Source: an optimization exercise on an open RTL-to-GDS flow (aim: small area and a short achievable clock period). Production flows keep margins and buffers that such runs may drop.
Where RTL was checked, it was by simulation tests only, not by an equivalence proof against the original.
Not every run is shown, and edits may drop behaviour that the tests do not exercise.
No functional check of the RTL was part of runs 2 to 14.
Power and IR drop assume default switching activity.

Figure 1. Cell classes on the final placement (run 1).
Drawn at 3 px/um. Fill, decap, tap and diode cells in gray.
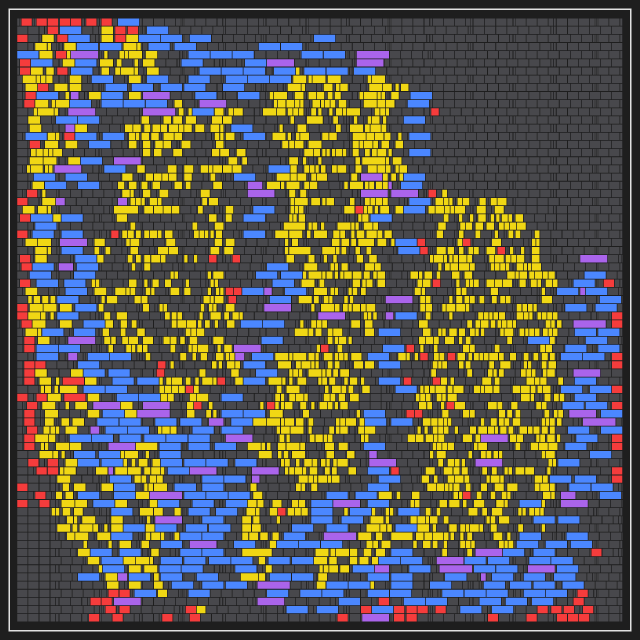
Figure 2. Routing congestion (run 1).
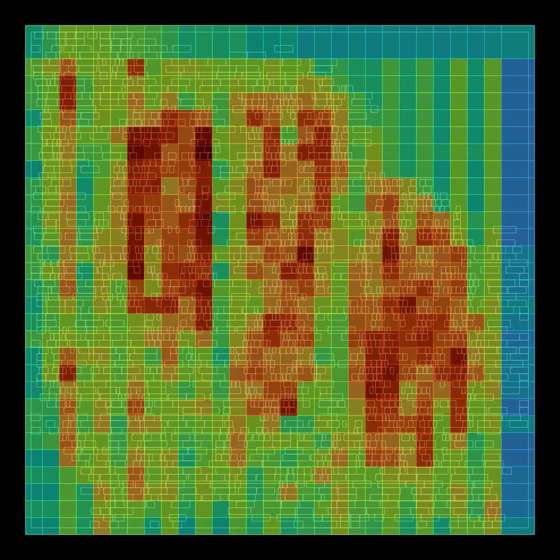
Figure 3. Where the registers sit (run 1).
Drawn at 2 px/um.
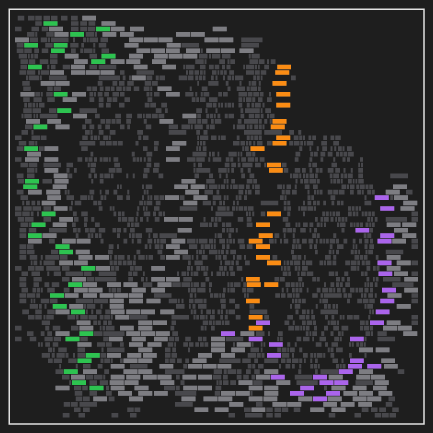
`flow/design.v`:
```
module lzsv(
	input wire clk,
	input wire [24:0] v,
	output wire [7:0] num,
	output wire [23:0] res
);
 reg [31:0] cnum;
 assign num = cnum[31:24];
 assign res = cnum[23:0];
always @(posedge clk) begin
	if (v[24]) cnum <= {8'hFF, v[24:1]};
	else if (v[23]) cnum <= {8'd0, v[23:0]};
	else if (v[22]) cnum <= {8'd1, v[22:0],  1'b0};
	else if (v[21]) cnum <= {8'd2, v[21:0],  2'b0};
	else if (v[20]) cnum <= {8'd3, v[20:0],  3'b0};
	else if (v[19]) cnum <= {8'd4, v[19:0],  4'b0};
	else if (v[18]) cnum <= {8'd5, v[18:0],  5'b0};
	else if (v[17]) cnum <= {8'd6, v[17:0],  6'b0};
	else if (v[16]) cnum <= {8'd7, v[16:0],  7'b0};
	else if (v[15]) cnum <= {8'd8, v[15:0],  8'b0};
	else if (v[14]) cnum <= {8'd9, v[14:0],  9'b0};
	else if (v[13]) cnum <= {8'd10, v[13:0], 10'b0};
	else if (v[12]) cnum <= {8'd11, v[12:0], 11'b0};
	else if (v[11]) cnum <= {8'd12, v[11:0], 12'b0};
	else if (v[10]) cnum <= {8'd13, v[10:0], 13'b0};
	else if (v[ 9]) cnum <= {8'd14, v[ 9:0], 14'b0};
	else if (v[ 8]) cnum <= {8'd15, v[ 8:0], 15'b0};
	else if (v[ 7]) cnum <= {8'd16, v[ 7:0], 16'b0};
	else if (v[ 6]) cnum <= {8'd17, v[ 6:0], 17'b0};
	else if (v[ 5]) cnum <= {8'd18, v[ 5:0], 18'b0};
	else if (v[ 4]) cnum <= {8'd19, v[ 4:0], 19'b0};
	else if (v[ 3]) cnum <= {8'd20, v[ 3:0], 20'b0};
	else if (v[ 2]) cnum <= {8'd21, v[ 2:0], 21'b0};
	else if (v[ 1]) cnum <= {8'd22, v[ 1:0], 22'b0};
	else if (v[ 0]) cnum <= {8'd23, 24'h800_000};
	else cnum <= {8'd0, 24'd0};
end
endmodule
module float_addsub(
	input wire clk,
	input wire [31:0] v1,
	input wire [31:0] v2,
	input wire op,
	output wire [31:0] vres
);
	assign vres = res;
	reg [31:0] vb;
	reg [31:0] vs;
	reg [7:0] dexp;
	reg [7:0] eb;
	reg [7:0] es;
	reg [22:0] vb2;
	reg [22:0] vs2;
	reg opb;
	reg ops;
	reg [7:0] eb2;
	reg [7:0] es2;
	reg [24:0] vb3;
	reg [24:0] vs3;
	reg opb2;
	reg ops2;
	reg [7:0] vexp3;
	reg [24:0] r;
	reg op3;
	reg [7:0] vexp4;
	reg [7:0] vexp5;
	reg [23:0] lzr;
	reg op4;
	reg op5;
	wire [7:0] lznum;
	wire [23:0] lzres;
	lzsv lzm(
		.clk(clk),
		.v(r),
		.num(lznum),
		.res(lzres)
	);
	reg [31:0] res;
	always @(posedge clk) begin
		if (v2[30:23] < v1[30:23]) begin
			vb <= v1;
			vs <= {v2[31] ^ op, v2[30:0]};
		end else if (v1[30:23] < v2[30:23]) begin
			vb <= {v2[31] ^ op, v2[30:0]};
			vs <= v1;
		end else if (v2[22:0] < v1[22:0]) begin
			vb <= v1;
			vs <= {v2[31] ^ op, v2[30:0]};
		end else begin
			vb <= {v2[31] ^ op, v2[30:0]};
			vs <= v1;
		end
		opb <= vb[31];
		ops <= vs[31];
		dexp <= vb[30:23] - vs[30:23];
		eb <= vb[30:23];
		es <= vs[30:23];
		vb2 <= vb;
		vs2 <= vs;
		opb2 <= opb;
		ops2 <= ops;
		eb2 <= eb;
		es2 <= es;
		vb3 <= {2'b1, vb2};
		vs3 <= {1'b0, vssf({1'b1, vs2}, dexp)};
		if ((eb2 == es2) && (vb3 == vs3) && (opb2 ^ ops2)) begin
			op3 <= 1'b0;
			vexp3 <= 8'b0;
		end else begin
			op3 <= opb2;
			vexp3 <= eb2;
		end
		if (eb2 == 8'b0) begin
			r <= 25'b0;
		end else if (es2 == 8'b0) begin
			r <= vb3;
		end else if (opb2 ^ ops2) begin
			r <= vb3 - vs3;
		end else begin
			r <= vb3 + vs3;
		end
		op4 <= op3;
		op5 <= op4;
		vexp4 <= vexp3;
		vexp5 <= vexp4 - lznum;
		lzr <= lzres;
		res[31] <= op5;
		res[30:23] <= vexp5;
		res[22:0] <= lzr[22:0];
	end
function [23:0] vssf(input [23:0] v, input [7:0] num);
begin
  case(num)
  8'd0: vssf = v;
  8'd1: vssf = {1'b0, v[23:1]};
  8'd2: vssf = {2'b0, v[23:2]};
  8'd3: vssf = {3'b0, v[23:3]};
  8'd4: vssf = {4'b0, v[23:4]};
  8'd5: vssf = {5'b0, v[23:5]};
  8'd6: vssf = {6'b0, v[23:6]};
  8'd7: vssf = {7'b0, v[23:7]};
  8'd8: vssf = {8'b0, v[23:8]};
  8'd9: vssf = {9'b0, v[23:9]};
  8'd10: vssf = {10'b0, v[23:10]};
  8'd11: vssf = {11'b0, v[23:11]};
  8'd12: vssf = {12'b0, v[23:12]};
  8'd13: vssf = {13'b0, v[23:13]};
  8'd14: vssf = {14'b0, v[23:14]};
  8'd15: vssf = {15'b0, v[23:15]};
  8'd16: vssf = {16'b0, v[23:16]};
  8'd17: vssf = {17'b0, v[23:17]};
  8'd18: vssf = {18'b0, v[23:18]};
  8'd19: vssf = {19'b0, v[23:19]};
  8'd20: vssf = {20'b0, v[23:20]};
  8'd21: vssf = {21'b0, v[23:21]};
  8'd22: vssf = {22'b0, v[23:22]};
  8'd23: vssf = {23'b0, v[23]};
  default: vssf = 24'b0;
  endcase
end
endfunction
endmodule
```
`flow/run.sh`:
```
#!/bin/bash
# synth_recipe.tcl (not shown) runs the flow's synth.tcl, then flattens the netlist and writes it again
# the make line also repeats each setting of config.mk as NAME=value (left out here)
make -C /OpenROAD-flow-scripts/flow DESIGN_CONFIG=/design/flow/config.mk WORK_HOME=/design/flow/orfs CLKGATE_MAP_FILE= SYNTH_SCRIPT=/design/flow/synth_recipe.tcl finish
```
`flow/config.mk`:
```
export PLATFORM = sky130hd
export DESIGN_NAME = float_addsub
export DESIGN_NICKNAME = float_addsub
export VERILOG_FILES = /design/flow/design.v
export SDC_FILE = /design/flow/constraint.sdc
export NUM_CORES = 4
export LEC_CHECK = 0
export CAP_MARGIN = 20
export CORE_MARGIN = 2
export CORE_UTILIZATION = 40
export SLEW_MARGIN = 20
```
`flow/constraint.sdc`:
```
create_clock -name core_clock -period 4.0 [get_ports {clk}]
set_input_delay 0.8000 -clock core_clock [delete_from_list [all_inputs] [get_ports {clk}]]
set_output_delay 0.8000 -clock core_clock [all_outputs]
set_load 0.01 [all_outputs]
```
==> out/metrics.cfg, run 1 <==
[critical_path]
crit_cells=13
crit_required_ns=4.44
regToRegEndpoint=r[24]
crit_family=compound AO/OA/AOI/OAI gates
worstPathCellList=clkdlybuf4s50_1 > inv_1 > ha_1 > a21o_1 > a21oi_1 > nor2_1 > a2111oi_2 > nor2_1 > o2111ai_1 > o211ai_1 > o21ai_4 > buf_12 > mux2_2
startpoint=v1[8]
endpoint_kind=flip-flop
arrival_ns=3.77
critPathMaxStageDelay_ns=0.49
cp_num_buf_inv=3
timing.rr.start=vs3[8]
endpoint=vb[2]

[sta]
grt_setup_unrepaired=no
setup_viol=0
finalSetupTns_ns=0
fin_skew_ns=0.0156
slew_headroom=0.281
finalCritPeriodShare=0.832
hold_viol=0
whs_ns=0.321
max_freq_mhz=301

[finish]
buffers=131
multi_input_area_share=0.452
nNonClkInverters=112
seqCellArea_mm2=0.00675
final_nets=2049
layout_commonest_cell=dfxtp_1
reg.largest.list=res: 32 flops, vb: 32 flops, vs: 32 flops
nFillCells=3830
seq_share=0.351
clock_cell_area_share=0.0756
design_area_mm2=0.0192
multi_input_cells=1269
area_growth_pct=17.0
final_cell_mix=dfxtp_1 (337), a21oi_1 (161), nor2_1 (134), nand2_1 (114), inv_1 (107)

[placed_design]
post-place-ws_ns=0.0861
io_buffer_count=97
dpl_cell_area_mm2=0.0178
place_congestion=0.973
dp_hpwl_um=33000

[yosys]
synth_warnings=2
synth_simple_gate_area_share=0.128
synthFlopType=dfxtp_1
synth-xor-area-share=0.0229
synth-compound-area-share=0.246
yosysSeqAreaShare=0.411
async_reset_ff_frac=0
ys_top_cells_by_area=dfxtp_1 (41%), ha_1 (6.9%), a21oi_1 (4.9%)
ys_seq_elements=337
synth_top_family_by_area=compound AO/OA/AOI/OAI gates
netlist_instances=1863
syn-cell-area_mm2=0.0164
synth_edf_count=0
synth.top_cell.area_share=0.411
synth_fa_ha_area_frac=0.0734
synth_top_cell_by_area=dfxtp_1
synthMuxAreaShare=0.0570
syn_nets=2023
synth_common_cells=dfxtp_1 (337), a21oi_1 (161), nor2_1 (134)

[power_and_ir_drop]
p_seq_mw=5.23
p_total_mw=14.6
pwr-share-seq=0.358
sw_frac_of_total=0.380
powerDensity_mw_per_mm2=759
p_comb_mw=5.45
leakage_nw=7.71
p_comb_frac=0.373
powerClk_mw=3.91
power_leader=combinational logic

[clocking]
hold_buffers=0
cts_max_level=2
numCtsBuffers=38
cts_tree=built
clock_latency_ns=0.56
post_cts_resized=0
cts.path.max_buffers=3
cts-root-buf=clkbuf_16
cts_setup_buffers=0
path_clk_slew_ns=0.06

[detailed_routing]
wl_met1_um=19600
drt_pre_antenna_iters=7
post-route-drc-count=0
dr_wl_met3_um=3210
wl_per_cell_um=19.1
routed_wl_um=46900
vias_per_cell=5.85
drt_iter0_drc=1775
top_layer=met4

[flow_run]
maxCapViolations=0

[floorplan]
core-area_mm2=0.0406
tap-cell-count=532
initial_core_util=0.404
dieHeight_um=207
die_x_um=207
die-area_mm2=0.0427

[outcome]
status=complete, no violations

[worst_hold_path]
min_path_cells=0
hold_class=reg -> reg
min_from=vb2[10]

[global_route]
grt_max_degree=39
antenna_found_initial=1
busiest_layer=met2
grt_pass1_wl_um=74000
grt_pass1_vias=13480
globalRoute.totalOverflow=0

About Figure 1:
flops: marked blue, cells 337, share of their area 36%. combinational and other logic: marked yellow, cells 1381, share of their area 49%. clock drivers and dummy loads: marked purple, cells 70, share of their area 7.8%. other buffers and delay cells: marked red, cells 131, share of their area 6.7%.

About Figure 2:
fin util: 0.473
met1 usage: 0.276
met3 usage: 0.0370

About Figure 3:
lzm.cnum: marked purple, placed flops 29, where bottom right. vs: marked green, placed flops 32, where a column on the left. r: marked orange, placed flops 25.

==> run 2, diff against run 1 <==
==> flow/design.v (replaced) <==
module lzc25(
	input wire [24:0] v,
	output reg [4:0] n
);
	integer i;
	always @(*) begin
		n = 5'd0;
		for (i = 0; i < 25; i = i + 1)
			if (v[i]) n = 5'd24 - i[4:0];
	end
endmodule
module float_addsub(
	input wire clk,
	input wire [31:0] v1,
	input wire [31:0] v2,
	input wire op,
	output wire [31:0] vres
);
	wire        s1 = v1[31];
	wire        s2 = v2[31] ^ op;
	wire [7:0]  e1 = v1[30:23];
	wire [7:0]  e2 = v2[30:23];
	wire        gt = v1[30:0] > v2[30:0];     
	wire        eq = v1[30:0] == v2[30:0];
	wire        sub = s1 ^ s2;
	wire [8:0]  d12 = {1'b0, e1} - {1'b0, e2};
	wire [7:0]  d21 = e2 - e1;
	wire [7:0]  d = d12[8] ? d21 : d12[7:0];
	wire        ez = (e1 == 8'd0) | (e2 == 8'd0);      
	wire        bz = (e1 == 8'd0) & (e2 == 8'd0);      
	wire        far = ez | (d[7:5] != 3'd0) | (d[4:3] == 2'b11);
	reg         r1_s, r1_sub, r1_kill;
	reg  [7:0]  r1_e;
	reg  [22:0] r1_fb, r1_fs;
	reg  [4:0]  r1_sh;
	always @(posedge clk) begin
		r1_s    <= (gt ? s1 : s2) & ~(eq & sub);
		r1_sub  <= sub;
		r1_kill <= bz | (eq & sub);
		r1_e    <= gt ? e1 : e2;
		r1_fb   <= gt ? v1[22:0] : v2[22:0];
		r1_fs   <= gt ? v2[22:0] : v1[22:0];
		r1_sh   <= far ? 5'd31 : d[4:0];
	end
	wire [23:0] sm = {1'b1, r1_fs} >> r1_sh;
	wire [24:0] sum = r1_sub ? ({2'b01, r1_fb} - {1'b0, sm}) : ({2'b01, r1_fb} + {1'b0, sm});
	reg         r2_s, r2_kill;
	reg  [7:0]  r2_e;
	reg  [24:0] r2_r;
	always @(posedge clk) begin
		r2_s    <= r1_s;
		r2_kill <= r1_kill;
		r2_e    <= r1_e + 8'd1;
		r2_r    <= sum;
	end
	wire [4:0] lz;
	lzc25 lzm(.v(r2_r), .n(lz));
	reg         r3_s, r3_kill;
	reg  [7:0]  r3_e;
	reg  [24:0] r3_r;
	reg  [4:0]  r3_lz;
	always @(posedge clk) begin
		r3_s    <= r2_s;
		r3_kill <= r2_kill;
		r3_e    <= r2_e;
		r3_r    <= r2_r;
		r3_lz   <= lz;
	end
	wire [24:0] nr = r3_r << r3_lz;
	wire [7:0]  ne = r3_e - {3'b0, r3_lz};
	reg  [31:0] r4, r5, r6, r7;
	always @(posedge clk) begin
		r4 <= {r3_s, r3_kill ? 8'd0 : ne, r3_kill ? 23'd0 : nr[23:1]};
		r5 <= r4;
		r6 <= r5;
		r7 <= r6;
	end
	assign vres = r7;
endmodule
==> out/metrics.cfg, run 2 <==
[critical_path]
worstPathCellList=buf_8 > buf_6 > mux4_2 > a22oi_2 > a31o_2 > nor4b_4 > buf_4 > nand3_4 > nor3_4 > and3b_2 > buf_4 > a31oi_1 > xnor2_1 > ha_1 > a21o_1 > or3_4 > o21ai_4 > o311ai_2 > or3_1 > o221ai_2 > xor2_1
regToRegEndpoint=r2_r[24]
endpoint_kind=flip-flop
arrival_ns=5.01
startpoint=r1_sh[0]
endpoint=r2_r[24]
timing.rr.start=r1_sh[0]
crit_cells=21
crit_family=simple AND/OR/NAND/NOR gates
crit_required_ns=4.46
cp_num_buf_inv=4
critPathMaxStageDelay_ns=0.50
slowest_stage=mux4_2

[detailed_routing]
drt_iter0_drc=644
dr_wl_met3_um=1680
wl_met1_um=15200
post-route-drc-count=0
vias_per_cell=5.29
routed_wl_um=34900
top_layer=met4
wl_per_cell_um=15.8
drt_pre_antenna_iters=6

[outcome]
status=failed layout checks
violatedChecks=negative setup slack

[sta]
hold_viol=0
grt_setup_unrepaired=yes
worst_slew_pin_slew_ns=0.832
max_freq_mhz=219
min_period_ns=4.56
slew_headroom=0.444
setup_viol=10
fin_skew_ns=0.00652
whs_ns=0.324
setup_ws_ns=-0.558
finalSetupTns_ns=-2.95
finalCritPeriodShare=1.14

[power_and_ir_drop]
powerDensity_mw_per_mm2=653
leakage_nw=7.55
powerClk_mw=2.28
p_comb_frac=0.433
p_total_mw=11.4
p_seq_mw=4.20
pwr-share-seq=0.367
sw_frac_of_total=0.335
p_comb_mw=4.95
power_leader=combinational logic

[yosys]
ys_top_cells_by_area=dfxtp_1 (40%), ha_1 (6.4%), nand2_1 (5.4%)
yosysSeqAreaShare=0.400
syn_nets=1610
netlist_instances=1472
async_reset_ff_frac=0
synth_top_family_by_area=compound AO/OA/AOI/OAI gates
syn-cell-area_mm2=0.0132
synthMuxAreaShare=0.0807
synth-compound-area-share=0.195
synth_top_cell_by_area=dfxtp_1
synth_fa_ha_area_frac=0.0704
ys_seq_elements=264
synth_warnings=2
synth_edf_count=0
synth_common_cells=dfxtp_1 (264), nand2_1 (191), nor2_1 (106)
synth-xor-area-share=0.0351
synthFlopType=dfxtp_1
synth_simple_gate_area_share=0.171

[worst_hold_path]
min_from=r4[2]
min_path_cells=0
hold_class=reg -> reg

[finish]
multi_input_area_share=0.437
seqCellArea_mm2=0.00529
nFillCells=2995
layout_commonest_cell=dfxtp_1
design_area_mm2=0.0175
clock_cell_area_share=0.0470
seq_share=0.302
multi_input_cells=1050
area_growth_pct=32.4
buffers=331

[floorplan]
die_x_um=186
die-area_mm2=0.0345
tap-cell-count=442
core-area_mm2=0.0325
dieHeight_um=186
initial_core_util=0.406

[clocking]
hold_buffers=0
cts_tree=built
path_clk_slew_ns=0.06
cts.path.max_buffers=3
cts_max_level=1
clock_latency_ns=0.53
cts-root-buf=clkbuf_16
post_cts_resized=38
numCtsBuffers=25
cts_setup_buffers=8

[global_route]
grt_pass1_wl_um=56400
globalRoute.totalOverflow=0
antenna_found_initial=0
grt_max_degree=69
grt_pass1_vias=11211
grt.met3_usage=0.0229

[placed_design]
dp_hpwl_um=27400
post-place-ws_ns=-0.821
place_congestion=0.912
dpl_cell_area_mm2=0.0163
io_buffer_count=97

[flow_run]
maxCapViolations=0

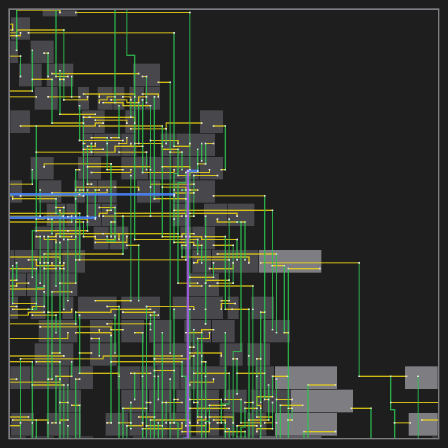
Figure 4: run 2, close-up of the layout.
Region (114, 114) to (164, 164) um. Cells in gray, sequential cells in the stronger gray; small squares are vias.
metal 3: marked blue. metal 2: marked green. metal 4: marked purple. metal 1: marked yellow.
Sequential cells in the window: 5. Most frequent: buf_4 (30), nor2_1 (9), nand2_1 (9). Netlist names of flops here include r2_r (3). 111 logic cells have their middle in the window.

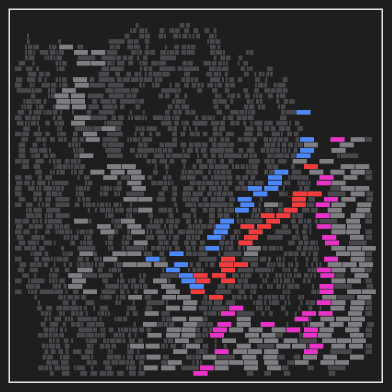
Figure 5: run 2, where the registers sit.
Drawn at 2 px/um.
r2_r: marked blue, placed flops 25. r3_r: marked red, placed flops 24. r4: marked magenta, placed flops 32, where bottom right.
Another 183 sequential cells are not colored.

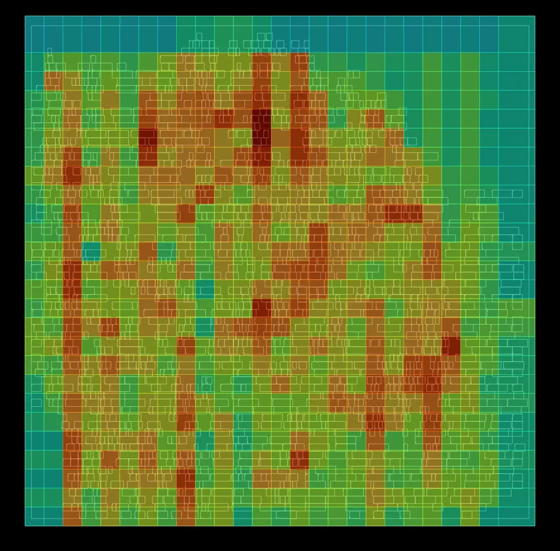
Figure 6: run 2, routing congestion.
fin util: 0.538
met1 usage: 0.256
Total GRT Usage: 0.203
GR peak layer: met2

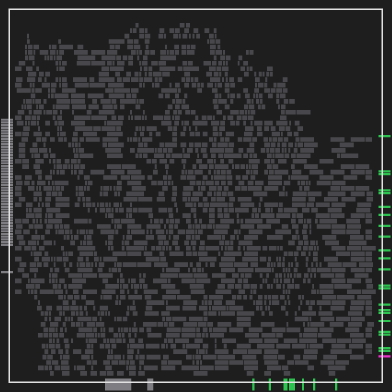
Figure 7: run 2, I/O pins on the die edge.
Drawn at 2 px/um. Pins as bars across the die edge, other pins in gray.
clk: marked magenta, pins 1, direction input, edge right. vres: marked green, pins 32, direction output, edge 22 right, 10 bottom.

==> run 3, diff against run 2 <==
--- a/flow/design.v
+++ b/flow/design.v
@@ -44,4 +44,15 @@
 	end
-	wire [23:0] sm = {1'b1, r1_fs} >> r1_sh;
-	wire [24:0] sum = r1_sub ? ({2'b01, r1_fb} - {1'b0, sm}) : ({2'b01, r1_fb} + {1'b0, sm});
+	reg         q_s, q_sub, q_kill;
+	reg  [7:0]  q_e;
+	reg  [22:0] q_fb;
+	reg  [23:0] q_sm;
+	always @(posedge clk) begin
+		q_s    <= r1_s;
+		q_sub  <= r1_sub;
+		q_kill <= r1_kill;
+		q_e    <= r1_e + 8'd1;
+		q_fb   <= r1_fb;
+		q_sm   <= {1'b1, r1_fs} >> r1_sh;
+	end
+	wire [24:0] sum = q_sub ? ({2'b01, q_fb} - {1'b0, q_sm}) : ({2'b01, q_fb} + {1'b0, q_sm});
 	reg         r2_s, r2_kill;
@@ -50,5 +61,5 @@
 	always @(posedge clk) begin
-		r2_s    <= r1_s;
-		r2_kill <= r1_kill;
-		r2_e    <= r1_e + 8'd1;
+		r2_s    <= q_s;
+		r2_kill <= q_kill;
+		r2_e    <= q_e;
 		r2_r    <= sum;
@@ -70,3 +81,3 @@
 	wire [7:0]  ne = r3_e - {3'b0, r3_lz};
-	reg  [31:0] r4, r5, r6, r7;
+	reg  [31:0] r4, r5, r6;
 	always @(posedge clk) begin
@@ -75,5 +86,4 @@
 		r6 <= r5;
-		r7 <= r6;
 	end
-	assign vres = r7;
+	assign vres = r6;
 endmodule
==> out/metrics.cfg, run 3 <==
[power_and_ir_drop]
sw_frac_of_total=0.315
p_comb_mw=3.86
pwr-share-seq=0.382
powerClk_mw=3.09
power_leader=sequential cells
p_total_mw=11.3
leakage_nw=6.21
powerDensity_mw_per_mm2=759
p_seq_mw=4.30

[floorplan]
die-area_mm2=0.0323
initial_core_util=0.404
die_x_um=180
core-area_mm2=0.0305
tap-cell-count=396
dieHeight_um=180

[finish]
seqCellArea_mm2=0.00581
nFillCells=2816
final_cell_mix=dfxtp_1 (290), nor2_1 (103), clkdlybuf4s50_1 (97), inv_1 (74), nand2_1 (72)
final_util=0.486
multi_input_area_share=0.406
nNonClkInverters=76
seq_share=0.392
final_nets=1443
reg.largest.list=r4: 32 flops, r5: 32 flops, r6: 32 flops
design_area_mm2=0.0148
multi_input_cells=798
final.clkbuf_count=33
clock_cell_area_share=0.0763

[critical_path]
slowest_stage=a2111oi_0
worstPathCellList=or4_1 > nor3b_4 > a21oi_1 > xnor2_1 > ha_1 > and4_1 > nand2_1 > o211ai_1 > a31o_2 > a2111oi_0 > o21bai_1 > xor2_1
arrival_ns=4.13
timing.rr.start=q_sm[0]
endpoint_kind=flip-flop
crit_family=compound AO/OA/AOI/OAI gates
crit_required_ns=4.43
regToRegEndpoint=r2_r[17]
endpoint=r2_r[17]
critPathLaunchType=flip-flop
cp_num_buf_inv=0
startpoint=q_sm[0]
critPathMaxStageDelay_ns=0.66

[yosys]
ys_seq_elements=290
syn_nets=1349
netlist_instances=1211
synthFlopType=dfxtp_1
ys_top_cells_by_area=dfxtp_1 (47%), ha_1 (6.9%), mux2i_1 (4.5%)
synth_simple_gate_area_share=0.114
synth_fa_ha_area_frac=0.0755
yosysSeqAreaShare=0.471
syn-cell-area_mm2=0.0123
synth-compound-area-share=0.131
synth_top_cell_by_area=dfxtp_1
async_reset_ff_frac=0
synth_warnings=2
synth_top_family_by_area=compound AO/OA/AOI/OAI gates
synth_common_cells=dfxtp_1 (290), nor2_1 (103), inv_1 (74)
synthMuxAreaShare=0.127
synth.top_cell.area_share=0.471
synth_edf_count=0
synth-xor-area-share=0.0411

[placed_design]
dpl_cell_area_mm2=0.0137
dp_hpwl_um=19500
io_buffer_count=97
post-place-ws_ns=0.202

[sta]
finalSetupTns_ns=0
slew_headroom=0.398
min_period_ns=3.69
setup_ws_ns=0.306
whs_ns=0.318
setup_viol=0
max_freq_mhz=271
hold_viol=0
grt_setup_unrepaired=no
finalCritPeriodShare=0.923
fin_skew_ns=0.0111

[global_route]
grt_max_degree=43
globalRoute.totalOverflow=0
grt_pass1_vias=8547
antenna_found_initial=0

[detailed_routing]
dr_wl_met3_um=934
routed_wl_um=24900
drt_pre_antenna_iters=7
vias_per_cell=5.01
drt_iter0_drc=534
post-route-drc-count=0
wl_met1_um=11400

[clocking]
post_cts_resized=0
cts-root-buf=clkbuf_16
cts.path.max_buffers=3
clock_latency_ns=0.55
path_clk_slew_ns=0.06
cts_tree=built
hold_buffers=0
numCtsBuffers=29
cts_max_level=1

[worst_hold_path]
min_from=q_e[7]
min_path_cells=0
hold_class=reg -> reg

[flow_run]
maxCapViolations=0

[outcome]
status=complete, no violations

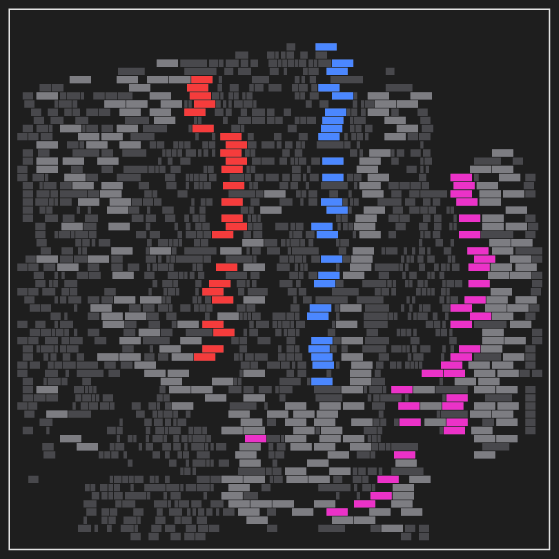
Figure 8: run 3, where the registers sit.
Drawn at 3 px/um.
r4: marked magenta, placed flops 32. q_sm: marked red, placed flops 24. r2_r: marked blue, placed flops 25.
Another 209 sequential cells are not colored.

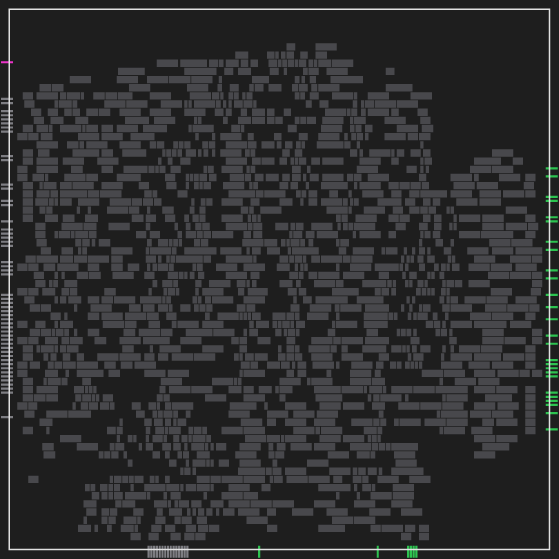
Figure 9: run 3, I/O pins on the die edge.
Drawn at 3 px/um. Pins as bars across the die edge, other pins in gray.
vres: marked green, pins 32, direction output, edge 26 right, 6 bottom. clk: marked magenta, pins 1, direction input, edge left.
All pins by edge: 51 left, 26 right, 21 bottom.

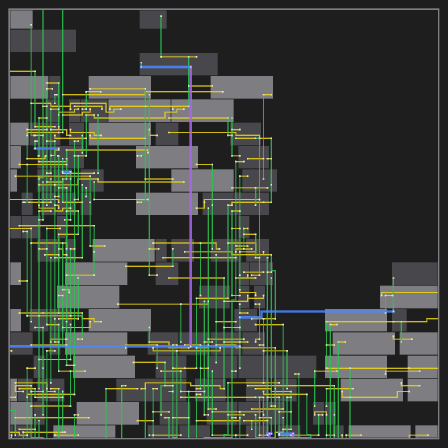
Figure 10: run 3, close-up of the layout.
Region (110, 110) to (160, 160) um. Cells in gray, sequential cells in the stronger gray; small squares are vias.
metal 2: marked green. metal 4: marked purple. metal 1: marked yellow. metal 3: marked blue.
Most frequent: dfxtp_1 (24), mux2i_1 (15), nor2_1 (12). Sequential cells in the window: 24. 98 logic cells have their middle in the window. Netlist names of flops here include r3_r (13), r4 (5), r3_lz (3).

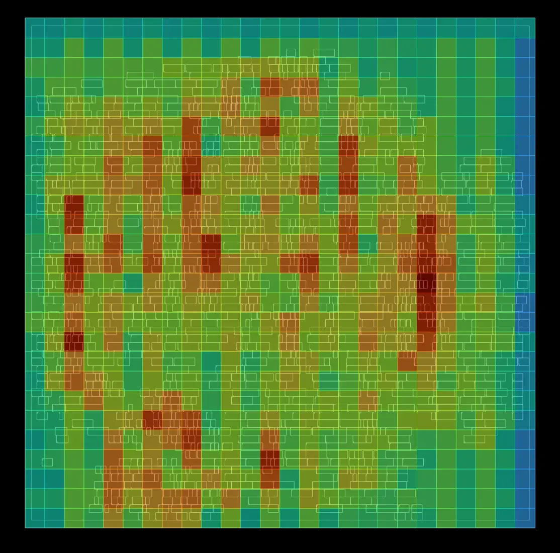
Figure 11: run 3, routing congestion.
met3 usage: 0.0223
Total GRT Usage: 0.151
Routed WL per cell: 14.4 um

==> run 4, diff against run 3 <==
--- a/flow/config.mk
+++ b/flow/config.mk
@@ -10,2 +10,3 @@
 export CORE_UTILIZATION = 40
+export SETUP_SLACK_MARGIN = 1.6
 export SLEW_MARGIN = 20
==> out/metrics.cfg, run 4 <==
[outcome]
status=complete, no violations

[finish]
final_cell_mix=dfxtp_1 (286), nor2_1 (93), buf_4 (75), nand2_1 (67), inv_1 (57)
area_growth_pct=37.4
final.clkbuf_count=36
buffers=215
final_nets=1550
multi_input_cells=799
multi_input_area_mm2=0.00707
layout_commonest_cell=dfxtp_1
seqCellArea_mm2=0.00581
seq_share=0.343
nFillCells=2602

[critical_path]
worstPathCellList=or4_4 > nor3b_4 > buf_6 > and2_4 > a21oi_2 > xnor2_1 > ha_1 > buf_4 > buf_4 > a21o_1 > a21o_1 > a21oi_1 > nand3b_1 > a21oi_1 > nor4_2
crit_cells=15
slowest_stage=or4_4
critPathLaunchType=flip-flop
crit_required_ns=4.42
arrival_ns=3.73
crit_family=simple AND/OR/NAND/NOR gates
timing.rr.start=q_sm[0]
startpoint=q_sm[0]
regToRegEndpoint=r2_r[23]
critPathMaxStageDelay_ns=0.57
endpoint=r2_r[23]
cp_num_buf_inv=3

[yosys]
synth.top_cell.area_share=0.471
synth_simple_gate_area_share=0.114
syn-cell-area_mm2=0.0123
synth-compound-area-share=0.131
yosysSeqAreaShare=0.471
synth_common_cells=dfxtp_1 (290), nor2_1 (103), inv_1 (74)
ys_seq_elements=290
ys_top_cells_by_area=dfxtp_1 (47%), ha_1 (6.9%), mux2i_1 (4.5%)
synth_warnings=2
async_reset_ff_frac=0
netlist_instances=1211
synth_fa_ha_area_frac=0.0755
syn_nets=1349
synthMuxAreaShare=0.127
synth_edf_count=0
synth-xor-area-share=0.0411
synthFlopType=dfxtp_1
synth_top_cell_by_area=dfxtp_1
synth_top_family_by_area=compound AO/OA/AOI/OAI gates

[power_and_ir_drop]
p_seq_mw=4.30
pwr-share-seq=0.358
p_comb_frac=0.401
sw_frac_of_total=0.324
power_leader=combinational logic
powerClk_mw=2.90
p_total_mw=12.0
leakage_nw=7.22
p_comb_mw=4.82
powerDensity_mw_per_mm2=709

[placed_design]
dp_hpwl_um=19500
post-place-ws_ns=0.0627
dpl_cell_area_mm2=0.0140
dp_cells=1672
place_congestion=0.898
io_buffer_count=97

[global_route]
antenna_found_initial=0
grt_pass1_vias=9208
grt_pass1_wl_um=45400
busiest_layer=met2
grt_max_degree=31
globalRoute.totalOverflow=0

[clocking]
cts.path.max_buffers=3
hold_buffers=0
cts_setup_buffers=61
clock-sinks=290
clock_latency_ns=0.54
cts_tree=built
post_cts_resized=324
path_clk_slew_ns=0.06
cts_max_level=1
numCtsBuffers=29

[worst_hold_path]
min_from=r5[25]
hold_class=reg -> reg
min_path_cells=0

[sta]
finalCritPeriodShare=0.828
whs_ns=0.324
min_period_ns=3.31
fin_skew_ns=0.0107
slew_headroom=0.491
max_freq_mhz=302
finalSetupTns_ns=0
setup_viol=0
grt_setup_unrepaired=yes
worst_slew_pin_slew_ns=0.762

[detailed_routing]
top_layer=met4
wl_per_cell_um=15.3
vias_per_cell=5.08
post-route-drc-count=0
routed_wl_um=28100
wl_met1_um=12200
drt_pre_antenna_iters=5
drt_iter0_drc=507
dr_wl_met3_um=1140

[flow_run]
maxCapViolations=0

[floorplan]
dieHeight_um=180
core-area_mm2=0.0305
die_x_um=180
tap-cell-count=396
die-area_mm2=0.0323
initial_core_util=0.404

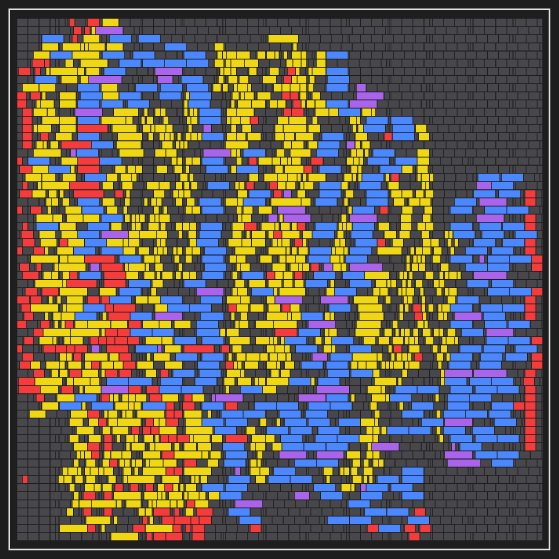
Figure 12: run 4, cell classes on the final placement.
Drawn at 3 px/um. Fill, decap, tap and diode cells in gray.
other buffers and delay cells: marked red, cells 215, share of their area 13%. combinational and other logic: marked yellow, cells 876, share of their area 45%. flops: marked blue, cells 290, share of their area 35%. clock drivers and dummy loads: marked purple, cells 54, share of their area 6.4%.

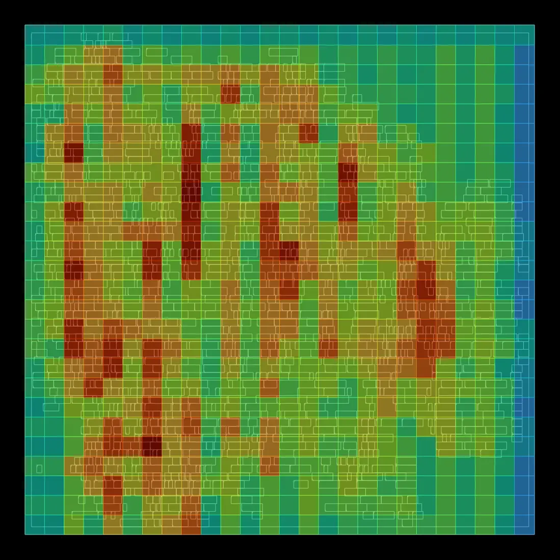
Figure 13: run 4, routing congestion.
met3 usage: 0.0243
met1 usage: 0.206
Total GRT Usage: 0.167
grt met2 use: 0.300
fin util: 0.555

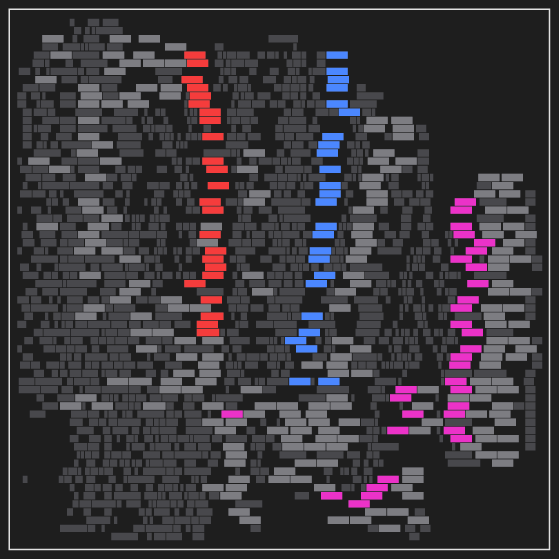
Figure 14: run 4, where the registers sit.
Drawn at 3 px/um.
r4: marked magenta, placed flops 32. q_sm: marked red, placed flops 24. r2_r: marked blue, placed flops 25.
Another 209 sequential cells are not colored.

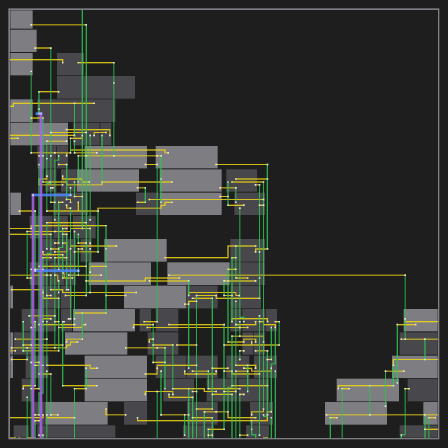
Figure 15: run 4, close-up of the layout.
Region (110, 110) to (160, 160) um. Cells in gray, sequential cells in the stronger gray; small squares are vias.
metal 4: marked purple. metal 3: marked blue. metal 1: marked yellow. metal 2: marked green.
Sequential cells in the window: 19. Most frequent: dfxtp_1 (19), mux2i_1 (12), nor2_1 (9). Netlist names of flops here include r3_r (11), r3_lz (3), r4 (2). 77 logic cells have their middle in the window.

## Run 5: files that changed since run 4, shown whole
==> flow/design.v <==
module ks_add #(parameter N = 25) (
	input  wire [N-1:0] a,
	input  wire [N-1:0] b,
	input  wire         cin,
	output wire [N-1:0] s,
	output wire         cout
);
	localparam L = $clog2(N);
	wire [N-1:0] p = a ^ b;
	wire [N-1:0] g [0:L];
	wire [N-1:0] q [0:L];
	assign g[0] = {(a[N-1:1] & b[N-1:1]), (a[0] & b[0]) | (p[0] & cin)};
	assign q[0] = p;
	genvar k, i;
	generate
		for (k = 0; k < L; k = k + 1) begin : lvl
			for (i = 0; i < N; i = i + 1) begin : bit_
				if (i >= (1 << k)) begin : comb
					assign g[k+1][i] = g[k][i] | (q[k][i] & g[k][i - (1 << k)]);
					assign q[k+1][i] = q[k][i] & q[k][i - (1 << k)];
				end else begin : pass
					assign g[k+1][i] = g[k][i];
					assign q[k+1][i] = q[k][i];
				end
			end
		end
	endgenerate
	assign s = p ^ {g[L][N-2:0], cin};
	assign cout = g[L][N-1];
endmodule
module lzc25(
	input  wire [24:0] v,
	output wire [4:0]  n
);
	wire [31:0] x = {v, 7'h7f};
	wire [15:0] z1;             
	wire [15:0] c1;             
	genvar i;
	generate
		for (i = 0; i < 16; i = i + 1) begin : l1
			assign z1[i] = ~(x[2*i+1] | x[2*i]);
			assign c1[i] = ~x[2*i+1];
		end
	endgenerate
	wire [7:0] z2;
	wire [1:0] c2 [0:7];
	generate
		for (i = 0; i < 8; i = i + 1) begin : l2
			assign z2[i] = z1[2*i+1] & z1[2*i];
			assign c2[i] = z1[2*i+1] ? {1'b1, c1[2*i]} : {1'b0, c1[2*i+1]};
		end
	endgenerate
	wire [3:0] z3;
	wire [2:0] c3 [0:3];
	generate
		for (i = 0; i < 4; i = i + 1) begin : l3
			assign z3[i] = z2[2*i+1] & z2[2*i];
			assign c3[i] = z2[2*i+1] ? {1'b1, c2[2*i]} : {1'b0, c2[2*i+1]};
		end
	endgenerate
	wire [1:0] z4;
	wire [3:0] c4 [0:1];
	generate
		for (i = 0; i < 2; i = i + 1) begin : l4
			assign z4[i] = z3[2*i+1] & z3[2*i];
			assign c4[i] = z3[2*i+1] ? {1'b1, c3[2*i]} : {1'b0, c3[2*i+1]};
		end
	endgenerate
	assign n = z4[1] ? {1'b1, c4[0]} : {1'b0, c4[1]};
endmodule
module float_addsub(
	input wire clk,
	input wire [31:0] v1,
	input wire [31:0] v2,
	input wire op,
	output wire [31:0] vres
);
	wire        s1 = v1[31];
	wire        s2 = v2[31] ^ op;
	wire [7:0]  e1 = v1[30:23];
	wire [7:0]  e2 = v2[30:23];
	wire        sub = s1 ^ s2;
	wire [30:0] bg = v1[30:0] & ~v2[30:0];
	wire [30:0] be = ~(v1[30:0] ^ v2[30:0]);
	function automatic [1:0] cmpc(input [1:0] hi, input [1:0] lo);  
		cmpc = {hi[1] | (hi[0] & lo[1]), hi[0] & lo[0]};
	endfunction
	function automatic [1:0] cmp8(input [7:0] g, input [7:0] e);
		reg [1:0] a0, a1, a2, a3, b0, b1;
		begin
			a0 = cmpc({g[1], e[1]}, {g[0], e[0]});
			a1 = cmpc({g[3], e[3]}, {g[2], e[2]});
			a2 = cmpc({g[5], e[5]}, {g[4], e[4]});
			a3 = cmpc({g[7], e[7]}, {g[6], e[6]});
			b0 = cmpc(a1, a0);
			b1 = cmpc(a3, a2);
			cmp8 = cmpc(b1, b0);
		end
	endfunction
	wire [1:0] ce  = cmp8(bg[30:23], be[30:23]);
	wire [1:0] cf2 = cmp8(bg[22:15], be[22:15]);
	wire [1:0] cf1 = cmp8(bg[14:7], be[14:7]);
	wire [1:0] cf0 = cmp8({bg[6:0], 1'b0}, {be[6:0], 1'b1});
	wire [1:0] cf  = cmpc(cf2, cmpc(cf1, cf0));
	wire        gt = ce[1] | (ce[0] & cf[1]);    
	wire        eq = ce[0] & cf[0];
	wire [7:0]  d12, d21;
	wire        c12, c21;
	ks_add #(8) ad12(.a(e1), .b(~e2), .cin(1'b1), .s(d12), .cout(c12));
	ks_add #(8) ad21(.a(e2), .b(~e1), .cin(1'b1), .s(d21), .cout(c21));
	wire [7:0]  d = c12 ? d12 : d21;         
	wire        ez = (e1 == 8'd0) | (e2 == 8'd0);      
	wire        bz = (e1 == 8'd0) & (e2 == 8'd0);      
	wire        far = ez | (d[7:5] != 3'd0) | (d[4:3] == 2'b11);
	reg         r1_s, r1_sub, r1_kill;
	reg  [7:0]  r1_e;
	reg  [22:0] r1_fb, r1_fs;
	reg  [4:0]  r1_sh;
	always @(posedge clk) begin
		r1_s    <= (gt ? s1 : s2) & ~(eq & sub);
		r1_sub  <= sub;
		r1_kill <= bz | (eq & sub);
		r1_e    <= gt ? e1 : e2;
		r1_fb   <= gt ? v1[22:0] : v2[22:0];
		r1_fs   <= gt ? v2[22:0] : v1[22:0];
		r1_sh   <= far ? 5'd31 : d[4:0];
	end
	wire [23:0] t0 = r1_sh[0] ? {1'b0, 1'b1, r1_fs[22:1]} : {1'b1, r1_fs};
	wire [23:0] t1 = r1_sh[1] ? {2'b0, t0[23:2]} : t0;
	wire [23:0] t2 = r1_sh[2] ? {4'b0, t1[23:4]} : t1;
	wire [23:0] t3 = r1_sh[3] ? {8'b0, t2[23:8]} : t2;
	wire [23:0] t4 = r1_sh[4] ? {16'b0, t3[23:16]} : t3;
	reg         q_s, q_sub, q_kill;
	reg  [7:0]  q_e;
	reg  [22:0] q_fb;
	reg  [23:0] q_sm;
	always @(posedge clk) begin
		q_s    <= r1_s;
		q_sub  <= r1_sub;
		q_kill <= r1_kill;
		q_e    <= r1_e + 8'd1;
		q_fb   <= r1_fb;
		q_sm   <= t4 ^ {24{r1_sub}};
	end
	wire [24:0] sum;
	wire        cout_unused;
	ks_add #(25) addm(.a({2'b01, q_fb}), .b({q_sub, q_sm}), .cin(q_sub), .s(sum), .cout(cout_unused));
	reg         r2_s, r2_kill;
	reg  [7:0]  r2_e;
	reg  [24:0] r2_r;
	always @(posedge clk) begin
		r2_s    <= q_s;
		r2_kill <= q_kill;
		r2_e    <= q_e;
		r2_r    <= sum;
	end
	wire [4:0] lz;
	lzc25 lzm(.v(r2_r), .n(lz));
	reg         r3_s, r3_kill;
	reg  [7:0]  r3_e;
	reg  [24:0] r3_r;
	reg  [4:0]  r3_lz;
	always @(posedge clk) begin
		r3_s    <= r2_s;
		r3_kill <= r2_kill;
		r3_e    <= r2_e;
		r3_r    <= r2_r;
		r3_lz   <= lz;
	end
	wire [24:0] n0 = r3_lz[4] ? {r3_r[8:0], 16'b0} : r3_r;
	wire [24:0] n1 = r3_lz[3] ? {n0[16:0], 8'b0} : n0;
	wire [24:0] n2 = r3_lz[2] ? {n1[20:0], 4'b0} : n1;
	wire [24:0] n3 = r3_lz[1] ? {n2[22:0], 2'b0} : n2;
	wire [24:0] n4 = r3_lz[0] ? {n3[23:0], 1'b0} : n3;
	wire [7:0]  ne = r3_e - {3'b0, r3_lz};
	reg  [31:0] r4, r5, r6;
	always @(posedge clk) begin
		r4 <= {r3_s, r3_kill ? 8'd0 : ne, r3_kill ? 23'd0 : n4[23:1]};
		r5 <= r4;
		r6 <= r5;
	end
	assign vres = r6;
endmodule
==> flow/config.mk <==
export PLATFORM = sky130hd
export DESIGN_NAME = float_addsub
export DESIGN_NICKNAME = float_addsub
export VERILOG_FILES = /design/flow/design.v
export SDC_FILE = /design/flow/constraint.sdc
export NUM_CORES = 4
export LEC_CHECK = 0
export CAP_MARGIN = 20
export CORE_MARGIN = 2
export CORE_UTILIZATION = 40
export SETUP_SLACK_MARGIN = 1.5
export SLEW_MARGIN = 20
==> out/metrics.cfg, run 5 <==
[critical_path]
crit_required_ns=4.43
arrival_ns=3.12
timing.rr.start=q_sub
critPathMaxStageDelay_ns=0.50
endpoint=r1_fb[18]
startpoint=v2[2]
endpoint_kind=flip-flop

[clocking]
cts_tree=built
post_cts_resized=202
cts.path.max_buffers=3
clock_latency_ns=0.54
hold_buffers=0
cts-root-buf=clkbuf_16
cts_setup_buffers=26
numCtsBuffers=29
path_clk_slew_ns=0.06
clock-sinks=290

[placed_design]
dp_cells=1647
post-place-ws_ns=0.0359
dp_hpwl_um=17900
dpl_cell_area_mm2=0.0136

[global_route]
globalRoute.totalOverflow=0
busiest_layer=met2
grt_max_degree=40
grt_pass1_vias=8476
grt_pass1_wl_um=40300
antenna_found_initial=1

[floorplan]
die_x_um=177
die-area_mm2=0.0314
core-area_mm2=0.0296
dieHeight_um=177

[yosys]
yosysSeqAreaShare=0.484
syn_nets=1332
synth_edf_count=0
ys_top_cells_by_area=dfxtp_1 (48%), ha_1 (7.0%), mux2i_1 (4.3%)
synth_warnings=4
synth_simple_gate_area_share=0.108
synth_top_family_by_area=compound AO/OA/AOI/OAI gates
synth-compound-area-share=0.135
netlist_instances=1194
synthFlopType=dfxtp_1
synth.top_cell.area_share=0.484
synth_fa_ha_area_frac=0.0783
synthMuxAreaShare=0.104

[sta]
grt_setup_unrepaired=yes
max_freq_mhz=372
setup_ws_ns=1.31
setup_viol=0
slew_headroom=0.412
finalSetupTns_ns=0
fin_skew_ns=0.0139
finalCritPeriodShare=0.672

[detailed_routing]
drt_pre_antenna_iters=5
vias_per_cell=4.93
post-route-drc-count=0
top_layer=met5
wl_met1_um=11000
wl_per_cell_um=14.5

[worst_hold_path]
hold_class=reg -> reg
min_from=r4[12]

[power_and_ir_drop]
powerDensity_mw_per_mm2=671
power_leader=sequential cells
pwr-share-seq=0.416
p_seq_mw=4.38
p_comb_mw=3.23
sw_frac_of_total=0.303
powerClk_mw=2.91
p_comb_frac=0.307
leakage_nw=6.79

[flow_run]
maxCapViolations=0

[finish]
final_nets=1468
final.clkbuf_count=37
buffers=161
nNonClkInverters=68
multi_input_cells=780
area_growth_pct=30.7
nFillCells=2634
multi_input_area_share=0.412
reg.largest.list=r4: 32 flops, r5: 32 flops, r6: 32 flops
clock_cell_area_share=0.0684
multi_input_area_mm2=0.00645
seq_share=0.371
design_area_mm2=0.0157

[outcome]
status=complete, no violations

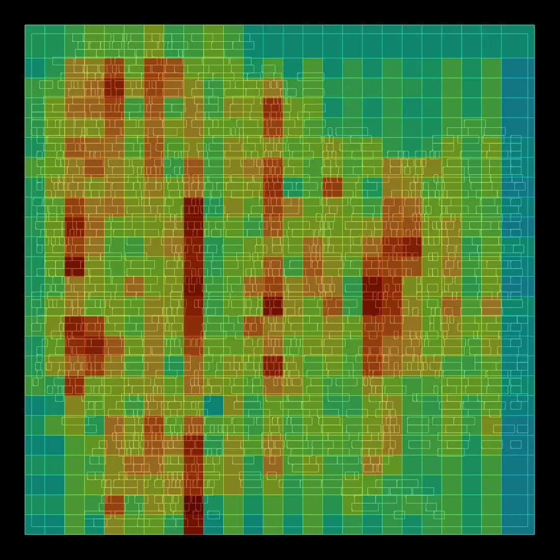
Figure 16: run 5, routing congestion.
Total GRT Usage: 0.156
fin util: 0.530
met3 usage: 0.0241
met1 usage: 0.185

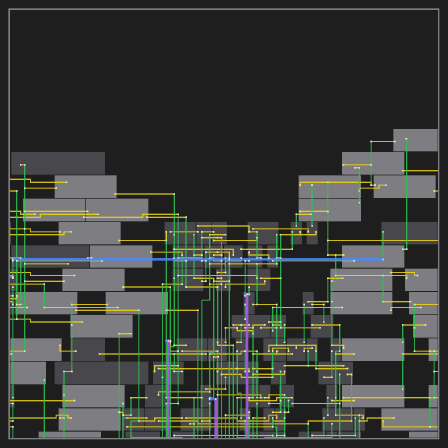
Figure 17: run 5, close-up of the layout.
Region (108, 108) to (158, 158) um. Cells in gray, sequential cells in the stronger gray; small squares are vias.
metal 1: marked yellow. metal 3: marked blue. metal 2: marked green. metal 4: marked purple.
Most frequent: dfxtp_1 (25), nor2_1 (10), mux2i_1 (9). Netlist names of flops here include r3_r (9), r4 (8), r3_lz (4). Sequential cells in the window: 25. 76 logic cells have their middle in the window.

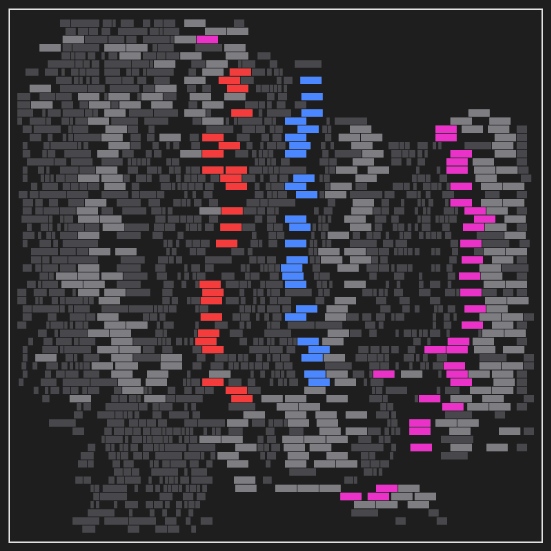
Figure 18: run 5, where the registers sit.
Drawn at 3 px/um.
q_sm: marked red, placed flops 24. r2_r: marked blue, placed flops 25. r4: marked magenta, placed flops 32.

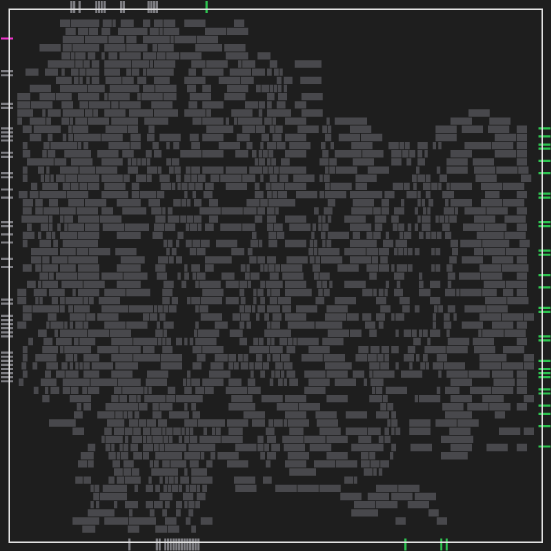
Figure 19: run 5, I/O pins on the die edge.
Drawn at 3 px/um. Pins as bars across the die edge, other pins in gray.
clk: marked magenta, pins 1, direction input, edge left. vres: marked green, pins 32, direction output, edge 28 right, 3 bottom, 1 top.
All pins by edge: 37 left, 28 right, 19 bottom, 14 top.

==> run 6, diff against run 5 <==
--- a/flow/config.mk
+++ b/flow/config.mk
@@ -10,3 +10,2 @@
 export CORE_UTILIZATION = 40
-export SETUP_SLACK_MARGIN = 1.5
 export SLEW_MARGIN = 20
==> out/metrics.cfg, run 6 <==
[critical_path]
critPathLaunchType=primary input
critPathMaxStageDelay_ns=0.47
regToRegEndpoint=r2_r[24]
endpoint_kind=flip-flop
endpoint=r1_fb[1]
crit_family=compound AO/OA/AOI/OAI gates
cp_num_buf_inv=4
arrival_ns=3.66
crit_required_ns=4.42
crit_cells=11
timing.rr.start=q_sub
slowest_stage=clkdlybuf4s50_1

[clocking]
clock_latency_ns=0.55
cts_max_level=1
cts_setup_buffers=0
clock-sinks=290
cts.path.max_buffers=3
post_cts_resized=0
numCtsBuffers=29

[yosys]
synth_top_cell_by_area=dfxtp_1
netlist_instances=1194
synth-xor-area-share=0.0468
synth.top_cell.area_share=0.484
synth_fa_ha_area_frac=0.0783
syn-cell-area_mm2=0.0120
synth_top_family_by_area=compound AO/OA/AOI/OAI gates
synth_common_cells=dfxtp_1 (290), nand2_1 (91), nor2_1 (85)
ys_top_cells_by_area=dfxtp_1 (48%), ha_1 (7.0%), mux2i_1 (4.3%)
async_reset_ff_frac=0
synth_warnings=4
syn_nets=1332
ys_seq_elements=290
yosysSeqAreaShare=0.484

[floorplan]
core-area_mm2=0.0296
die_x_um=177
initial_core_util=0.406
dieHeight_um=177
tap-cell-count=390

[finish]
layout_commonest_cell=dfxtp_1
nFillCells=2781
multi_input_area_share=0.393
multi_input_cells=780
reg.largest.list=r4: 32 flops, r5: 32 flops, r6: 32 flops
clock_cell_area_share=0.0698
seq_share=0.402
final_nets=1434
nNonClkInverters=68
final_cell_mix=dfxtp_1 (290), clkdlybuf4s50_1 (97), nand2_1 (91), nor2_1 (85), a21oi_1 (69)
final.clkbuf_count=36

[global_route]
globalRoute.totalOverflow=0
grt_pass1_vias=7913
antenna_found_initial=0
grt.met3_usage=0.0260
globalRouteMet2Util=0.261

[sta]
min_period_ns=3.24
slew_headroom=0.338
grt_setup_unrepaired=no
max_freq_mhz=309
whs_ns=0.321
hold_viol=0
setup_ws_ns=0.760

[power_and_ir_drop]
p_comb_frac=0.291
pwr-share-seq=0.434
powerClk_mw=2.77
sw_frac_of_total=0.303
p_comb_mw=2.94
p_total_mw=10.1
power_leader=sequential cells
p_seq_mw=4.38
powerDensity_mw_per_mm2=698
leakage_nw=6.24

[detailed_routing]
drt_pre_antenna_iters=4
drt_iter0_drc=346
vias_per_cell=4.86
routed_wl_um=23400
post-route-drc-count=0
dr_wl_met3_um=1000

[outcome]
status=complete, no violations

[placed_design]
post-place-ws_ns=0.201
io_buffer_count=97
dp_hpwl_um=18100

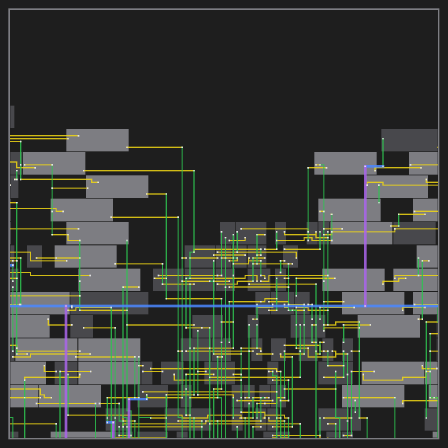
Figure 20: run 6, close-up of the layout.
Region (108, 108) to (158, 158) um. Cells in gray, sequential cells in the stronger gray; small squares are vias.
metal 1: marked yellow. metal 2: marked green. metal 4: marked purple. metal 3: marked blue.
80 logic cells have their middle in the window. Most frequent: dfxtp_1 (24), nor2_1 (10), mux2i_1 (9). Sequential cells in the window: 24. Netlist names of flops here include r3_r (9), r4 (8), r3_lz (5).

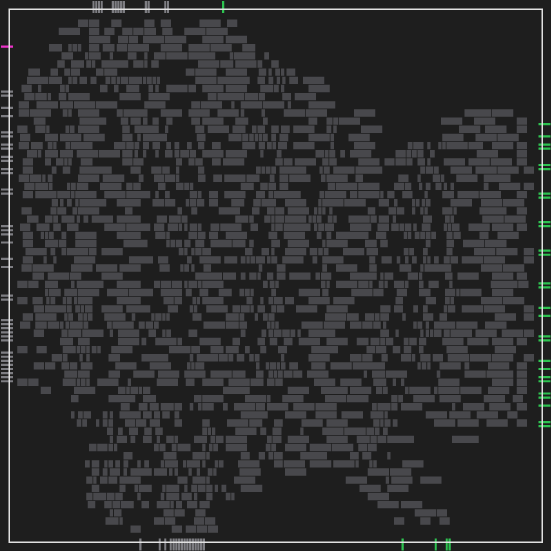
Figure 21: run 6, I/O pins on the die edge.
Drawn at 3 px/um. Pins as bars across the die edge, other pins in gray.
clk: marked magenta, pins 1, direction input, edge left. vres: marked green, pins 32, direction output, edge 27 right, 4 bottom, 1 top.
All pins by edge: 37 left, 27 right, 20 bottom, 14 top.

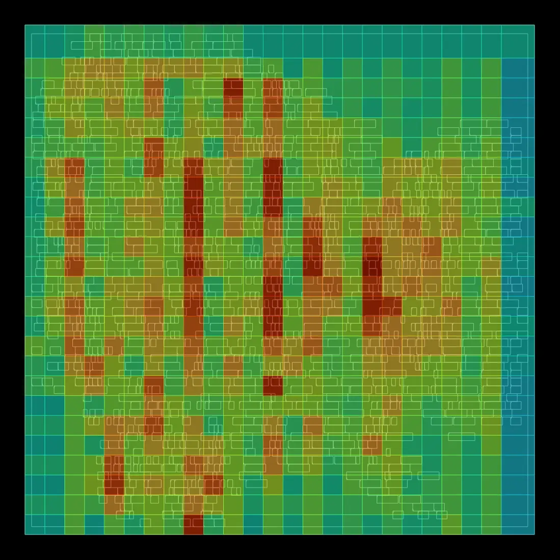
Figure 22: run 6, routing congestion.
Total GRT Usage: 0.149
met1 usage: 0.186
fin util: 0.489
Routed WL per cell: 13.7 um

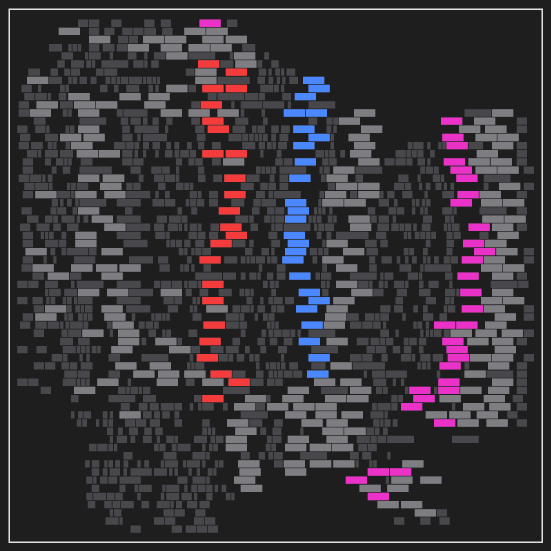
Figure 23: run 6, where the registers sit.
Drawn at 3 px/um.
q_sm: marked red, placed flops 24. r4: marked magenta, placed flops 32, where a column on the right. r2_r: marked blue, placed flops 25.
Another 209 sequential cells are not colored.

==> run 7, diff against run 6 <==
--- a/flow/config.mk
+++ b/flow/config.mk
@@ -10,2 +10,3 @@
 export CORE_UTILIZATION = 40
+export SETUP_SLACK_MARGIN = 2.0
 export SLEW_MARGIN = 20
==> out/metrics.cfg, run 7 <==
[floorplan]
die_x_um=177
initial_core_util=0.406
core-area_mm2=0.0296
tap-cell-count=390
dieHeight_um=177
die-area_mm2=0.0314

[global_route]
grt_max_degree=40
globalRouteMet2Util=0.288
grt_pass1_wl_um=42100
grt_pass1_vias=8717
busiest_layer=met2
antenna_found_initial=0
globalRoute.totalOverflow=0
grt_use_met1=0.195

[detailed_routing]
dr_wl_met3_um=996
top_layer=met4
ant_nets=0
post-route-drc-count=0
wl_per_cell_um=14.8
wl_met1_um=11300
vias_per_cell=4.97
routed_wl_um=26400
drt_pre_antenna_iters=4
drt_iter0_drc=339

[power_and_ir_drop]
pwr-share-seq=0.417
sw_frac_of_total=0.318
powerClk_mw=2.68
power_leader=sequential cells
p_comb_frac=0.328
p_total_mw=10.5
p_seq_mw=4.38
p_comb_mw=3.45
leakage_nw=6.99
powerDensity_mw_per_mm2=648

[placed_design]
dp_hpwl_um=18300
io_buffer_count=97
place_congestion=0.893
dp_cells=1644

[clocking]
path_clk_slew_ns=0.07
numCtsBuffers=29
hold_buffers=0
cts-root-buf=clkbuf_16
clock_latency_ns=0.54
cts.path.max_buffers=3
post_cts_resized=287
clock-sinks=290

[critical_path]
crit_fanout=5
crit_family=compound AO/OA/AOI/OAI gates
regToRegEndpoint=r2_r[20]
worstPathCellList=dlygate4sd2_1 > inv_2 > ha_4 > a21o_1 > a21o_1 > a2bb2oi_2 > a21oi_4 > a211oi_4 > buf_6 > buf_16 > buf_6 > mux2_4
timing.rr.start=q_sub
crit_cells=12
crit_required_ns=4.43
critPathMaxStageDelay_ns=0.32
slowest_stage=a211oi_4
endpoint=r1_fb[22]
cp_num_buf_inv=5
endpoint_kind=flip-flop
startpoint=v2[4]

[outcome]
status=complete, no violations

[yosys]
synthMuxAreaShare=0.104
yosysSeqAreaShare=0.484
ys_seq_elements=290
async_reset_ff_frac=0
synth-compound-area-share=0.135
synth.top_cell.area_share=0.484
ys_top_cells_by_area=dfxtp_1 (48%), ha_1 (7.0%), mux2i_1 (4.3%)
synth_fa_ha_area_frac=0.0783
synth_common_cells=dfxtp_1 (290), nand2_1 (91), nor2_1 (85)
synth-xor-area-share=0.0468
syn_nets=1332
synth_top_cell_by_area=dfxtp_1
synth_top_family_by_area=compound AO/OA/AOI/OAI gates
synth_warnings=4
synthFlopType=dfxtp_1
synth_edf_count=0

[sta]
grt_setup_unrepaired=yes
setup_ws_ns=1.46
finalSetupTns_ns=0
fin_skew_ns=0.0111
hold_viol=0
whs_ns=0.325
setup_viol=0
slew_headroom=0.426
max_freq_mhz=394
worst_slew_pin_slew_ns=0.860
finalCritPeriodShare=0.634
min_period_ns=2.54

[worst_hold_path]
hold_class=reg -> reg
min_from=r5[12]
min_path_cells=0

[finish]
multi_input_area_share=0.412
area_growth_pct=35.4
final_cell_mix=dfxtp_1 (284), nor2_1 (83), nand2_1 (72), buf_4 (62), a21oi_1 (55)
nFillCells=2585
layout_commonest_cell=dfxtp_1
final_nets=1508
reg.largest.list=r4: 32 flops, r5: 32 flops, r6: 32 flops
multi_input_area_mm2=0.00670
multi_input_cells=780
buffers=201
seqCellArea_mm2=0.00582
clock_cell_area_share=0.0599
design_area_mm2=0.0162

[flow_run]
maxCapViolations=0

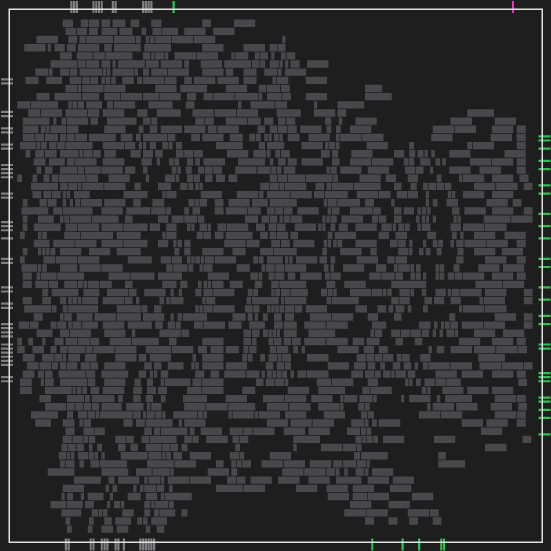
Figure 24: run 7, I/O pins on the die edge.
Drawn at 3 px/um. Pins as bars across the die edge, other pins in gray.
clk: marked magenta, pins 1, direction input, edge top. vres: marked green, pins 32, direction output, edge 26 right, 5 bottom, 1 top.

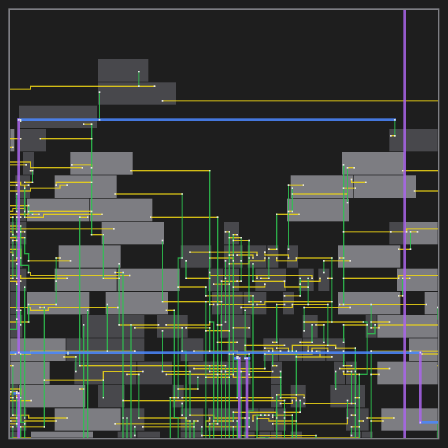
Figure 25: run 7, close-up of the layout.
Region (108, 108) to (158, 158) um. Cells in gray, sequential cells in the stronger gray; small squares are vias.
metal 3: marked blue. metal 4: marked purple. metal 1: marked yellow. metal 2: marked green.
Most frequent: dfxtp_1 (22), nor2_1 (10), mux2i_1 (8). Netlist names of flops here include r3_r (9), r4 (7), r3_lz (5). 84 logic cells have their middle in the window. Sequential cells in the window: 25.

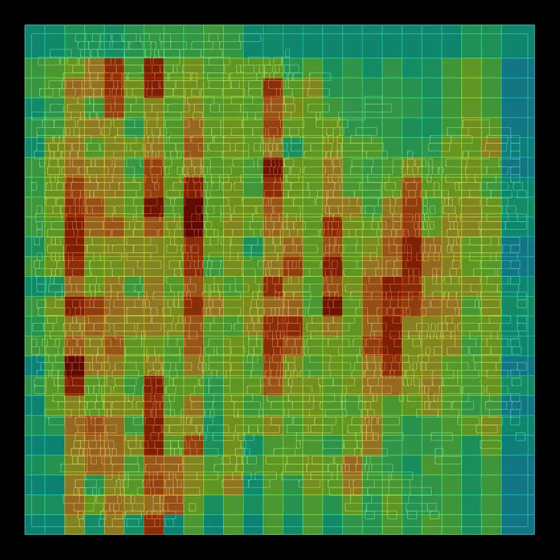
Figure 26: run 7, routing congestion.
Total GRT Usage: 0.163
met3 usage: 0.0264

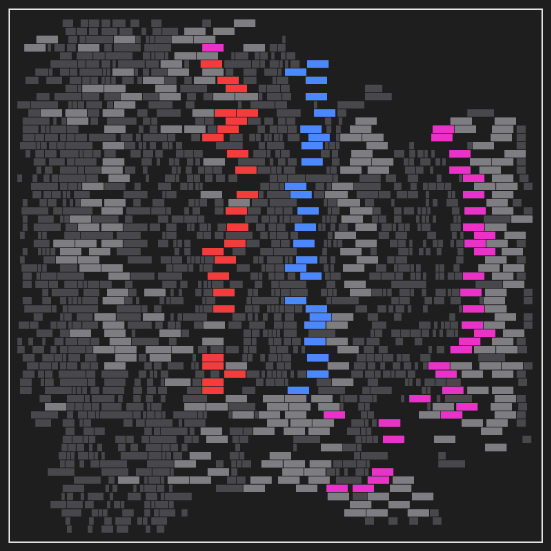
Figure 27: run 7, where the registers sit.
Drawn at 3 px/um.
q_sm: marked red, placed flops 24. r4: marked magenta, placed flops 32. r2_r: marked blue, placed flops 25.

==> run 8, diff against run 7 <==
==> flow/flow/run.sh (new file) <==
#!/bin/bash
set -euo pipefail
export BUFFER_PORTS_ARGS="-buffer_cell sky130_fd_sc_hd__buf_2"
bash standard.sh > standard_flow.log 2>&1
==> flow/standard.sh (new file) <==
#!/bin/bash
# synth_recipe.tcl (not shown) runs the flow's synth.tcl, then flattens the netlist and writes it again
# the make line also repeats each setting of config.mk as NAME=value (left out here)
make -C /OpenROAD-flow-scripts/flow DESIGN_CONFIG=/design/flow/config.mk WORK_HOME=/design/flow/orfs CLKGATE_MAP_FILE= SYNTH_SCRIPT=/design/flow/synth_recipe.tcl "${@:-finish}"
--- a/flow/config.mk
+++ b/flow/config.mk
@@ -10,3 +10,3 @@
 export CORE_UTILIZATION = 40
-export SETUP_SLACK_MARGIN = 2.0
+export SETUP_SLACK_MARGIN = 1.5
 export SLEW_MARGIN = 20
removed: flow/run.sh
==> out/metrics.cfg, run 8 <==
[outcome]
status=complete, no violations

[global_route]
grt.met3_usage=0.0217
grt_max_degree=40
grt_use_total=0.155
globalRoute.totalOverflow=0
grt_pass1_vias=8133
antenna_found_initial=0
busiest_layer=met2

[critical_path]
crit_required_ns=4.43
cp_num_buf_inv=4
worstPathCellList=buf_8 > ha_4 > a211oi_2 > o21bai_1 > a2111oi_2 > o21ai_1 > a211oi_4 > buf_6 > buf_6 > buf_16 > mux2_4
endpoint_kind=flip-flop
critPathLaunchType=primary input
crit_fanout=5
crit_family=compound AO/OA/AOI/OAI gates
critPathMaxStageDelay_ns=0.33
slowest_stage=a2111oi_2
arrival_ns=2.95

[detailed_routing]
drt_iter0_drc=346
vias_per_cell=4.91
ant_nets=0
drt_pre_antenna_iters=5
wl_per_cell_um=14.6
post-route-drc-count=0
routed_wl_um=25100
top_layer=met4

[sta]
fin_skew_ns=0.00997
grt_setup_unrepaired=yes
whs_ns=0.324
finalCritPeriodShare=0.630
setup_ws_ns=1.48
setup_viol=0
max_freq_mhz=397
min_period_ns=2.52
hold_viol=0
worst_slew_pin_slew_ns=0.891

[yosys]
async_reset_ff_frac=0
synthMuxAreaShare=0.104
ys_seq_elements=290
synth_common_cells=dfxtp_1 (290), nand2_1 (91), nor2_1 (85)
synth_warnings=4
synth_simple_gate_area_share=0.108
synth-compound-area-share=0.135
synth_edf_count=0
syn-cell-area_mm2=0.0120
syn_nets=1332
synth_fa_ha_area_frac=0.0783
synth.top_cell.area_share=0.484

[floorplan]
tap-cell-count=390
die_x_um=177

[finish]
final.clkbuf_count=37
reg.largest.list=r4: 32 flops, r5: 32 flops, r6: 32 flops
final_nets=1446
multi_input_area_mm2=0.00613
seq_share=0.395
seqCellArea_mm2=0.00581
nFillCells=2663
multi_input_cells=780
final_cell_mix=dfxtp_1 (287), buf_2 (93), nand2_1 (91), nor2_1 (84), a21oi_1 (62)
multi_input_area_share=0.416
final_util=0.498
nNonClkInverters=68
design_area_mm2=0.0147

[clocking]
cts_tree=built
clock-sinks=290
clock_latency_ns=0.55
cts_max_level=1
cts.path.max_buffers=3
post_cts_resized=27
path_clk_slew_ns=0.06
hold_buffers=0
numCtsBuffers=30

[worst_hold_path]
hold_class=reg -> reg
min_path_cells=0

[power_and_ir_drop]
p_total_mw=10.1
power_leader=sequential cells
leakage_nw=6.49
powerClk_mw=2.77
p_comb_frac=0.294

[placed_design]
io_buffer_count=97
post-place-ws_ns=0.345
dpl_cell_area_mm2=0.0130
dp_hpwl_um=18000
dp_cells=1638

[flow_run]
maxCapViolations=0

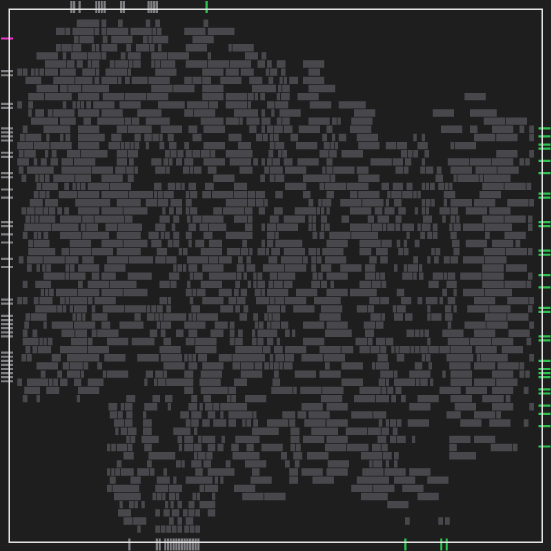
Figure 28: run 8, I/O pins on the die edge.
Drawn at 3 px/um. Pins as bars across the die edge, other pins in gray.
vres: marked green, pins 32, direction output, edge 28 right, 3 bottom, 1 top. clk: marked magenta, pins 1, direction input, edge left.

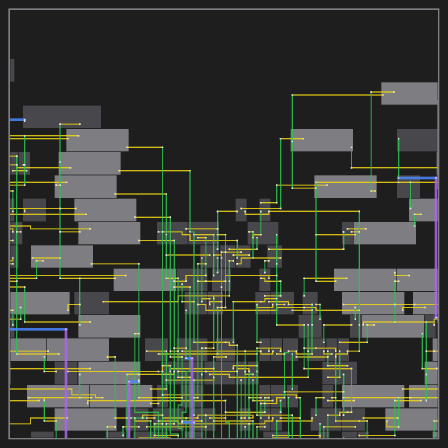
Figure 29: run 8, close-up of the layout.
Region (108, 108) to (158, 158) um. Cells in gray, sequential cells in the stronger gray; small squares are vias.
metal 2: marked green. metal 1: marked yellow. metal 3: marked blue. metal 4: marked purple.
84 logic cells have their middle in the window. Sequential cells in the window: 25. Netlist names of flops here include r3_r (10), r4 (8), r3_lz (5). Most frequent: dfxtp_1 (25), nor2_1 (11), mux2i_1 (9).

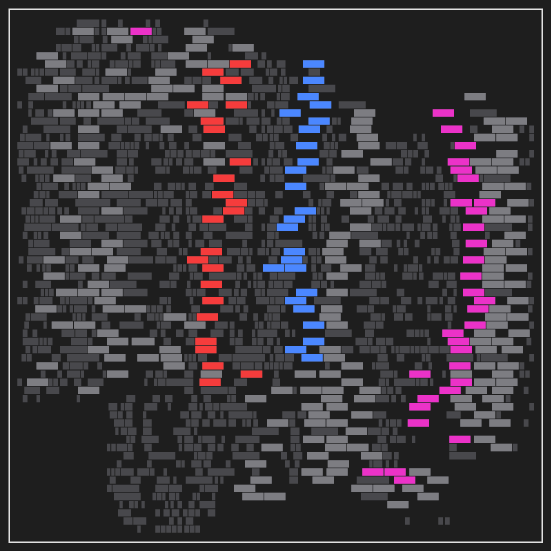
Figure 30: run 8, where the registers sit.
Drawn at 3 px/um.
r4: marked magenta, placed flops 32. q_sm: marked red, placed flops 24. r2_r: marked blue, placed flops 25.
Another 209 sequential cells are not colored.

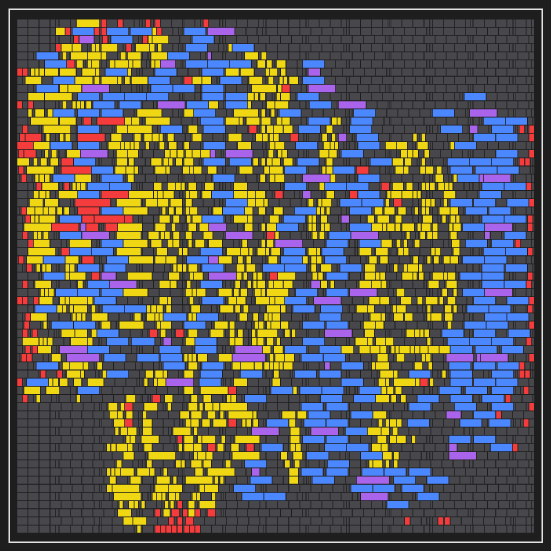
Figure 31: run 8, cell classes on the final placement.
Drawn at 3 px/um. Fill, decap, tap and diode cells in gray.
flops: marked blue, cells 290, share of their area 41%. other buffers and delay cells: marked red, cells 138, share of their area 7.0%. combinational and other logic: marked yellow, cells 848, share of their area 45%. clock drivers and dummy loads: marked purple, cells 55, share of their area 7.2%.

==> run 9, diff against run 8 <==
--- a/flow/config.mk
+++ b/flow/config.mk
@@ -10,2 +10,5 @@
 export CORE_UTILIZATION = 40
+export CTS_BUF_LIST = sky130_fd_sc_hd__clkbuf_8
+export CTS_CLUSTER_DIAMETER = 50
+export CTS_CLUSTER_SIZE = 20
 export SETUP_SLACK_MARGIN = 1.5
==> out/metrics.cfg, run 9 <==
[outcome]
status=complete, no violations

[yosys]
synth_edf_count=0
synth.top_cell.area_share=0.484
synth_fa_ha_area_frac=0.0783
synth_simple_gate_area_share=0.108
ys_top_cells_by_area=dfxtp_1 (48%), ha_1 (7.0%), mux2i_1 (4.3%)
synth-xor-area-share=0.0468
synth-compound-area-share=0.135
synthMuxAreaShare=0.104
syn_nets=1332

[flow_run]
maxCapViolations=0

[critical_path]
worstPathCellList=buf_2 > inv_1 > ha_1 > a21o_1 > a21o_1 > a21oi_1 > o21ai_1 > a211oi_4 > bufbuf_16 > mux2_4
cp_num_buf_inv=3
crit_required_ns=4.47
slowest_stage=bufbuf_16
arrival_ns=2.98
critPathMaxStageDelay_ns=0.37
crit_family=compound AO/OA/AOI/OAI gates

[detailed_routing]
wl_per_cell_um=14.1
dr_wl_met3_um=855
top_layer=met4
vias_per_cell=4.85
post-route-drc-count=0

[clocking]
cts.path.max_buffers=3
post_cts_resized=22
cts_setup_buffers=5
path_clk_slew_ns=0.10
cts_max_level=1
cts-root-buf=clkbuf_8

[sta]
fin_skew_ns=0.0264
min_period_ns=2.51
max_freq_mhz=398

[power_and_ir_drop]
powerClk_mw=1.94
p_seq_mw=4.35
p_total_mw=9.19
sw_frac_of_total=0.337

[global_route]
grt_pass1_vias=8061
grt_max_degree=40
grt_use_total=0.153

[placed_design]
post-place-ws_ns=0.345
io_buffer_count=97
place_congestion=0.866

[finish]
multi_input_area_share=0.430
final_nets=1426
buffers=121

[floorplan]
die_x_um=177
initial_core_util=0.406

[worst_hold_path]
hold_class=reg -> reg
min_path_cells=0

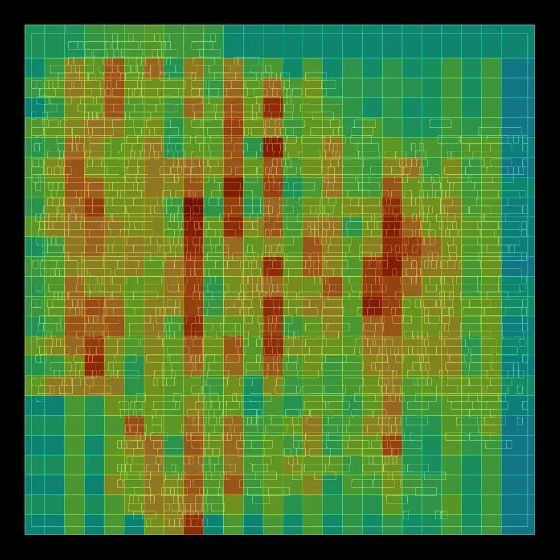
Figure 32: run 9, routing congestion.
fin util: 0.475
met3 usage: 0.0230
met1 usage: 0.191

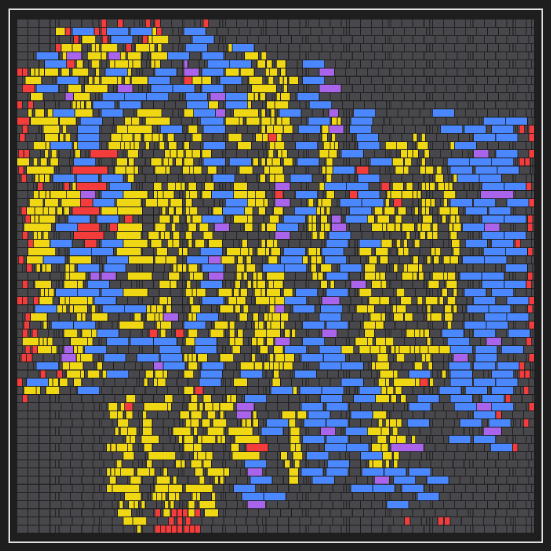
Figure 33: run 9, cell classes on the final placement.
Drawn at 3 px/um. Fill, decap, tap and diode cells in gray.
other buffers and delay cells: marked red, cells 121, share of their area 6.0%. combinational and other logic: marked yellow, cells 848, share of their area 47%. flops: marked blue, cells 290, share of their area 43%. clock drivers and dummy loads: marked purple, cells 46, share of their area 4.6%.

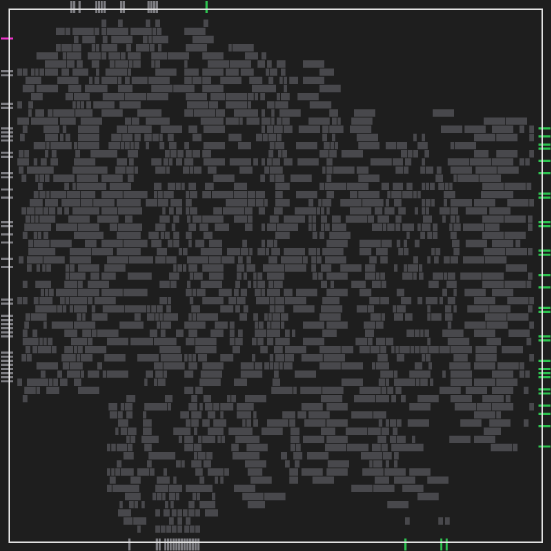
Figure 34: run 9, I/O pins on the die edge.
Drawn at 3 px/um. Pins as bars across the die edge, other pins in gray.
clk: marked magenta, pins 1, direction input, edge left. vres: marked green, pins 32, direction output, edge 28 right, 3 bottom, 1 top.
All pins by edge: 37 left, 28 right, 19 bottom, 14 top.

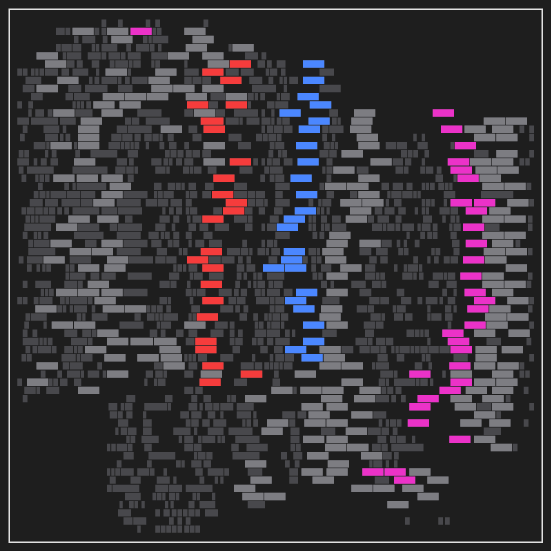
Figure 35: run 9, where the registers sit.
Drawn at 3 px/um.
r2_r: marked blue, placed flops 25. q_sm: marked red, placed flops 24. r4: marked magenta, placed flops 32.
Another 209 sequential cells are not colored.

==> run 10, diff against run 9 <==
--- a/flow/config.mk
+++ b/flow/config.mk
@@ -10,5 +10,5 @@
 export CORE_UTILIZATION = 40
-export CTS_BUF_LIST = sky130_fd_sc_hd__clkbuf_8
-export CTS_CLUSTER_DIAMETER = 50
-export CTS_CLUSTER_SIZE = 20
+export CTS_BUF_LIST = sky130_fd_sc_hd__clkbuf_16
+export CTS_CLUSTER_DIAMETER = 100
+export CTS_CLUSTER_SIZE = 30
 export SETUP_SLACK_MARGIN = 1.5
==> out/metrics.cfg, run 10 <==
[outcome]
status=complete, no violations

[clocking]
cts_setup_buffers=6
cts_tree=built
hold_buffers=0
post_cts_resized=34

[global_route]
grt_use_total=0.152
grt_max_degree=40
grt_use_met1=0.189
grt_pass1_wl_um=39200
grt_pass1_vias=7966
grt.met3_usage=0.0232
antenna_found_initial=0
globalRoute.totalOverflow=0

[yosys]
synth_common_cells=dfxtp_1 (290), nand2_1 (91), nor2_1 (85)
async_reset_ff_frac=0
synth_edf_count=0
synth_simple_gate_area_share=0.108
syn_nets=1332
netlist_instances=1194
synth_top_cell_by_area=dfxtp_1
synth-xor-area-share=0.0468
synth_fa_ha_area_frac=0.0783

[power_and_ir_drop]
powerDensity_mw_per_mm2=638
p_seq_mw=4.35
sw_frac_of_total=0.326
leakage_nw=6.19
p_comb_mw=2.95

[detailed_routing]
top_layer=met4
drt_pre_antenna_iters=6
dr_wl_met3_um=830
drt_iter0_drc=344
wl_met1_um=10900
vias_per_cell=4.90

[finish]
final_cell_mix=dfxtp_1 (286), buf_2 (92), nand2_1 (91), nor2_1 (84), a21oi_1 (61)
final.clkbuf_count=15
nFillCells=2726
final_nets=1425
layout_commonest_cell=dfxtp_1
multi_input_area_mm2=0.00611
buffers=133
design_area_mm2=0.0141
seq_share=0.413

[critical_path]
crit_required_ns=4.38
crit_cells=11
regToRegEndpoint=r2_r[20]
crit_family=compound AO/OA/AOI/OAI gates
arrival_ns=2.87
endpoint_kind=flip-flop
critPathLaunchType=primary input
endpoint=r1_fb[15]
critPathMaxStageDelay_ns=0.31

[floorplan]
die-area_mm2=0.0314
die_x_um=177
dieHeight_um=177
core-area_mm2=0.0296

[worst_hold_path]
min_from=r1_fb[15]

[placed_design]
dpl_cell_area_mm2=0.0130
dp_hpwl_um=18000
post-place-ws_ns=0.345
io_buffer_count=97
dp_cells=1638

[sta]
fin_skew_ns=0.0208
whs_ns=0.313
slew_headroom=0.405
min_period_ns=2.49
finalSetupTns_ns=0
setup_viol=0

[flow_run]
maxCapViolations=0

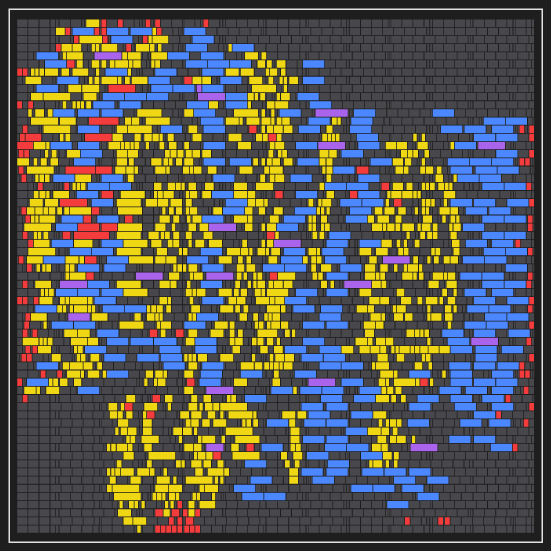
Figure 36: run 10, cell classes on the final placement.
Drawn at 3 px/um. Fill, decap, tap and diode cells in gray.
other buffers and delay cells: marked red, cells 133, share of their area 6.9%. flops: marked blue, cells 290, share of their area 43%. combinational and other logic: marked yellow, cells 848, share of their area 47%. clock drivers and dummy loads: marked purple, cells 19, share of their area 3.3%.

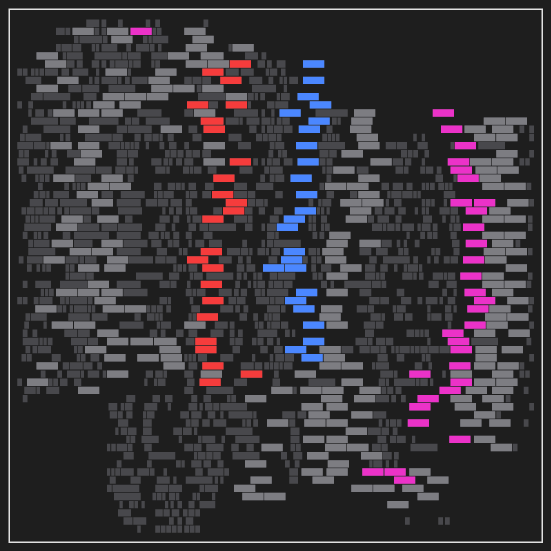
Figure 37: run 10, where the registers sit.
Drawn at 3 px/um.
r4: marked magenta, placed flops 32. q_sm: marked red, placed flops 24. r2_r: marked blue, placed flops 25.

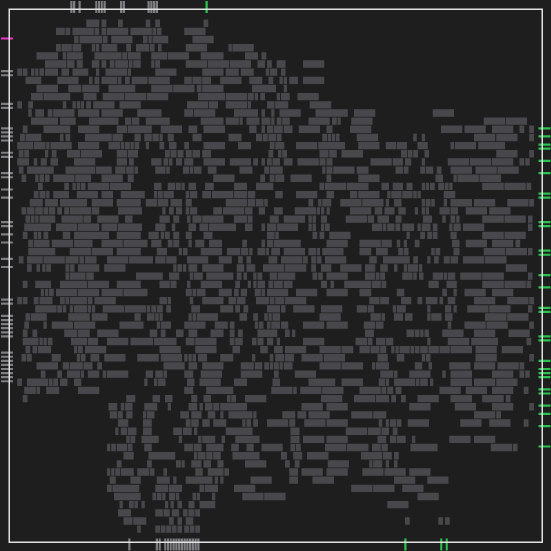
Figure 38: run 10, I/O pins on the die edge.
Drawn at 3 px/um. Pins as bars across the die edge, other pins in gray.
vres: marked green, pins 32, direction output, edge 28 right, 3 bottom, 1 top. clk: marked magenta, pins 1, direction input, edge left.

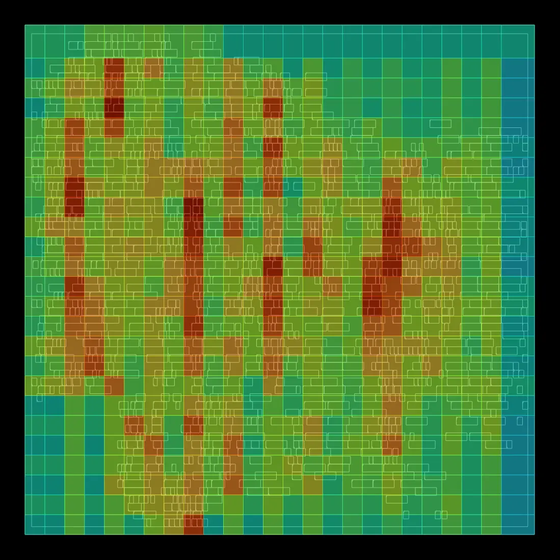
Figure 39: run 10, routing congestion.
grt met2 use: 0.271
Routed WL per cell: 14.4 um
fin util: 0.476

==> run 11, diff against run 10 <==
--- a/flow/design.v
+++ b/flow/design.v
@@ -114,3 +114,3 @@
 	wire        far = ez | (d[7:5] != 3'd0) | (d[4:3] == 2'b11);
-	reg         r1_s, r1_sub, r1_kill;
+	reg         r1_s, r1_sub, r1_bz;
 	reg  [7:0]  r1_e;
@@ -121,4 +121,4 @@
 		r1_sub  <= sub;
-		r1_kill <= bz | (eq & sub);
-		r1_e    <= gt ? e1 : e2;
+		r1_bz   <= bz;
+		r1_e    <= ce[1] ? e1 : e2;
 		r1_fb   <= gt ? v1[22:0] : v2[22:0];
@@ -132,3 +132,3 @@
 	wire [23:0] t4 = r1_sh[4] ? {16'b0, t3[23:16]} : t3;
-	reg         q_s, q_sub, q_kill;
+	reg         q_s, q_sub, q_hb;
 	reg  [7:0]  q_e;
@@ -139,5 +139,5 @@
 		q_sub  <= r1_sub;
-		q_kill <= r1_kill;
+		q_hb   <= ~r1_bz;                       
 		q_e    <= r1_e + 8'd1;
-		q_fb   <= r1_fb;
+		q_fb   <= r1_fb & {23{~r1_bz}};
 		q_sm   <= t4 ^ {24{r1_sub}};
@@ -146,4 +146,4 @@
 	wire        cout_unused;
-	ks_add #(25) addm(.a({2'b01, q_fb}), .b({q_sub, q_sm}), .cin(q_sub), .s(sum), .cout(cout_unused));
-	reg         r2_s, r2_kill;
+	ks_add #(25) addm(.a({1'b0, q_hb, q_fb}), .b({q_sub, q_sm}), .cin(q_sub), .s(sum), .cout(cout_unused));
+	reg         r2_s;
 	reg  [7:0]  r2_e;
@@ -152,3 +152,2 @@
 		r2_s    <= q_s;
-		r2_kill <= q_kill;
 		r2_e    <= q_e;
@@ -158,3 +157,3 @@
 	lzc25 lzm(.v(r2_r), .n(lz));
-	reg         r3_s, r3_kill;
+	reg         r3_s;
 	reg  [7:0]  r3_e;
@@ -164,3 +163,2 @@
 		r3_s    <= r2_s;
-		r3_kill <= r2_kill;
 		r3_e    <= r2_e;
@@ -174,6 +172,6 @@
 	wire [24:0] n4 = r3_lz[0] ? {n3[23:0], 1'b0} : n3;
-	wire [7:0]  ne = r3_e - {3'b0, r3_lz};
+	wire [7:0]  ne = (r3_lz == 5'd25) ? 8'd0 : r3_e - {3'b0, r3_lz};
 	reg  [31:0] r4, r5, r6;
 	always @(posedge clk) begin
-		r4 <= {r3_s, r3_kill ? 8'd0 : ne, r3_kill ? 23'd0 : n4[23:1]};
+		r4 <= {r3_s, ne, n4[23:1]};
 		r5 <= r4;
==> out/metrics.cfg, run 11 <==
[outcome]
status=complete, no violations

[finish]
multi_input_area_share=0.433
final_util=0.485
clock_cell_area_share=0.0301
multi_input_cells=782
seq_share=0.402
nNonClkInverters=68
multi_input_area_mm2=0.00622
area_growth_pct=19.4
final_nets=1447
reg.largest.list=r4: 32 flops, r5: 32 flops, r6: 32 flops
final.clkbuf_count=15
nFillCells=2837
buffers=154

[power_and_ir_drop]
powerClk_mw=1.60
pwr-share-seq=0.488
p_comb_frac=0.331
sw_frac_of_total=0.328
p_seq_mw=4.33

[floorplan]
die_x_um=177
core-area_mm2=0.0296
tap-cell-count=390
die-area_mm2=0.0315

[yosys]
synth_top_family_by_area=compound AO/OA/AOI/OAI gates
netlist_instances=1198
synth_warnings=4
synth-xor-area-share=0.0481
synthFlopType=dfxtp_1
synth_fa_ha_area_frac=0.0791
synth_common_cells=dfxtp_1 (288), nand2_1 (96), a21oi_1 (69), nor2_1 (69), ha_1 (68)
async_reset_ff_frac=0
synth-compound-area-share=0.130
syn-cell-area_mm2=0.0120
synth_edf_count=0
synth_simple_gate_area_share=0.115
synthMuxAreaShare=0.106

[clocking]
cts_setup_buffers=18
hold_buffers=0
cts_tree=built
cts_max_level=1
post_cts_resized=32
clock-sinks=288
path_clk_slew_ns=0.11
cts.path.max_buffers=3
clock_latency_ns=0.49

[detailed_routing]
vias_per_cell=4.98
drt_iter0_drc=288
post-route-drc-count=0
wl_met1_um=11100
routed_wl_um=24500
top_layer=met4

[critical_path]
endpoint=r1_fb[3]
critPathLaunchType=primary input
critPathMaxStageDelay_ns=0.30
crit_required_ns=4.39
slowest_stage=a2111oi_4
timing.rr.start=q_sub
regToRegEndpoint=r2_r[18]
arrival_ns=2.93
endpoint_kind=flip-flop
crit_cells=12
crit_family=compound AO/OA/AOI/OAI gates
startpoint=v2[20]
worstPathCellList=buf_8 > inv_4 > ha_4 > a21o_1 > a21o_1 > a21oi_4 > a211oi_2 > a2111oi_4 > buf_6 > buf_6 > clkbuf_16 > mux2_4

[global_route]
globalRouteMet2Util=0.264
grt_use_met1=0.185
busiest_layer=met2
grt.met3_usage=0.0221
globalRoute.totalOverflow=0
grt_max_degree=37

[placed_design]
dpl_cell_area_mm2=0.0129
post-place-ws_ns=0.610
io_buffer_count=97
dp_hpwl_um=17400
place_congestion=0.894

[sta]
slew_headroom=0.382
finalCritPeriodShare=0.634
worst_slew_pin_slew_ns=0.926
hold_viol=0
grt_setup_unrepaired=yes
finalSetupTns_ns=0
setup_viol=0

[worst_hold_path]
hold_class=reg -> reg
min_from=r4[11]

[flow_run]
maxCapViolations=0

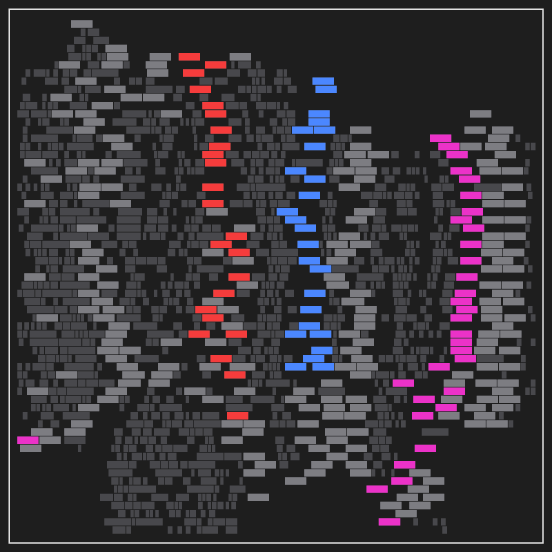
Figure 40: run 11, where the registers sit.
Drawn at 3 px/um.
r4: marked magenta, placed flops 32. q_sm: marked red, placed flops 24. r2_r: marked blue, placed flops 25.
Another 207 sequential cells are not colored.

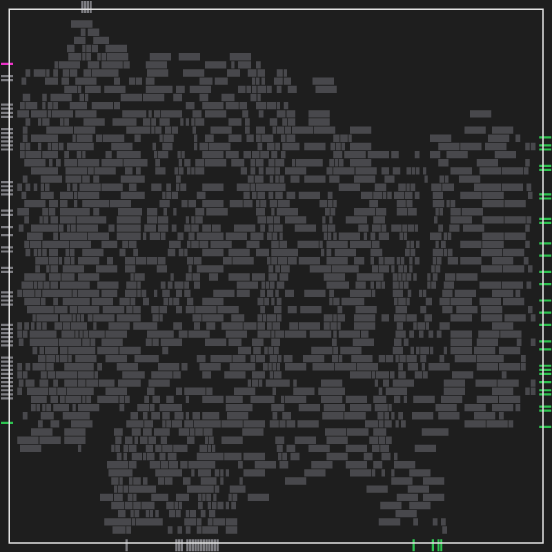
Figure 41: run 11, I/O pins on the die edge.
Drawn at 3 px/um. Pins as bars across the die edge, other pins in gray.
clk: marked magenta, pins 1, direction input, edge left. vres: marked green, pins 32, direction output, edge 27 right, 4 bottom, 1 left.
All pins by edge: 47 left, 27 right, 20 bottom, 4 top.

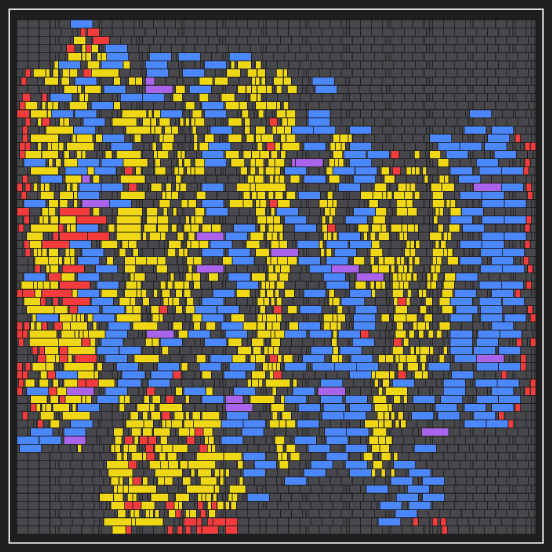
Figure 42: run 11, cell classes on the final placement.
Drawn at 3 px/um. Fill, decap, tap and diode cells in gray.
other buffers and delay cells: marked red, cells 154, share of their area 8.4%. flops: marked blue, cells 288, share of their area 42%. clock drivers and dummy loads: marked purple, cells 20, share of their area 3.1%. combinational and other logic: marked yellow, cells 850, share of their area 47%.

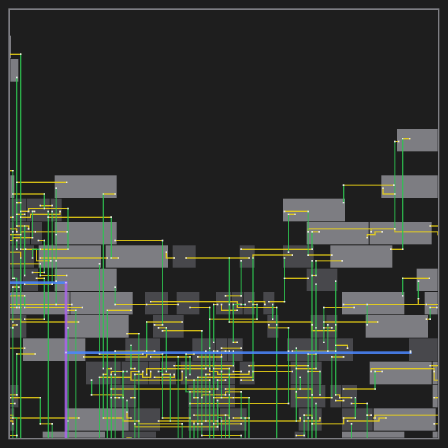
Figure 43: run 11, close-up of the layout.
Region (108, 108) to (158, 158) um. Cells in gray, sequential cells in the stronger gray; small squares are vias.
metal 4: marked purple. metal 2: marked green. metal 1: marked yellow. metal 3: marked blue.
Most frequent: dfxtp_1 (20), mux2i_1 (9), nor2_1 (8). Netlist names of flops here include r3_r (8), r4 (7), r5 (3). Sequential cells in the window: 20. 70 logic cells have their middle in the window.

## Run 12: files that changed since run 11, shown whole
==> flow/design.v <==
module ks_sum #(parameter N = 25) (
	input  wire [N-1:0] g,
	input  wire [N-1:0] p,
	input  wire         cin,
	output wire [N-1:0] s
);
	localparam L = $clog2(N);
	wire [N-1:0] gg [0:L];
	wire [N-1:0] pp [0:L];
	assign gg[0] = g;
	assign pp[0] = p;
	genvar k, i;
	generate
		for (k = 0; k < L; k = k + 1) begin : lvl
			for (i = 0; i < N; i = i + 1) begin : bit_
				if (i >= (1 << k)) begin : comb
					assign gg[k+1][i] = gg[k][i] | (pp[k][i] & gg[k][i - (1 << k)]);
					assign pp[k+1][i] = pp[k][i] & pp[k][i - (1 << k)];
				end else begin : pass
					assign gg[k+1][i] = gg[k][i];
					assign pp[k+1][i] = pp[k][i];
				end
			end
		end
	endgenerate
	assign s = p ^ {gg[L][N-2:0], cin};
endmodule
module ks_add #(parameter N = 8) (
	input  wire [N-1:0] a,
	input  wire [N-1:0] b,
	input  wire         cin,
	output wire [N-1:0] s,
	output wire         cout
);
	localparam L = $clog2(N);
	wire [N-1:0] p = a ^ b;
	wire [N-1:0] g [0:L];
	wire [N-1:0] q [0:L];
	assign g[0] = {(a[N-1:1] & b[N-1:1]), (a[0] & b[0]) | (p[0] & cin)};
	assign q[0] = p;
	genvar k, i;
	generate
		for (k = 0; k < L; k = k + 1) begin : lvl
			for (i = 0; i < N; i = i + 1) begin : bit_
				if (i >= (1 << k)) begin : comb
					assign g[k+1][i] = g[k][i] | (q[k][i] & g[k][i - (1 << k)]);
					assign q[k+1][i] = q[k][i] & q[k][i - (1 << k)];
				end else begin : pass
					assign g[k+1][i] = g[k][i];
					assign q[k+1][i] = q[k][i];
				end
			end
		end
	endgenerate
	assign s = p ^ {g[L][N-2:0], cin};
	assign cout = g[L][N-1];
endmodule
module lzc25(
	input  wire [24:0] v,
	output wire [4:0]  n
);
	wire [31:0] x = {v, 7'h7f};
	wire [15:0] z1;             
	wire [15:0] c1;             
	genvar i;
	generate
		for (i = 0; i < 16; i = i + 1) begin : l1
			assign z1[i] = ~(x[2*i+1] | x[2*i]);
			assign c1[i] = ~x[2*i+1];
		end
	endgenerate
	wire [7:0] z2;
	wire [1:0] c2 [0:7];
	generate
		for (i = 0; i < 8; i = i + 1) begin : l2
			assign z2[i] = z1[2*i+1] & z1[2*i];
			assign c2[i] = z1[2*i+1] ? {1'b1, c1[2*i]} : {1'b0, c1[2*i+1]};
		end
	endgenerate
	wire [3:0] z3;
	wire [2:0] c3 [0:3];
	generate
		for (i = 0; i < 4; i = i + 1) begin : l3
			assign z3[i] = z2[2*i+1] & z2[2*i];
			assign c3[i] = z2[2*i+1] ? {1'b1, c2[2*i]} : {1'b0, c2[2*i+1]};
		end
	endgenerate
	wire [1:0] z4;
	wire [3:0] c4 [0:1];
	generate
		for (i = 0; i < 2; i = i + 1) begin : l4
			assign z4[i] = z3[2*i+1] & z3[2*i];
			assign c4[i] = z3[2*i+1] ? {1'b1, c3[2*i]} : {1'b0, c3[2*i+1]};
		end
	endgenerate
	assign n = z4[1] ? {1'b1, c4[0]} : {1'b0, c4[1]};
endmodule
module float_addsub(
	input wire clk,
	input wire [31:0] v1,
	input wire [31:0] v2,
	input wire op,
	output wire [31:0] vres
);
	wire        s1 = v1[31];
	wire        s2 = v2[31] ^ op;
	wire [7:0]  e1 = v1[30:23];
	wire [7:0]  e2 = v2[30:23];
	wire        sub = s1 ^ s2;
	wire [30:0] bg = v1[30:0] & ~v2[30:0];
	wire [30:0] be = ~(v1[30:0] ^ v2[30:0]);
	function automatic [1:0] cmpc(input [1:0] hi, input [1:0] lo);  
		cmpc = {hi[1] | (hi[0] & lo[1]), hi[0] & lo[0]};
	endfunction
	function automatic [1:0] cmp8(input [7:0] g, input [7:0] e);
		reg [1:0] a0, a1, a2, a3, b0, b1;
		begin
			a0 = cmpc({g[1], e[1]}, {g[0], e[0]});
			a1 = cmpc({g[3], e[3]}, {g[2], e[2]});
			a2 = cmpc({g[5], e[5]}, {g[4], e[4]});
			a3 = cmpc({g[7], e[7]}, {g[6], e[6]});
			b0 = cmpc(a1, a0);
			b1 = cmpc(a3, a2);
			cmp8 = cmpc(b1, b0);
		end
	endfunction
	wire [1:0] ce  = cmp8(bg[30:23], be[30:23]);
	wire [1:0] cf2 = cmp8(bg[22:15], be[22:15]);
	wire [1:0] cf1 = cmp8(bg[14:7], be[14:7]);
	wire [1:0] cf0 = cmp8({bg[6:0], 1'b0}, {be[6:0], 1'b1});
	wire [1:0] cf  = cmpc(cf2, cmpc(cf1, cf0));
	wire        gt = ce[1] | (ce[0] & cf[1]);    
	wire        eq = ce[0] & cf[0];
	wire [7:0]  d12, d21;
	wire        c12, c21;
	ks_add #(8) ad12(.a(e1), .b(~e2), .cin(1'b1), .s(d12), .cout(c12));
	ks_add #(8) ad21(.a(e2), .b(~e1), .cin(1'b1), .s(d21), .cout(c21));
	wire [7:0]  d = c12 ? d12 : d21;         
	wire        ez = (e1 == 8'd0) | (e2 == 8'd0);      
	wire        bz = (e1 == 8'd0) & (e2 == 8'd0);      
	wire        far = ez | (d[7:5] != 3'd0) | (d[4:3] == 2'b11);
	reg         r1_s, r1_sub, r1_bz, r1_gt;
	reg  [7:0]  r1_e;
	reg  [22:0] r1_f1, r1_f2;
	reg  [4:0]  r1_sh;
	always @(posedge clk) begin
		r1_s    <= (gt ? s1 : s2) & ~(eq & sub);
		r1_sub  <= sub;
		r1_bz   <= bz;
		r1_gt   <= gt;
		r1_e    <= ce[1] ? e1 : e2;
		r1_f1   <= v1[22:0];
		r1_f2   <= v2[22:0];
		r1_sh   <= far ? 5'd31 : d[4:0];    
	end
	wire [22:0] fb = r1_gt ? r1_f1 : r1_f2;
	wire [23:0] x0 = {1'b1, r1_gt ? r1_f2 : r1_f1};
	wire [23:0] x1 = r1_sh[4] ? {16'b0, x0[23:16]} : x0;
	wire [23:0] x2 = r1_sh[3] ? {8'b0, x1[23:8]} : x1;
	reg         r2_s, r2_sub, r2_hb;
	reg  [7:0]  r2_e;
	reg  [22:0] r2_fb;
	reg  [23:0] r2_x;
	reg  [2:0]  r2_sh;
	always @(posedge clk) begin
		r2_s    <= r1_s;
		r2_sub  <= r1_sub;
		r2_hb   <= ~r1_bz;                       
		r2_e    <= r1_e + 8'd1;
		r2_fb   <= fb & {23{~r1_bz}};
		r2_x    <= x2;
		r2_sh   <= r1_sh[2:0];
	end
	wire [23:0] x3 = r2_sh[2] ? {4'b0, x2_r[23:4]} : x2_r;
	wire [23:0] x2_r = r2_x;
	wire [23:0] x4 = r2_sh[1] ? {2'b0, x3[23:2]} : x3;
	wire [23:0] x5 = r2_sh[0] ? {1'b0, x4[23:1]} : x4;
	wire [24:0] opa = {1'b0, r2_hb, r2_fb};
	wire [24:0] opb = {r2_sub, x5 ^ {24{r2_sub}}};
	wire [24:0] gen = {opa[24:1] & opb[24:1], (opa[0] & opb[0]) | ((opa[0] ^ opb[0]) & r2_sub)};
	wire [24:0] pro = opa ^ opb;
	reg         r3_s, r3_cin;
	reg  [7:0]  r3_e;
	reg  [24:0] r3_g, r3_p;
	always @(posedge clk) begin
		r3_s    <= r2_s;
		r3_cin  <= r2_sub;
		r3_e    <= r2_e;
		r3_g    <= gen;
		r3_p    <= pro;
	end
	wire [24:0] sum;
	ks_sum #(25) addm(.g(r3_g), .p(r3_p), .cin(r3_cin), .s(sum));
	reg         r4_s;
	reg  [7:0]  r4_e;
	reg  [24:0] r4_r;
	always @(posedge clk) begin
		r4_s    <= r3_s;
		r4_e    <= r3_e;
		r4_r    <= sum;
	end
	wire [4:0] lz;
	lzc25 lzm(.v(r4_r), .n(lz));
	reg         r5_s;
	reg  [7:0]  r5_e;
	reg  [24:0] r5_r;
	reg  [4:0]  r5_lz;
	always @(posedge clk) begin
		r5_s    <= r4_s;
		r5_e    <= r4_e;
		r5_r    <= r4_r;
		r5_lz   <= lz;
	end
	wire [24:0] n0 = r5_lz[4] ? {r5_r[8:0], 16'b0} : r5_r;
	wire [24:0] n1 = r5_lz[3] ? {n0[16:0], 8'b0} : n0;
	wire [24:0] n2 = r5_lz[2] ? {n1[20:0], 4'b0} : n1;
	wire [24:0] n3 = r5_lz[1] ? {n2[22:0], 2'b0} : n2;
	wire [24:0] n4 = r5_lz[0] ? {n3[23:0], 1'b0} : n3;
	wire [7:0]  ne = (r5_lz == 5'd25) ? 8'd0 : r5_e - {3'b0, r5_lz};
	reg  [31:0] r6, r7;
	always @(posedge clk) begin
		r6 <= {r5_s, ne, n4[23:1]};
		r7 <= r6;
	end
	assign vres = r7;
endmodule
==> flow/config.mk <==
export PLATFORM = sky130hd
export DESIGN_NAME = float_addsub
export DESIGN_NICKNAME = float_addsub
export VERILOG_FILES = /design/flow/design.v
export SDC_FILE = /design/flow/constraint.sdc
export NUM_CORES = 4
export LEC_CHECK = 0
export CAP_MARGIN = 20
export CORE_MARGIN = 2
export CORE_UTILIZATION = 40
export CTS_BUF_LIST = sky130_fd_sc_hd__clkbuf_16
export CTS_CLUSTER_DIAMETER = 100
export CTS_CLUSTER_SIZE = 30
export SETUP_SLACK_MARGIN = 2.2
export SLEW_MARGIN = 20
==> out/metrics.cfg, run 12 <==
[outcome]
status=complete, no violations

[worst_hold_path]
hold_class=reg -> reg
min_from=r1_sh[2]
min_path_cells=0

[critical_path]
critPathLaunchType=primary input
crit_required_ns=4.37
timing.rr.start=r3_p[9]
worstPathCellList=buf_8 > inv_4 > ha_4 > fa_2 > o21ai_4 > a21oi_4 > mux2_4 > a211o_1 > a2111oi_4 > buf_4 > o2111ai_2
crit_family=compound AO/OA/AOI/OAI gates
regToRegEndpoint=r4_r[22]
crit_fanout=5
endpoint_kind=flip-flop
slowest_stage=fa_2
endpoint=r1_sh[1]
crit_cells=11
critPathMaxStageDelay_ns=0.42
arrival_ns=2.99

[detailed_routing]
vias_per_cell=4.99
wl_met1_um=12200
top_layer=met4
drt_pre_antenna_iters=4
post-route-drc-count=0
ant_nets=0

[placed_design]
place_congestion=0.851
dp_hpwl_um=20100
dpl_cell_area_mm2=0.0140
post-place-ws_ns=0.616
io_buffer_count=97

[finish]
design_area_mm2=0.0157
clock_cell_area_share=0.0249
seqCellArea_mm2=0.00642
multi_input_cells=770
seq_share=0.409
layout_commonest_cell=dfxtp_1
buffers=166
final_nets=1471
multi_input_area_mm2=0.00682
final.clkbuf_count=15
nNonClkInverters=63
reg.largest.list=r6: 32 flops, r7: 32 flops, r4_r: 25 flops
area_growth_pct=23.8
nFillCells=2848

[sta]
finalCritPeriodShare=0.654
slew_headroom=0.372
min_period_ns=2.61
whs_ns=0.325
setup_viol=0
fin_skew_ns=0.0132
max_freq_mhz=382
finalSetupTns_ns=0
setup_ws_ns=1.39

[yosys]
synth_top_family_by_area=multiplexers
netlist_instances=1196
synthFlopType=dfxtp_1
ys_top_cells_by_area=dfxtp_1 (50%), mux2i_1 (8.4%), ha_1 (6.8%)
synth_common_cells=dfxtp_1 (318), mux2i_1 (106), nor2_1 (92)
synthMuxAreaShare=0.137
async_reset_ff_frac=0
yosysSeqAreaShare=0.502
synth.top_cell.area_share=0.502
synth_warnings=4
synth-compound-area-share=0.109
syn-cell-area_mm2=0.0127
ys_seq_elements=318
syn_nets=1334
synth_fa_ha_area_frac=0.0728

[power_and_ir_drop]
sw_frac_of_total=0.323
p_comb_frac=0.324
powerClk_mw=1.59
p_total_mw=9.35
p_seq_mw=4.73
p_comb_mw=3.03
powerDensity_mw_per_mm2=596
power_leader=sequential cells
pwr-share-seq=0.506

[flow_run]
maxCapViolations=0

[floorplan]
tap-cell-count=402
initial_core_util=0.404
die_x_um=182
core-area_mm2=0.0314
dieHeight_um=182

[global_route]
antenna_found_initial=1
grt_pass1_wl_um=42300
busiest_layer=met2

[clocking]
path_clk_slew_ns=0.11
clock_latency_ns=0.49
cts-root-buf=clkbuf_16
cts_setup_buffers=30
clock-sinks=318
post_cts_resized=87
cts_max_level=1
cts_tree=built

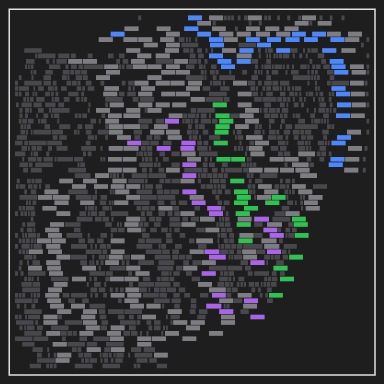
Figure 44: run 12, where the registers sit.
Drawn at 2 px/um.
r4_r: marked green, placed flops 25. r3_g: marked purple, placed flops 24. r6: marked blue, placed flops 32.

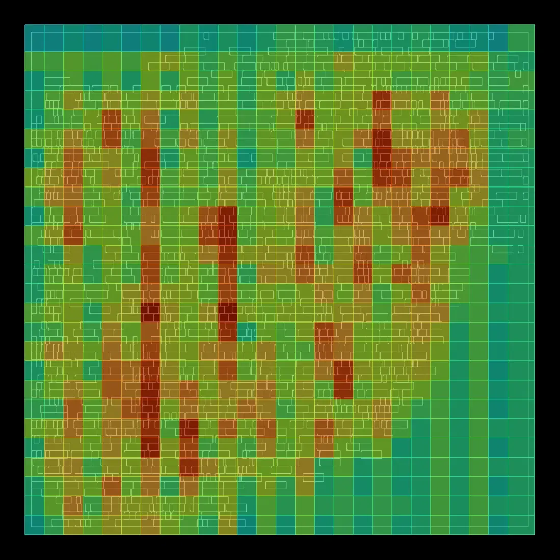
Figure 45: run 12, routing congestion.
met3 usage: 0.0170
Routed WL per cell: 15.5 um
fin util: 0.500
grt met2 use: 0.287
met1 usage: 0.199

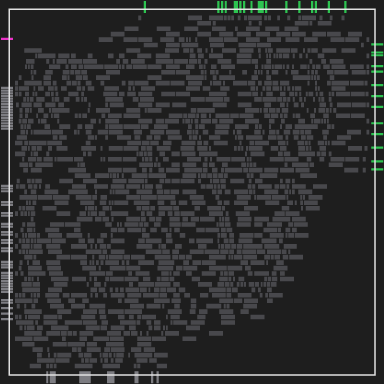
Figure 46: run 12, I/O pins on the die edge.
Drawn at 2 px/um. Pins as bars across the die edge, other pins in gray.
clk: marked magenta, pins 1, direction input, edge left. vres: marked green, pins 32, direction output, edge 19 top, 13 right.

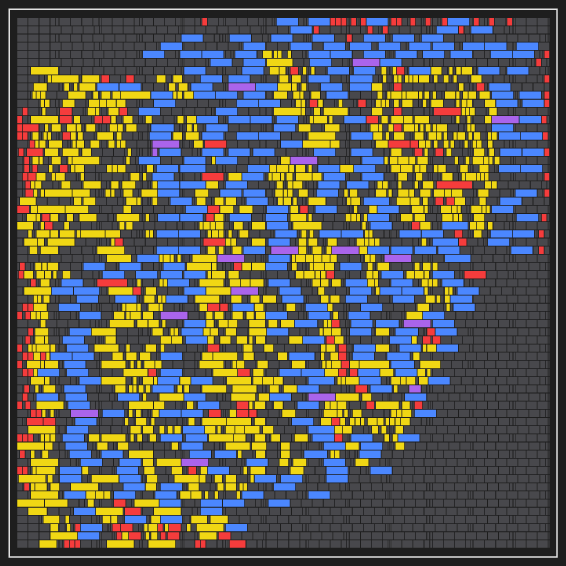
Figure 47: run 12, cell classes on the final placement.
Drawn at 3 px/um. Fill, decap, tap and diode cells in gray.
clock drivers and dummy loads: marked purple, cells 17, share of their area 2.6%. combinational and other logic: marked yellow, cells 833, share of their area 47%. other buffers and delay cells: marked red, cells 166, share of their area 8.4%. flops: marked blue, cells 318, share of their area 42%.

==> run 13, diff against run 12 <==
--- a/flow/config.mk
+++ b/flow/config.mk
@@ -13,3 +13,3 @@
 export CTS_CLUSTER_SIZE = 30
-export SETUP_SLACK_MARGIN = 2.2
+export SETUP_SLACK_MARGIN = 1.9
 export SLEW_MARGIN = 20
==> out/metrics.cfg, run 13 <==
[sta]
grt_setup_unrepaired=yes
min_period_ns=2.69
finalCritPeriodShare=0.673
max_freq_mhz=371

[global_route]
globalRoute.totalOverflow=0
busiest_layer=met2
grt_max_degree=33
grt_pass1_wl_um=40200
antenna_found_initial=0

[power_and_ir_drop]
p_total_mw=8.97
p_comb_mw=2.63
sw_frac_of_total=0.318
leakage_nw=6.21
p_comb_frac=0.293

[detailed_routing]
dr_wl_met3_um=893
drt_iter0_drc=396
wl_met1_um=11300
drt_pre_antenna_iters=4

[yosys]
synth_top_cell_by_area=dfxtp_1
async_reset_ff_frac=0
netlist_instances=1196
synth_common_cells=dfxtp_1 (318), mux2i_1 (106), nor2_1 (92)
synthMuxAreaShare=0.137
synth_top_family_by_area=multiplexers
synth.top_cell.area_share=0.502
syn-cell-area_mm2=0.0127
synth_warnings=4

[outcome]
status=complete, no violations

[finish]
multi_input_area_share=0.436
nFillCells=2929
seqCellArea_mm2=0.00637
reg.largest.list=r6: 32 flops, r7: 32 flops, r4_r: 25 flops
final_nets=1423
multi_input_cells=770
nNonClkInverters=63
multi_input_area_mm2=0.00647
clock_cell_area_share=0.0282
design_area_mm2=0.0148

[critical_path]
crit_fanout=5
cp_num_buf_inv=2
startpoint=v1[23]
critPathMaxStageDelay_ns=0.49

[worst_hold_path]
min_path_cells=0
hold_class=reg -> reg

[clocking]
clock_latency_ns=0.49
path_clk_slew_ns=0.11
cts_max_level=1
cts.path.max_buffers=3
cts-root-buf=clkbuf_16

[placed_design]
dp_cells=1659

[floorplan]
tap-cell-count=402

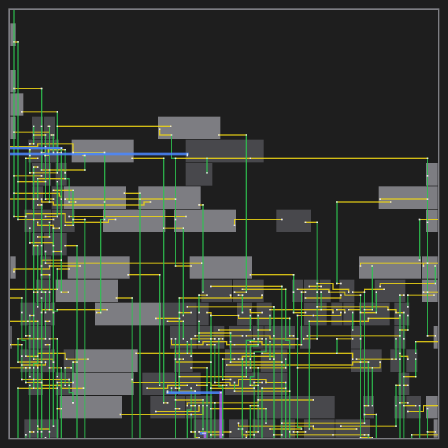
Figure 48: run 13, close-up of the layout.
Region (112, 112) to (162, 162) um. Cells in gray, sequential cells in the stronger gray; small squares are vias.
metal 1: marked yellow. metal 2: marked green. metal 4: marked purple. metal 3: marked blue.
90 logic cells have their middle in the window. Netlist names of flops here include r5_r (10), r5_lz (3), r6 (2). Sequential cells in the window: 15. Most frequent: dfxtp_1 (14), nor2_1 (12), mux2i_1 (10).

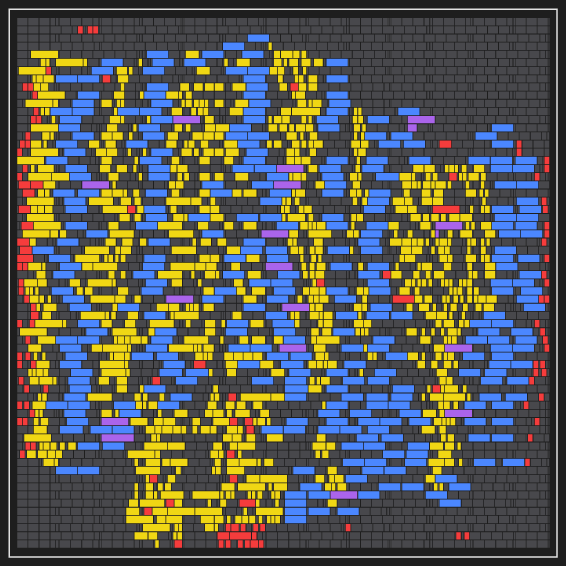
Figure 49: run 13, cell classes on the final placement.
Drawn at 3 px/um. Fill, decap, tap and diode cells in gray.
clock drivers and dummy loads: marked purple, cells 18, share of their area 2.9%. flops: marked blue, cells 318, share of their area 45%. combinational and other logic: marked yellow, cells 833, share of their area 47%. other buffers and delay cells: marked red, cells 118, share of their area 5.4%.

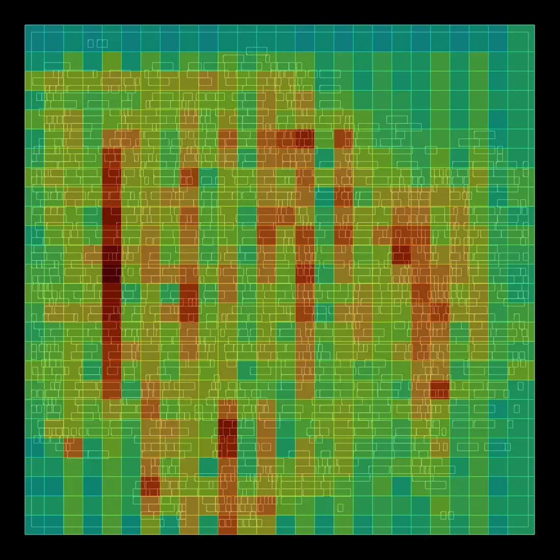
Figure 50: run 13, routing congestion.
fin util: 0.472
Total GRT Usage: 0.146
grt met2 use: 0.259
met1 usage: 0.188
met3 usage: 0.0194

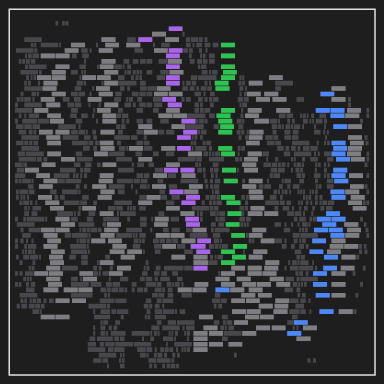
Figure 51: run 13, where the registers sit.
Drawn at 2 px/um.
r4_r: marked green, placed flops 25. r3_g: marked purple, placed flops 24. r6: marked blue, placed flops 32.
Another 237 sequential cells are not colored.

==> run 14, diff against run 13 <==
--- a/flow/design.v
+++ b/flow/design.v
@@ -140,7 +140,6 @@
 	wire        bz = (e1 == 8'd0) & (e2 == 8'd0);      
-	wire        far = ez | (d[7:5] != 3'd0) | (d[4:3] == 2'b11);
-	reg         r1_s, r1_sub, r1_bz, r1_gt;
+	reg         r1_s, r1_sub, r1_bz, r1_gt, r1_ez;
 	reg  [7:0]  r1_e;
 	reg  [22:0] r1_f1, r1_f2;
-	reg  [4:0]  r1_sh;
+	reg  [7:0]  r1_d;
 	always @(posedge clk) begin
@@ -153,8 +152,11 @@
 		r1_f2   <= v2[22:0];
-		r1_sh   <= far ? 5'd31 : d[4:0];    
-	end
+		r1_ez   <= ez;
+		r1_d    <= d;
+	end
+	wire        far = r1_ez | (r1_d[7:5] != 3'd0) | (r1_d[4:3] == 2'b11);
+	wire [4:0]  sh = far ? 5'd31 : r1_d[4:0];
 	wire [22:0] fb = r1_gt ? r1_f1 : r1_f2;
 	wire [23:0] x0 = {1'b1, r1_gt ? r1_f2 : r1_f1};
-	wire [23:0] x1 = r1_sh[4] ? {16'b0, x0[23:16]} : x0;
-	wire [23:0] x2 = r1_sh[3] ? {8'b0, x1[23:8]} : x1;
+	wire [23:0] x1 = sh[4] ? {16'b0, x0[23:16]} : x0;
+	wire [23:0] x2 = sh[3] ? {8'b0, x1[23:8]} : x1;
 	reg         r2_s, r2_sub, r2_hb;
@@ -171,3 +173,3 @@
 		r2_x    <= x2;
-		r2_sh   <= r1_sh[2:0];
+		r2_sh   <= sh[2:0];
 	end
==> out/metrics.cfg, run 14 <==
[worst_hold_path]
hold_class=reg -> reg
min_path_cells=0

[finish]
buffers=135
final_cell_mix=dfxtp_1 (315), nor2_1 (114), mux2i_1 (109), buf_2 (90), nand2_1 (76)
area_growth_pct=15.1
final_util=0.464
multi_input_cells=784
final.clkbuf_count=15

[global_route]
globalRoute.totalOverflow=0
grt.met3_usage=0.0160
grt_use_met1=0.184

[yosys]
syn-cell-area_mm2=0.0126
synth_edf_count=0
yosysSeqAreaShare=0.511
syn_nets=1355
netlist_instances=1217
synth_top_family_by_area=multiplexers
synth_common_cells=dfxtp_1 (322), nor2_1 (114), mux2i_1 (109)
synth.top_cell.area_share=0.511
ys_top_cells_by_area=dfxtp_1 (51%), mux2i_1 (8.6%), ha_1 (6.8%)

[floorplan]
tap-cell-count=402

[detailed_routing]
post-route-drc-count=0
drt_iter0_drc=370
dr_wl_met3_um=696

[outcome]
status=complete, no violations

[clocking]
hold_buffers=0
numCtsBuffers=14
cts-root-buf=clkbuf_16

[sta]
setup_ws_ns=1.82
finalSetupTns_ns=0
finalCritPeriodShare=0.545
min_period_ns=2.18

[power_and_ir_drop]
p_seq_mw=4.77
p_comb_frac=0.296
p_total_mw=9.14
p_comb_mw=2.71
sw_frac_of_total=0.321

[critical_path]
critPathLaunchType=primary input
crit_family=compound AO/OA/AOI/OAI gates
critPathMaxStageDelay_ns=0.33
crit_fanout=5
endpoint_kind=flip-flop

[placed_design]
dpl_cell_area_mm2=0.0136

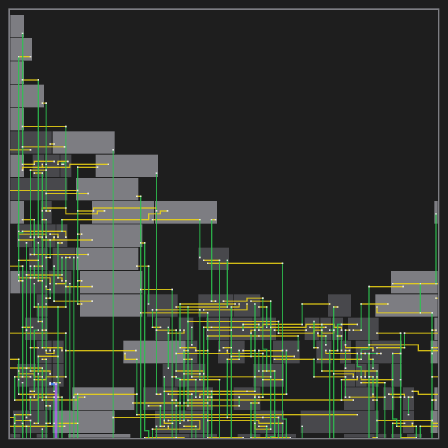
Figure 52: run 14, close-up of the layout.
Region (111, 111) to (161, 161) um. Cells in gray, sequential cells in the stronger gray; small squares are vias.
metal 4: marked purple. metal 3: marked blue. metal 2: marked green. metal 1: marked yellow.
Netlist names of flops here include r5_r (10), r5_lz (2), r6 (2). Sequential cells in the window: 15. 80 logic cells have their middle in the window. Most frequent: dfxtp_1 (15), nor2_1 (12), mux2i_1 (9).

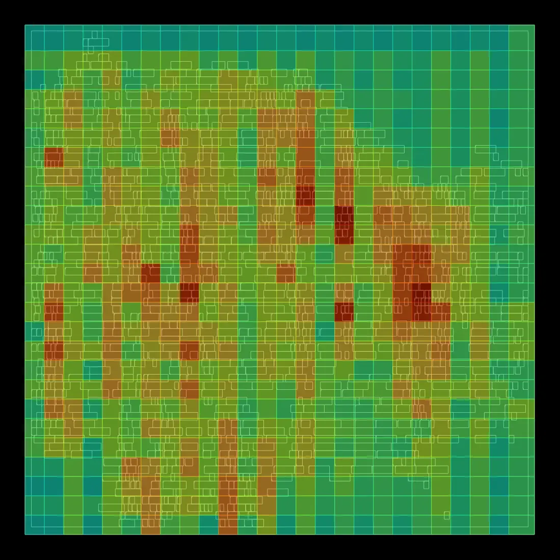
Figure 53: run 14, routing congestion.
grt met2 use: 0.259
Routed WL per cell: 14.0 um

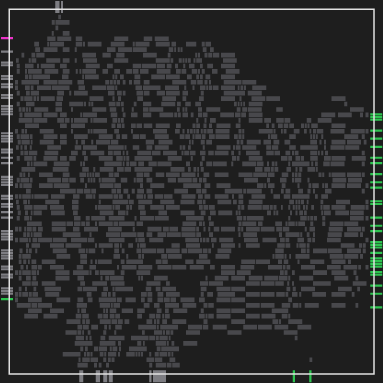
Figure 54: run 14, I/O pins on the die edge.
Drawn at 2 px/um. Pins as bars across the die edge, other pins in gray.
clk: marked magenta, pins 1, direction input, edge left. vres: marked green, pins 32, direction output, edge 29 right, 2 bottom, 1 left.
All pins by edge: 48 left, 29 right, 18 bottom, 3 top.

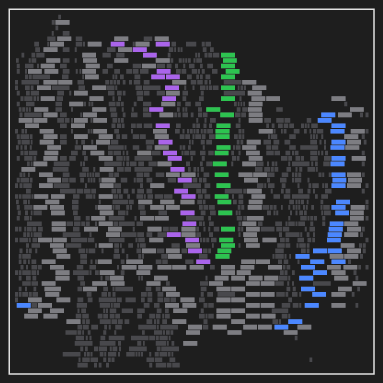
Figure 55: run 14, where the registers sit.
Drawn at 2 px/um.
r3_g: marked purple, placed flops 24. r4_r: marked green, placed flops 25. r6: marked blue, placed flops 32.
Another 241 sequential cells are not colored.

[static timing again, ports no longer ideal]
The results above use ideal ports. As a check the final layouts listed here were re-extracted and re-timed, cells and wires unchanged.
Step 1: set_driving_cell puts a clkbuf_16 on clk and a buf_2 on each other input, an assumption about the parent block.
Step 2 also shifts input and output timing later by t, the mid clock arrival at the registers, as if the neighbouring blocks saw the same clock.
a / b / c = no drivers / after step 1 / after step 2; a / b = the first two.
| run | t, ns | setup slack, ns | hold WS [ns] | clock arrival spread, ns | worst data-port slew with drivers (ns) |
|---|---|---|---|---|---|
| run 1 | 0.607 | 0.674 / 0.699 / 0.092 | 0.321 / 0.321 / 0.321 | 0.019 / 0.019 | 0.05 |
| run 2 | 0.573 | -0.558 / -0.558 / -0.558 | 0.324 / 0.324 / 0.324 | 0.007 / 0.007 | 0.05 |
| run 3 | 0.592 | 0.306 / 0.306 / 0.178 | 0.318 / 0.318 / 0.318 | 0.014 / 0.014 | 0.04 |
| run 4 | 0.584 | 0.689 / 0.689 / 0.535 | 0.324 / 0.324 / 0.324 | 0.012 / 0.012 | 0.06 |
| run 5 | 0.589 | 1.311 / 1.338 / 0.749 | 0.311 / 0.311 / 0.311 | 0.016 / 0.016 | 0.05 |
| run 6 | 0.587 | 0.760 / 0.784 / 0.197 | 0.321 / 0.321 / 0.321 | 0.018 / 0.018 | 0.04 |
| run 7 | 0.580 | 1.464 / 1.496 / 0.916 | 0.325 / 0.325 / 0.325 | 0.016 / 0.016 | 0.05 |
| run 8 | 0.589 | 1.479 / 1.477 / 0.888 | 0.324 / 0.324 / 0.324 | 0.012 / 0.011 | 0.05 |
| run 9 | 0.602 | 1.487 / 1.500 / 0.898 | 0.327 / 0.327 / 0.327 | 0.030 / 0.030 | 0.04 |
| run 10 | 0.537 | 1.507 / 1.506 / 0.969 | 0.313 / 0.313 / 0.313 | 0.022 / 0.022 | 0.05 |
| run 11 | 0.531 | 1.465 / 1.472 / 0.941 | 0.331 / 0.331 / 0.331 | 0.018 / 0.018 | 0.05 |
| run 12 | 0.535 | 1.386 / 1.378 / 0.843 | 0.325 / 0.325 / 0.325 | 0.014 / 0.014 | 0.05 |
| run 13 | 0.537 | 1.307 / 1.292 / 0.755 | 0.320 / 0.320 / 0.320 | 0.014 / 0.014 | 0.06 |
| run 14 | 0.534 | 1.821 / 1.829 / 1.295 | 0.333 / 0.333 / 0.333 | 0.016 / 0.016 | 0.06 |
The setup slack of run 8, which loses most, moves by -0.002 ns with the drivers and by -0.591 ns with both steps.
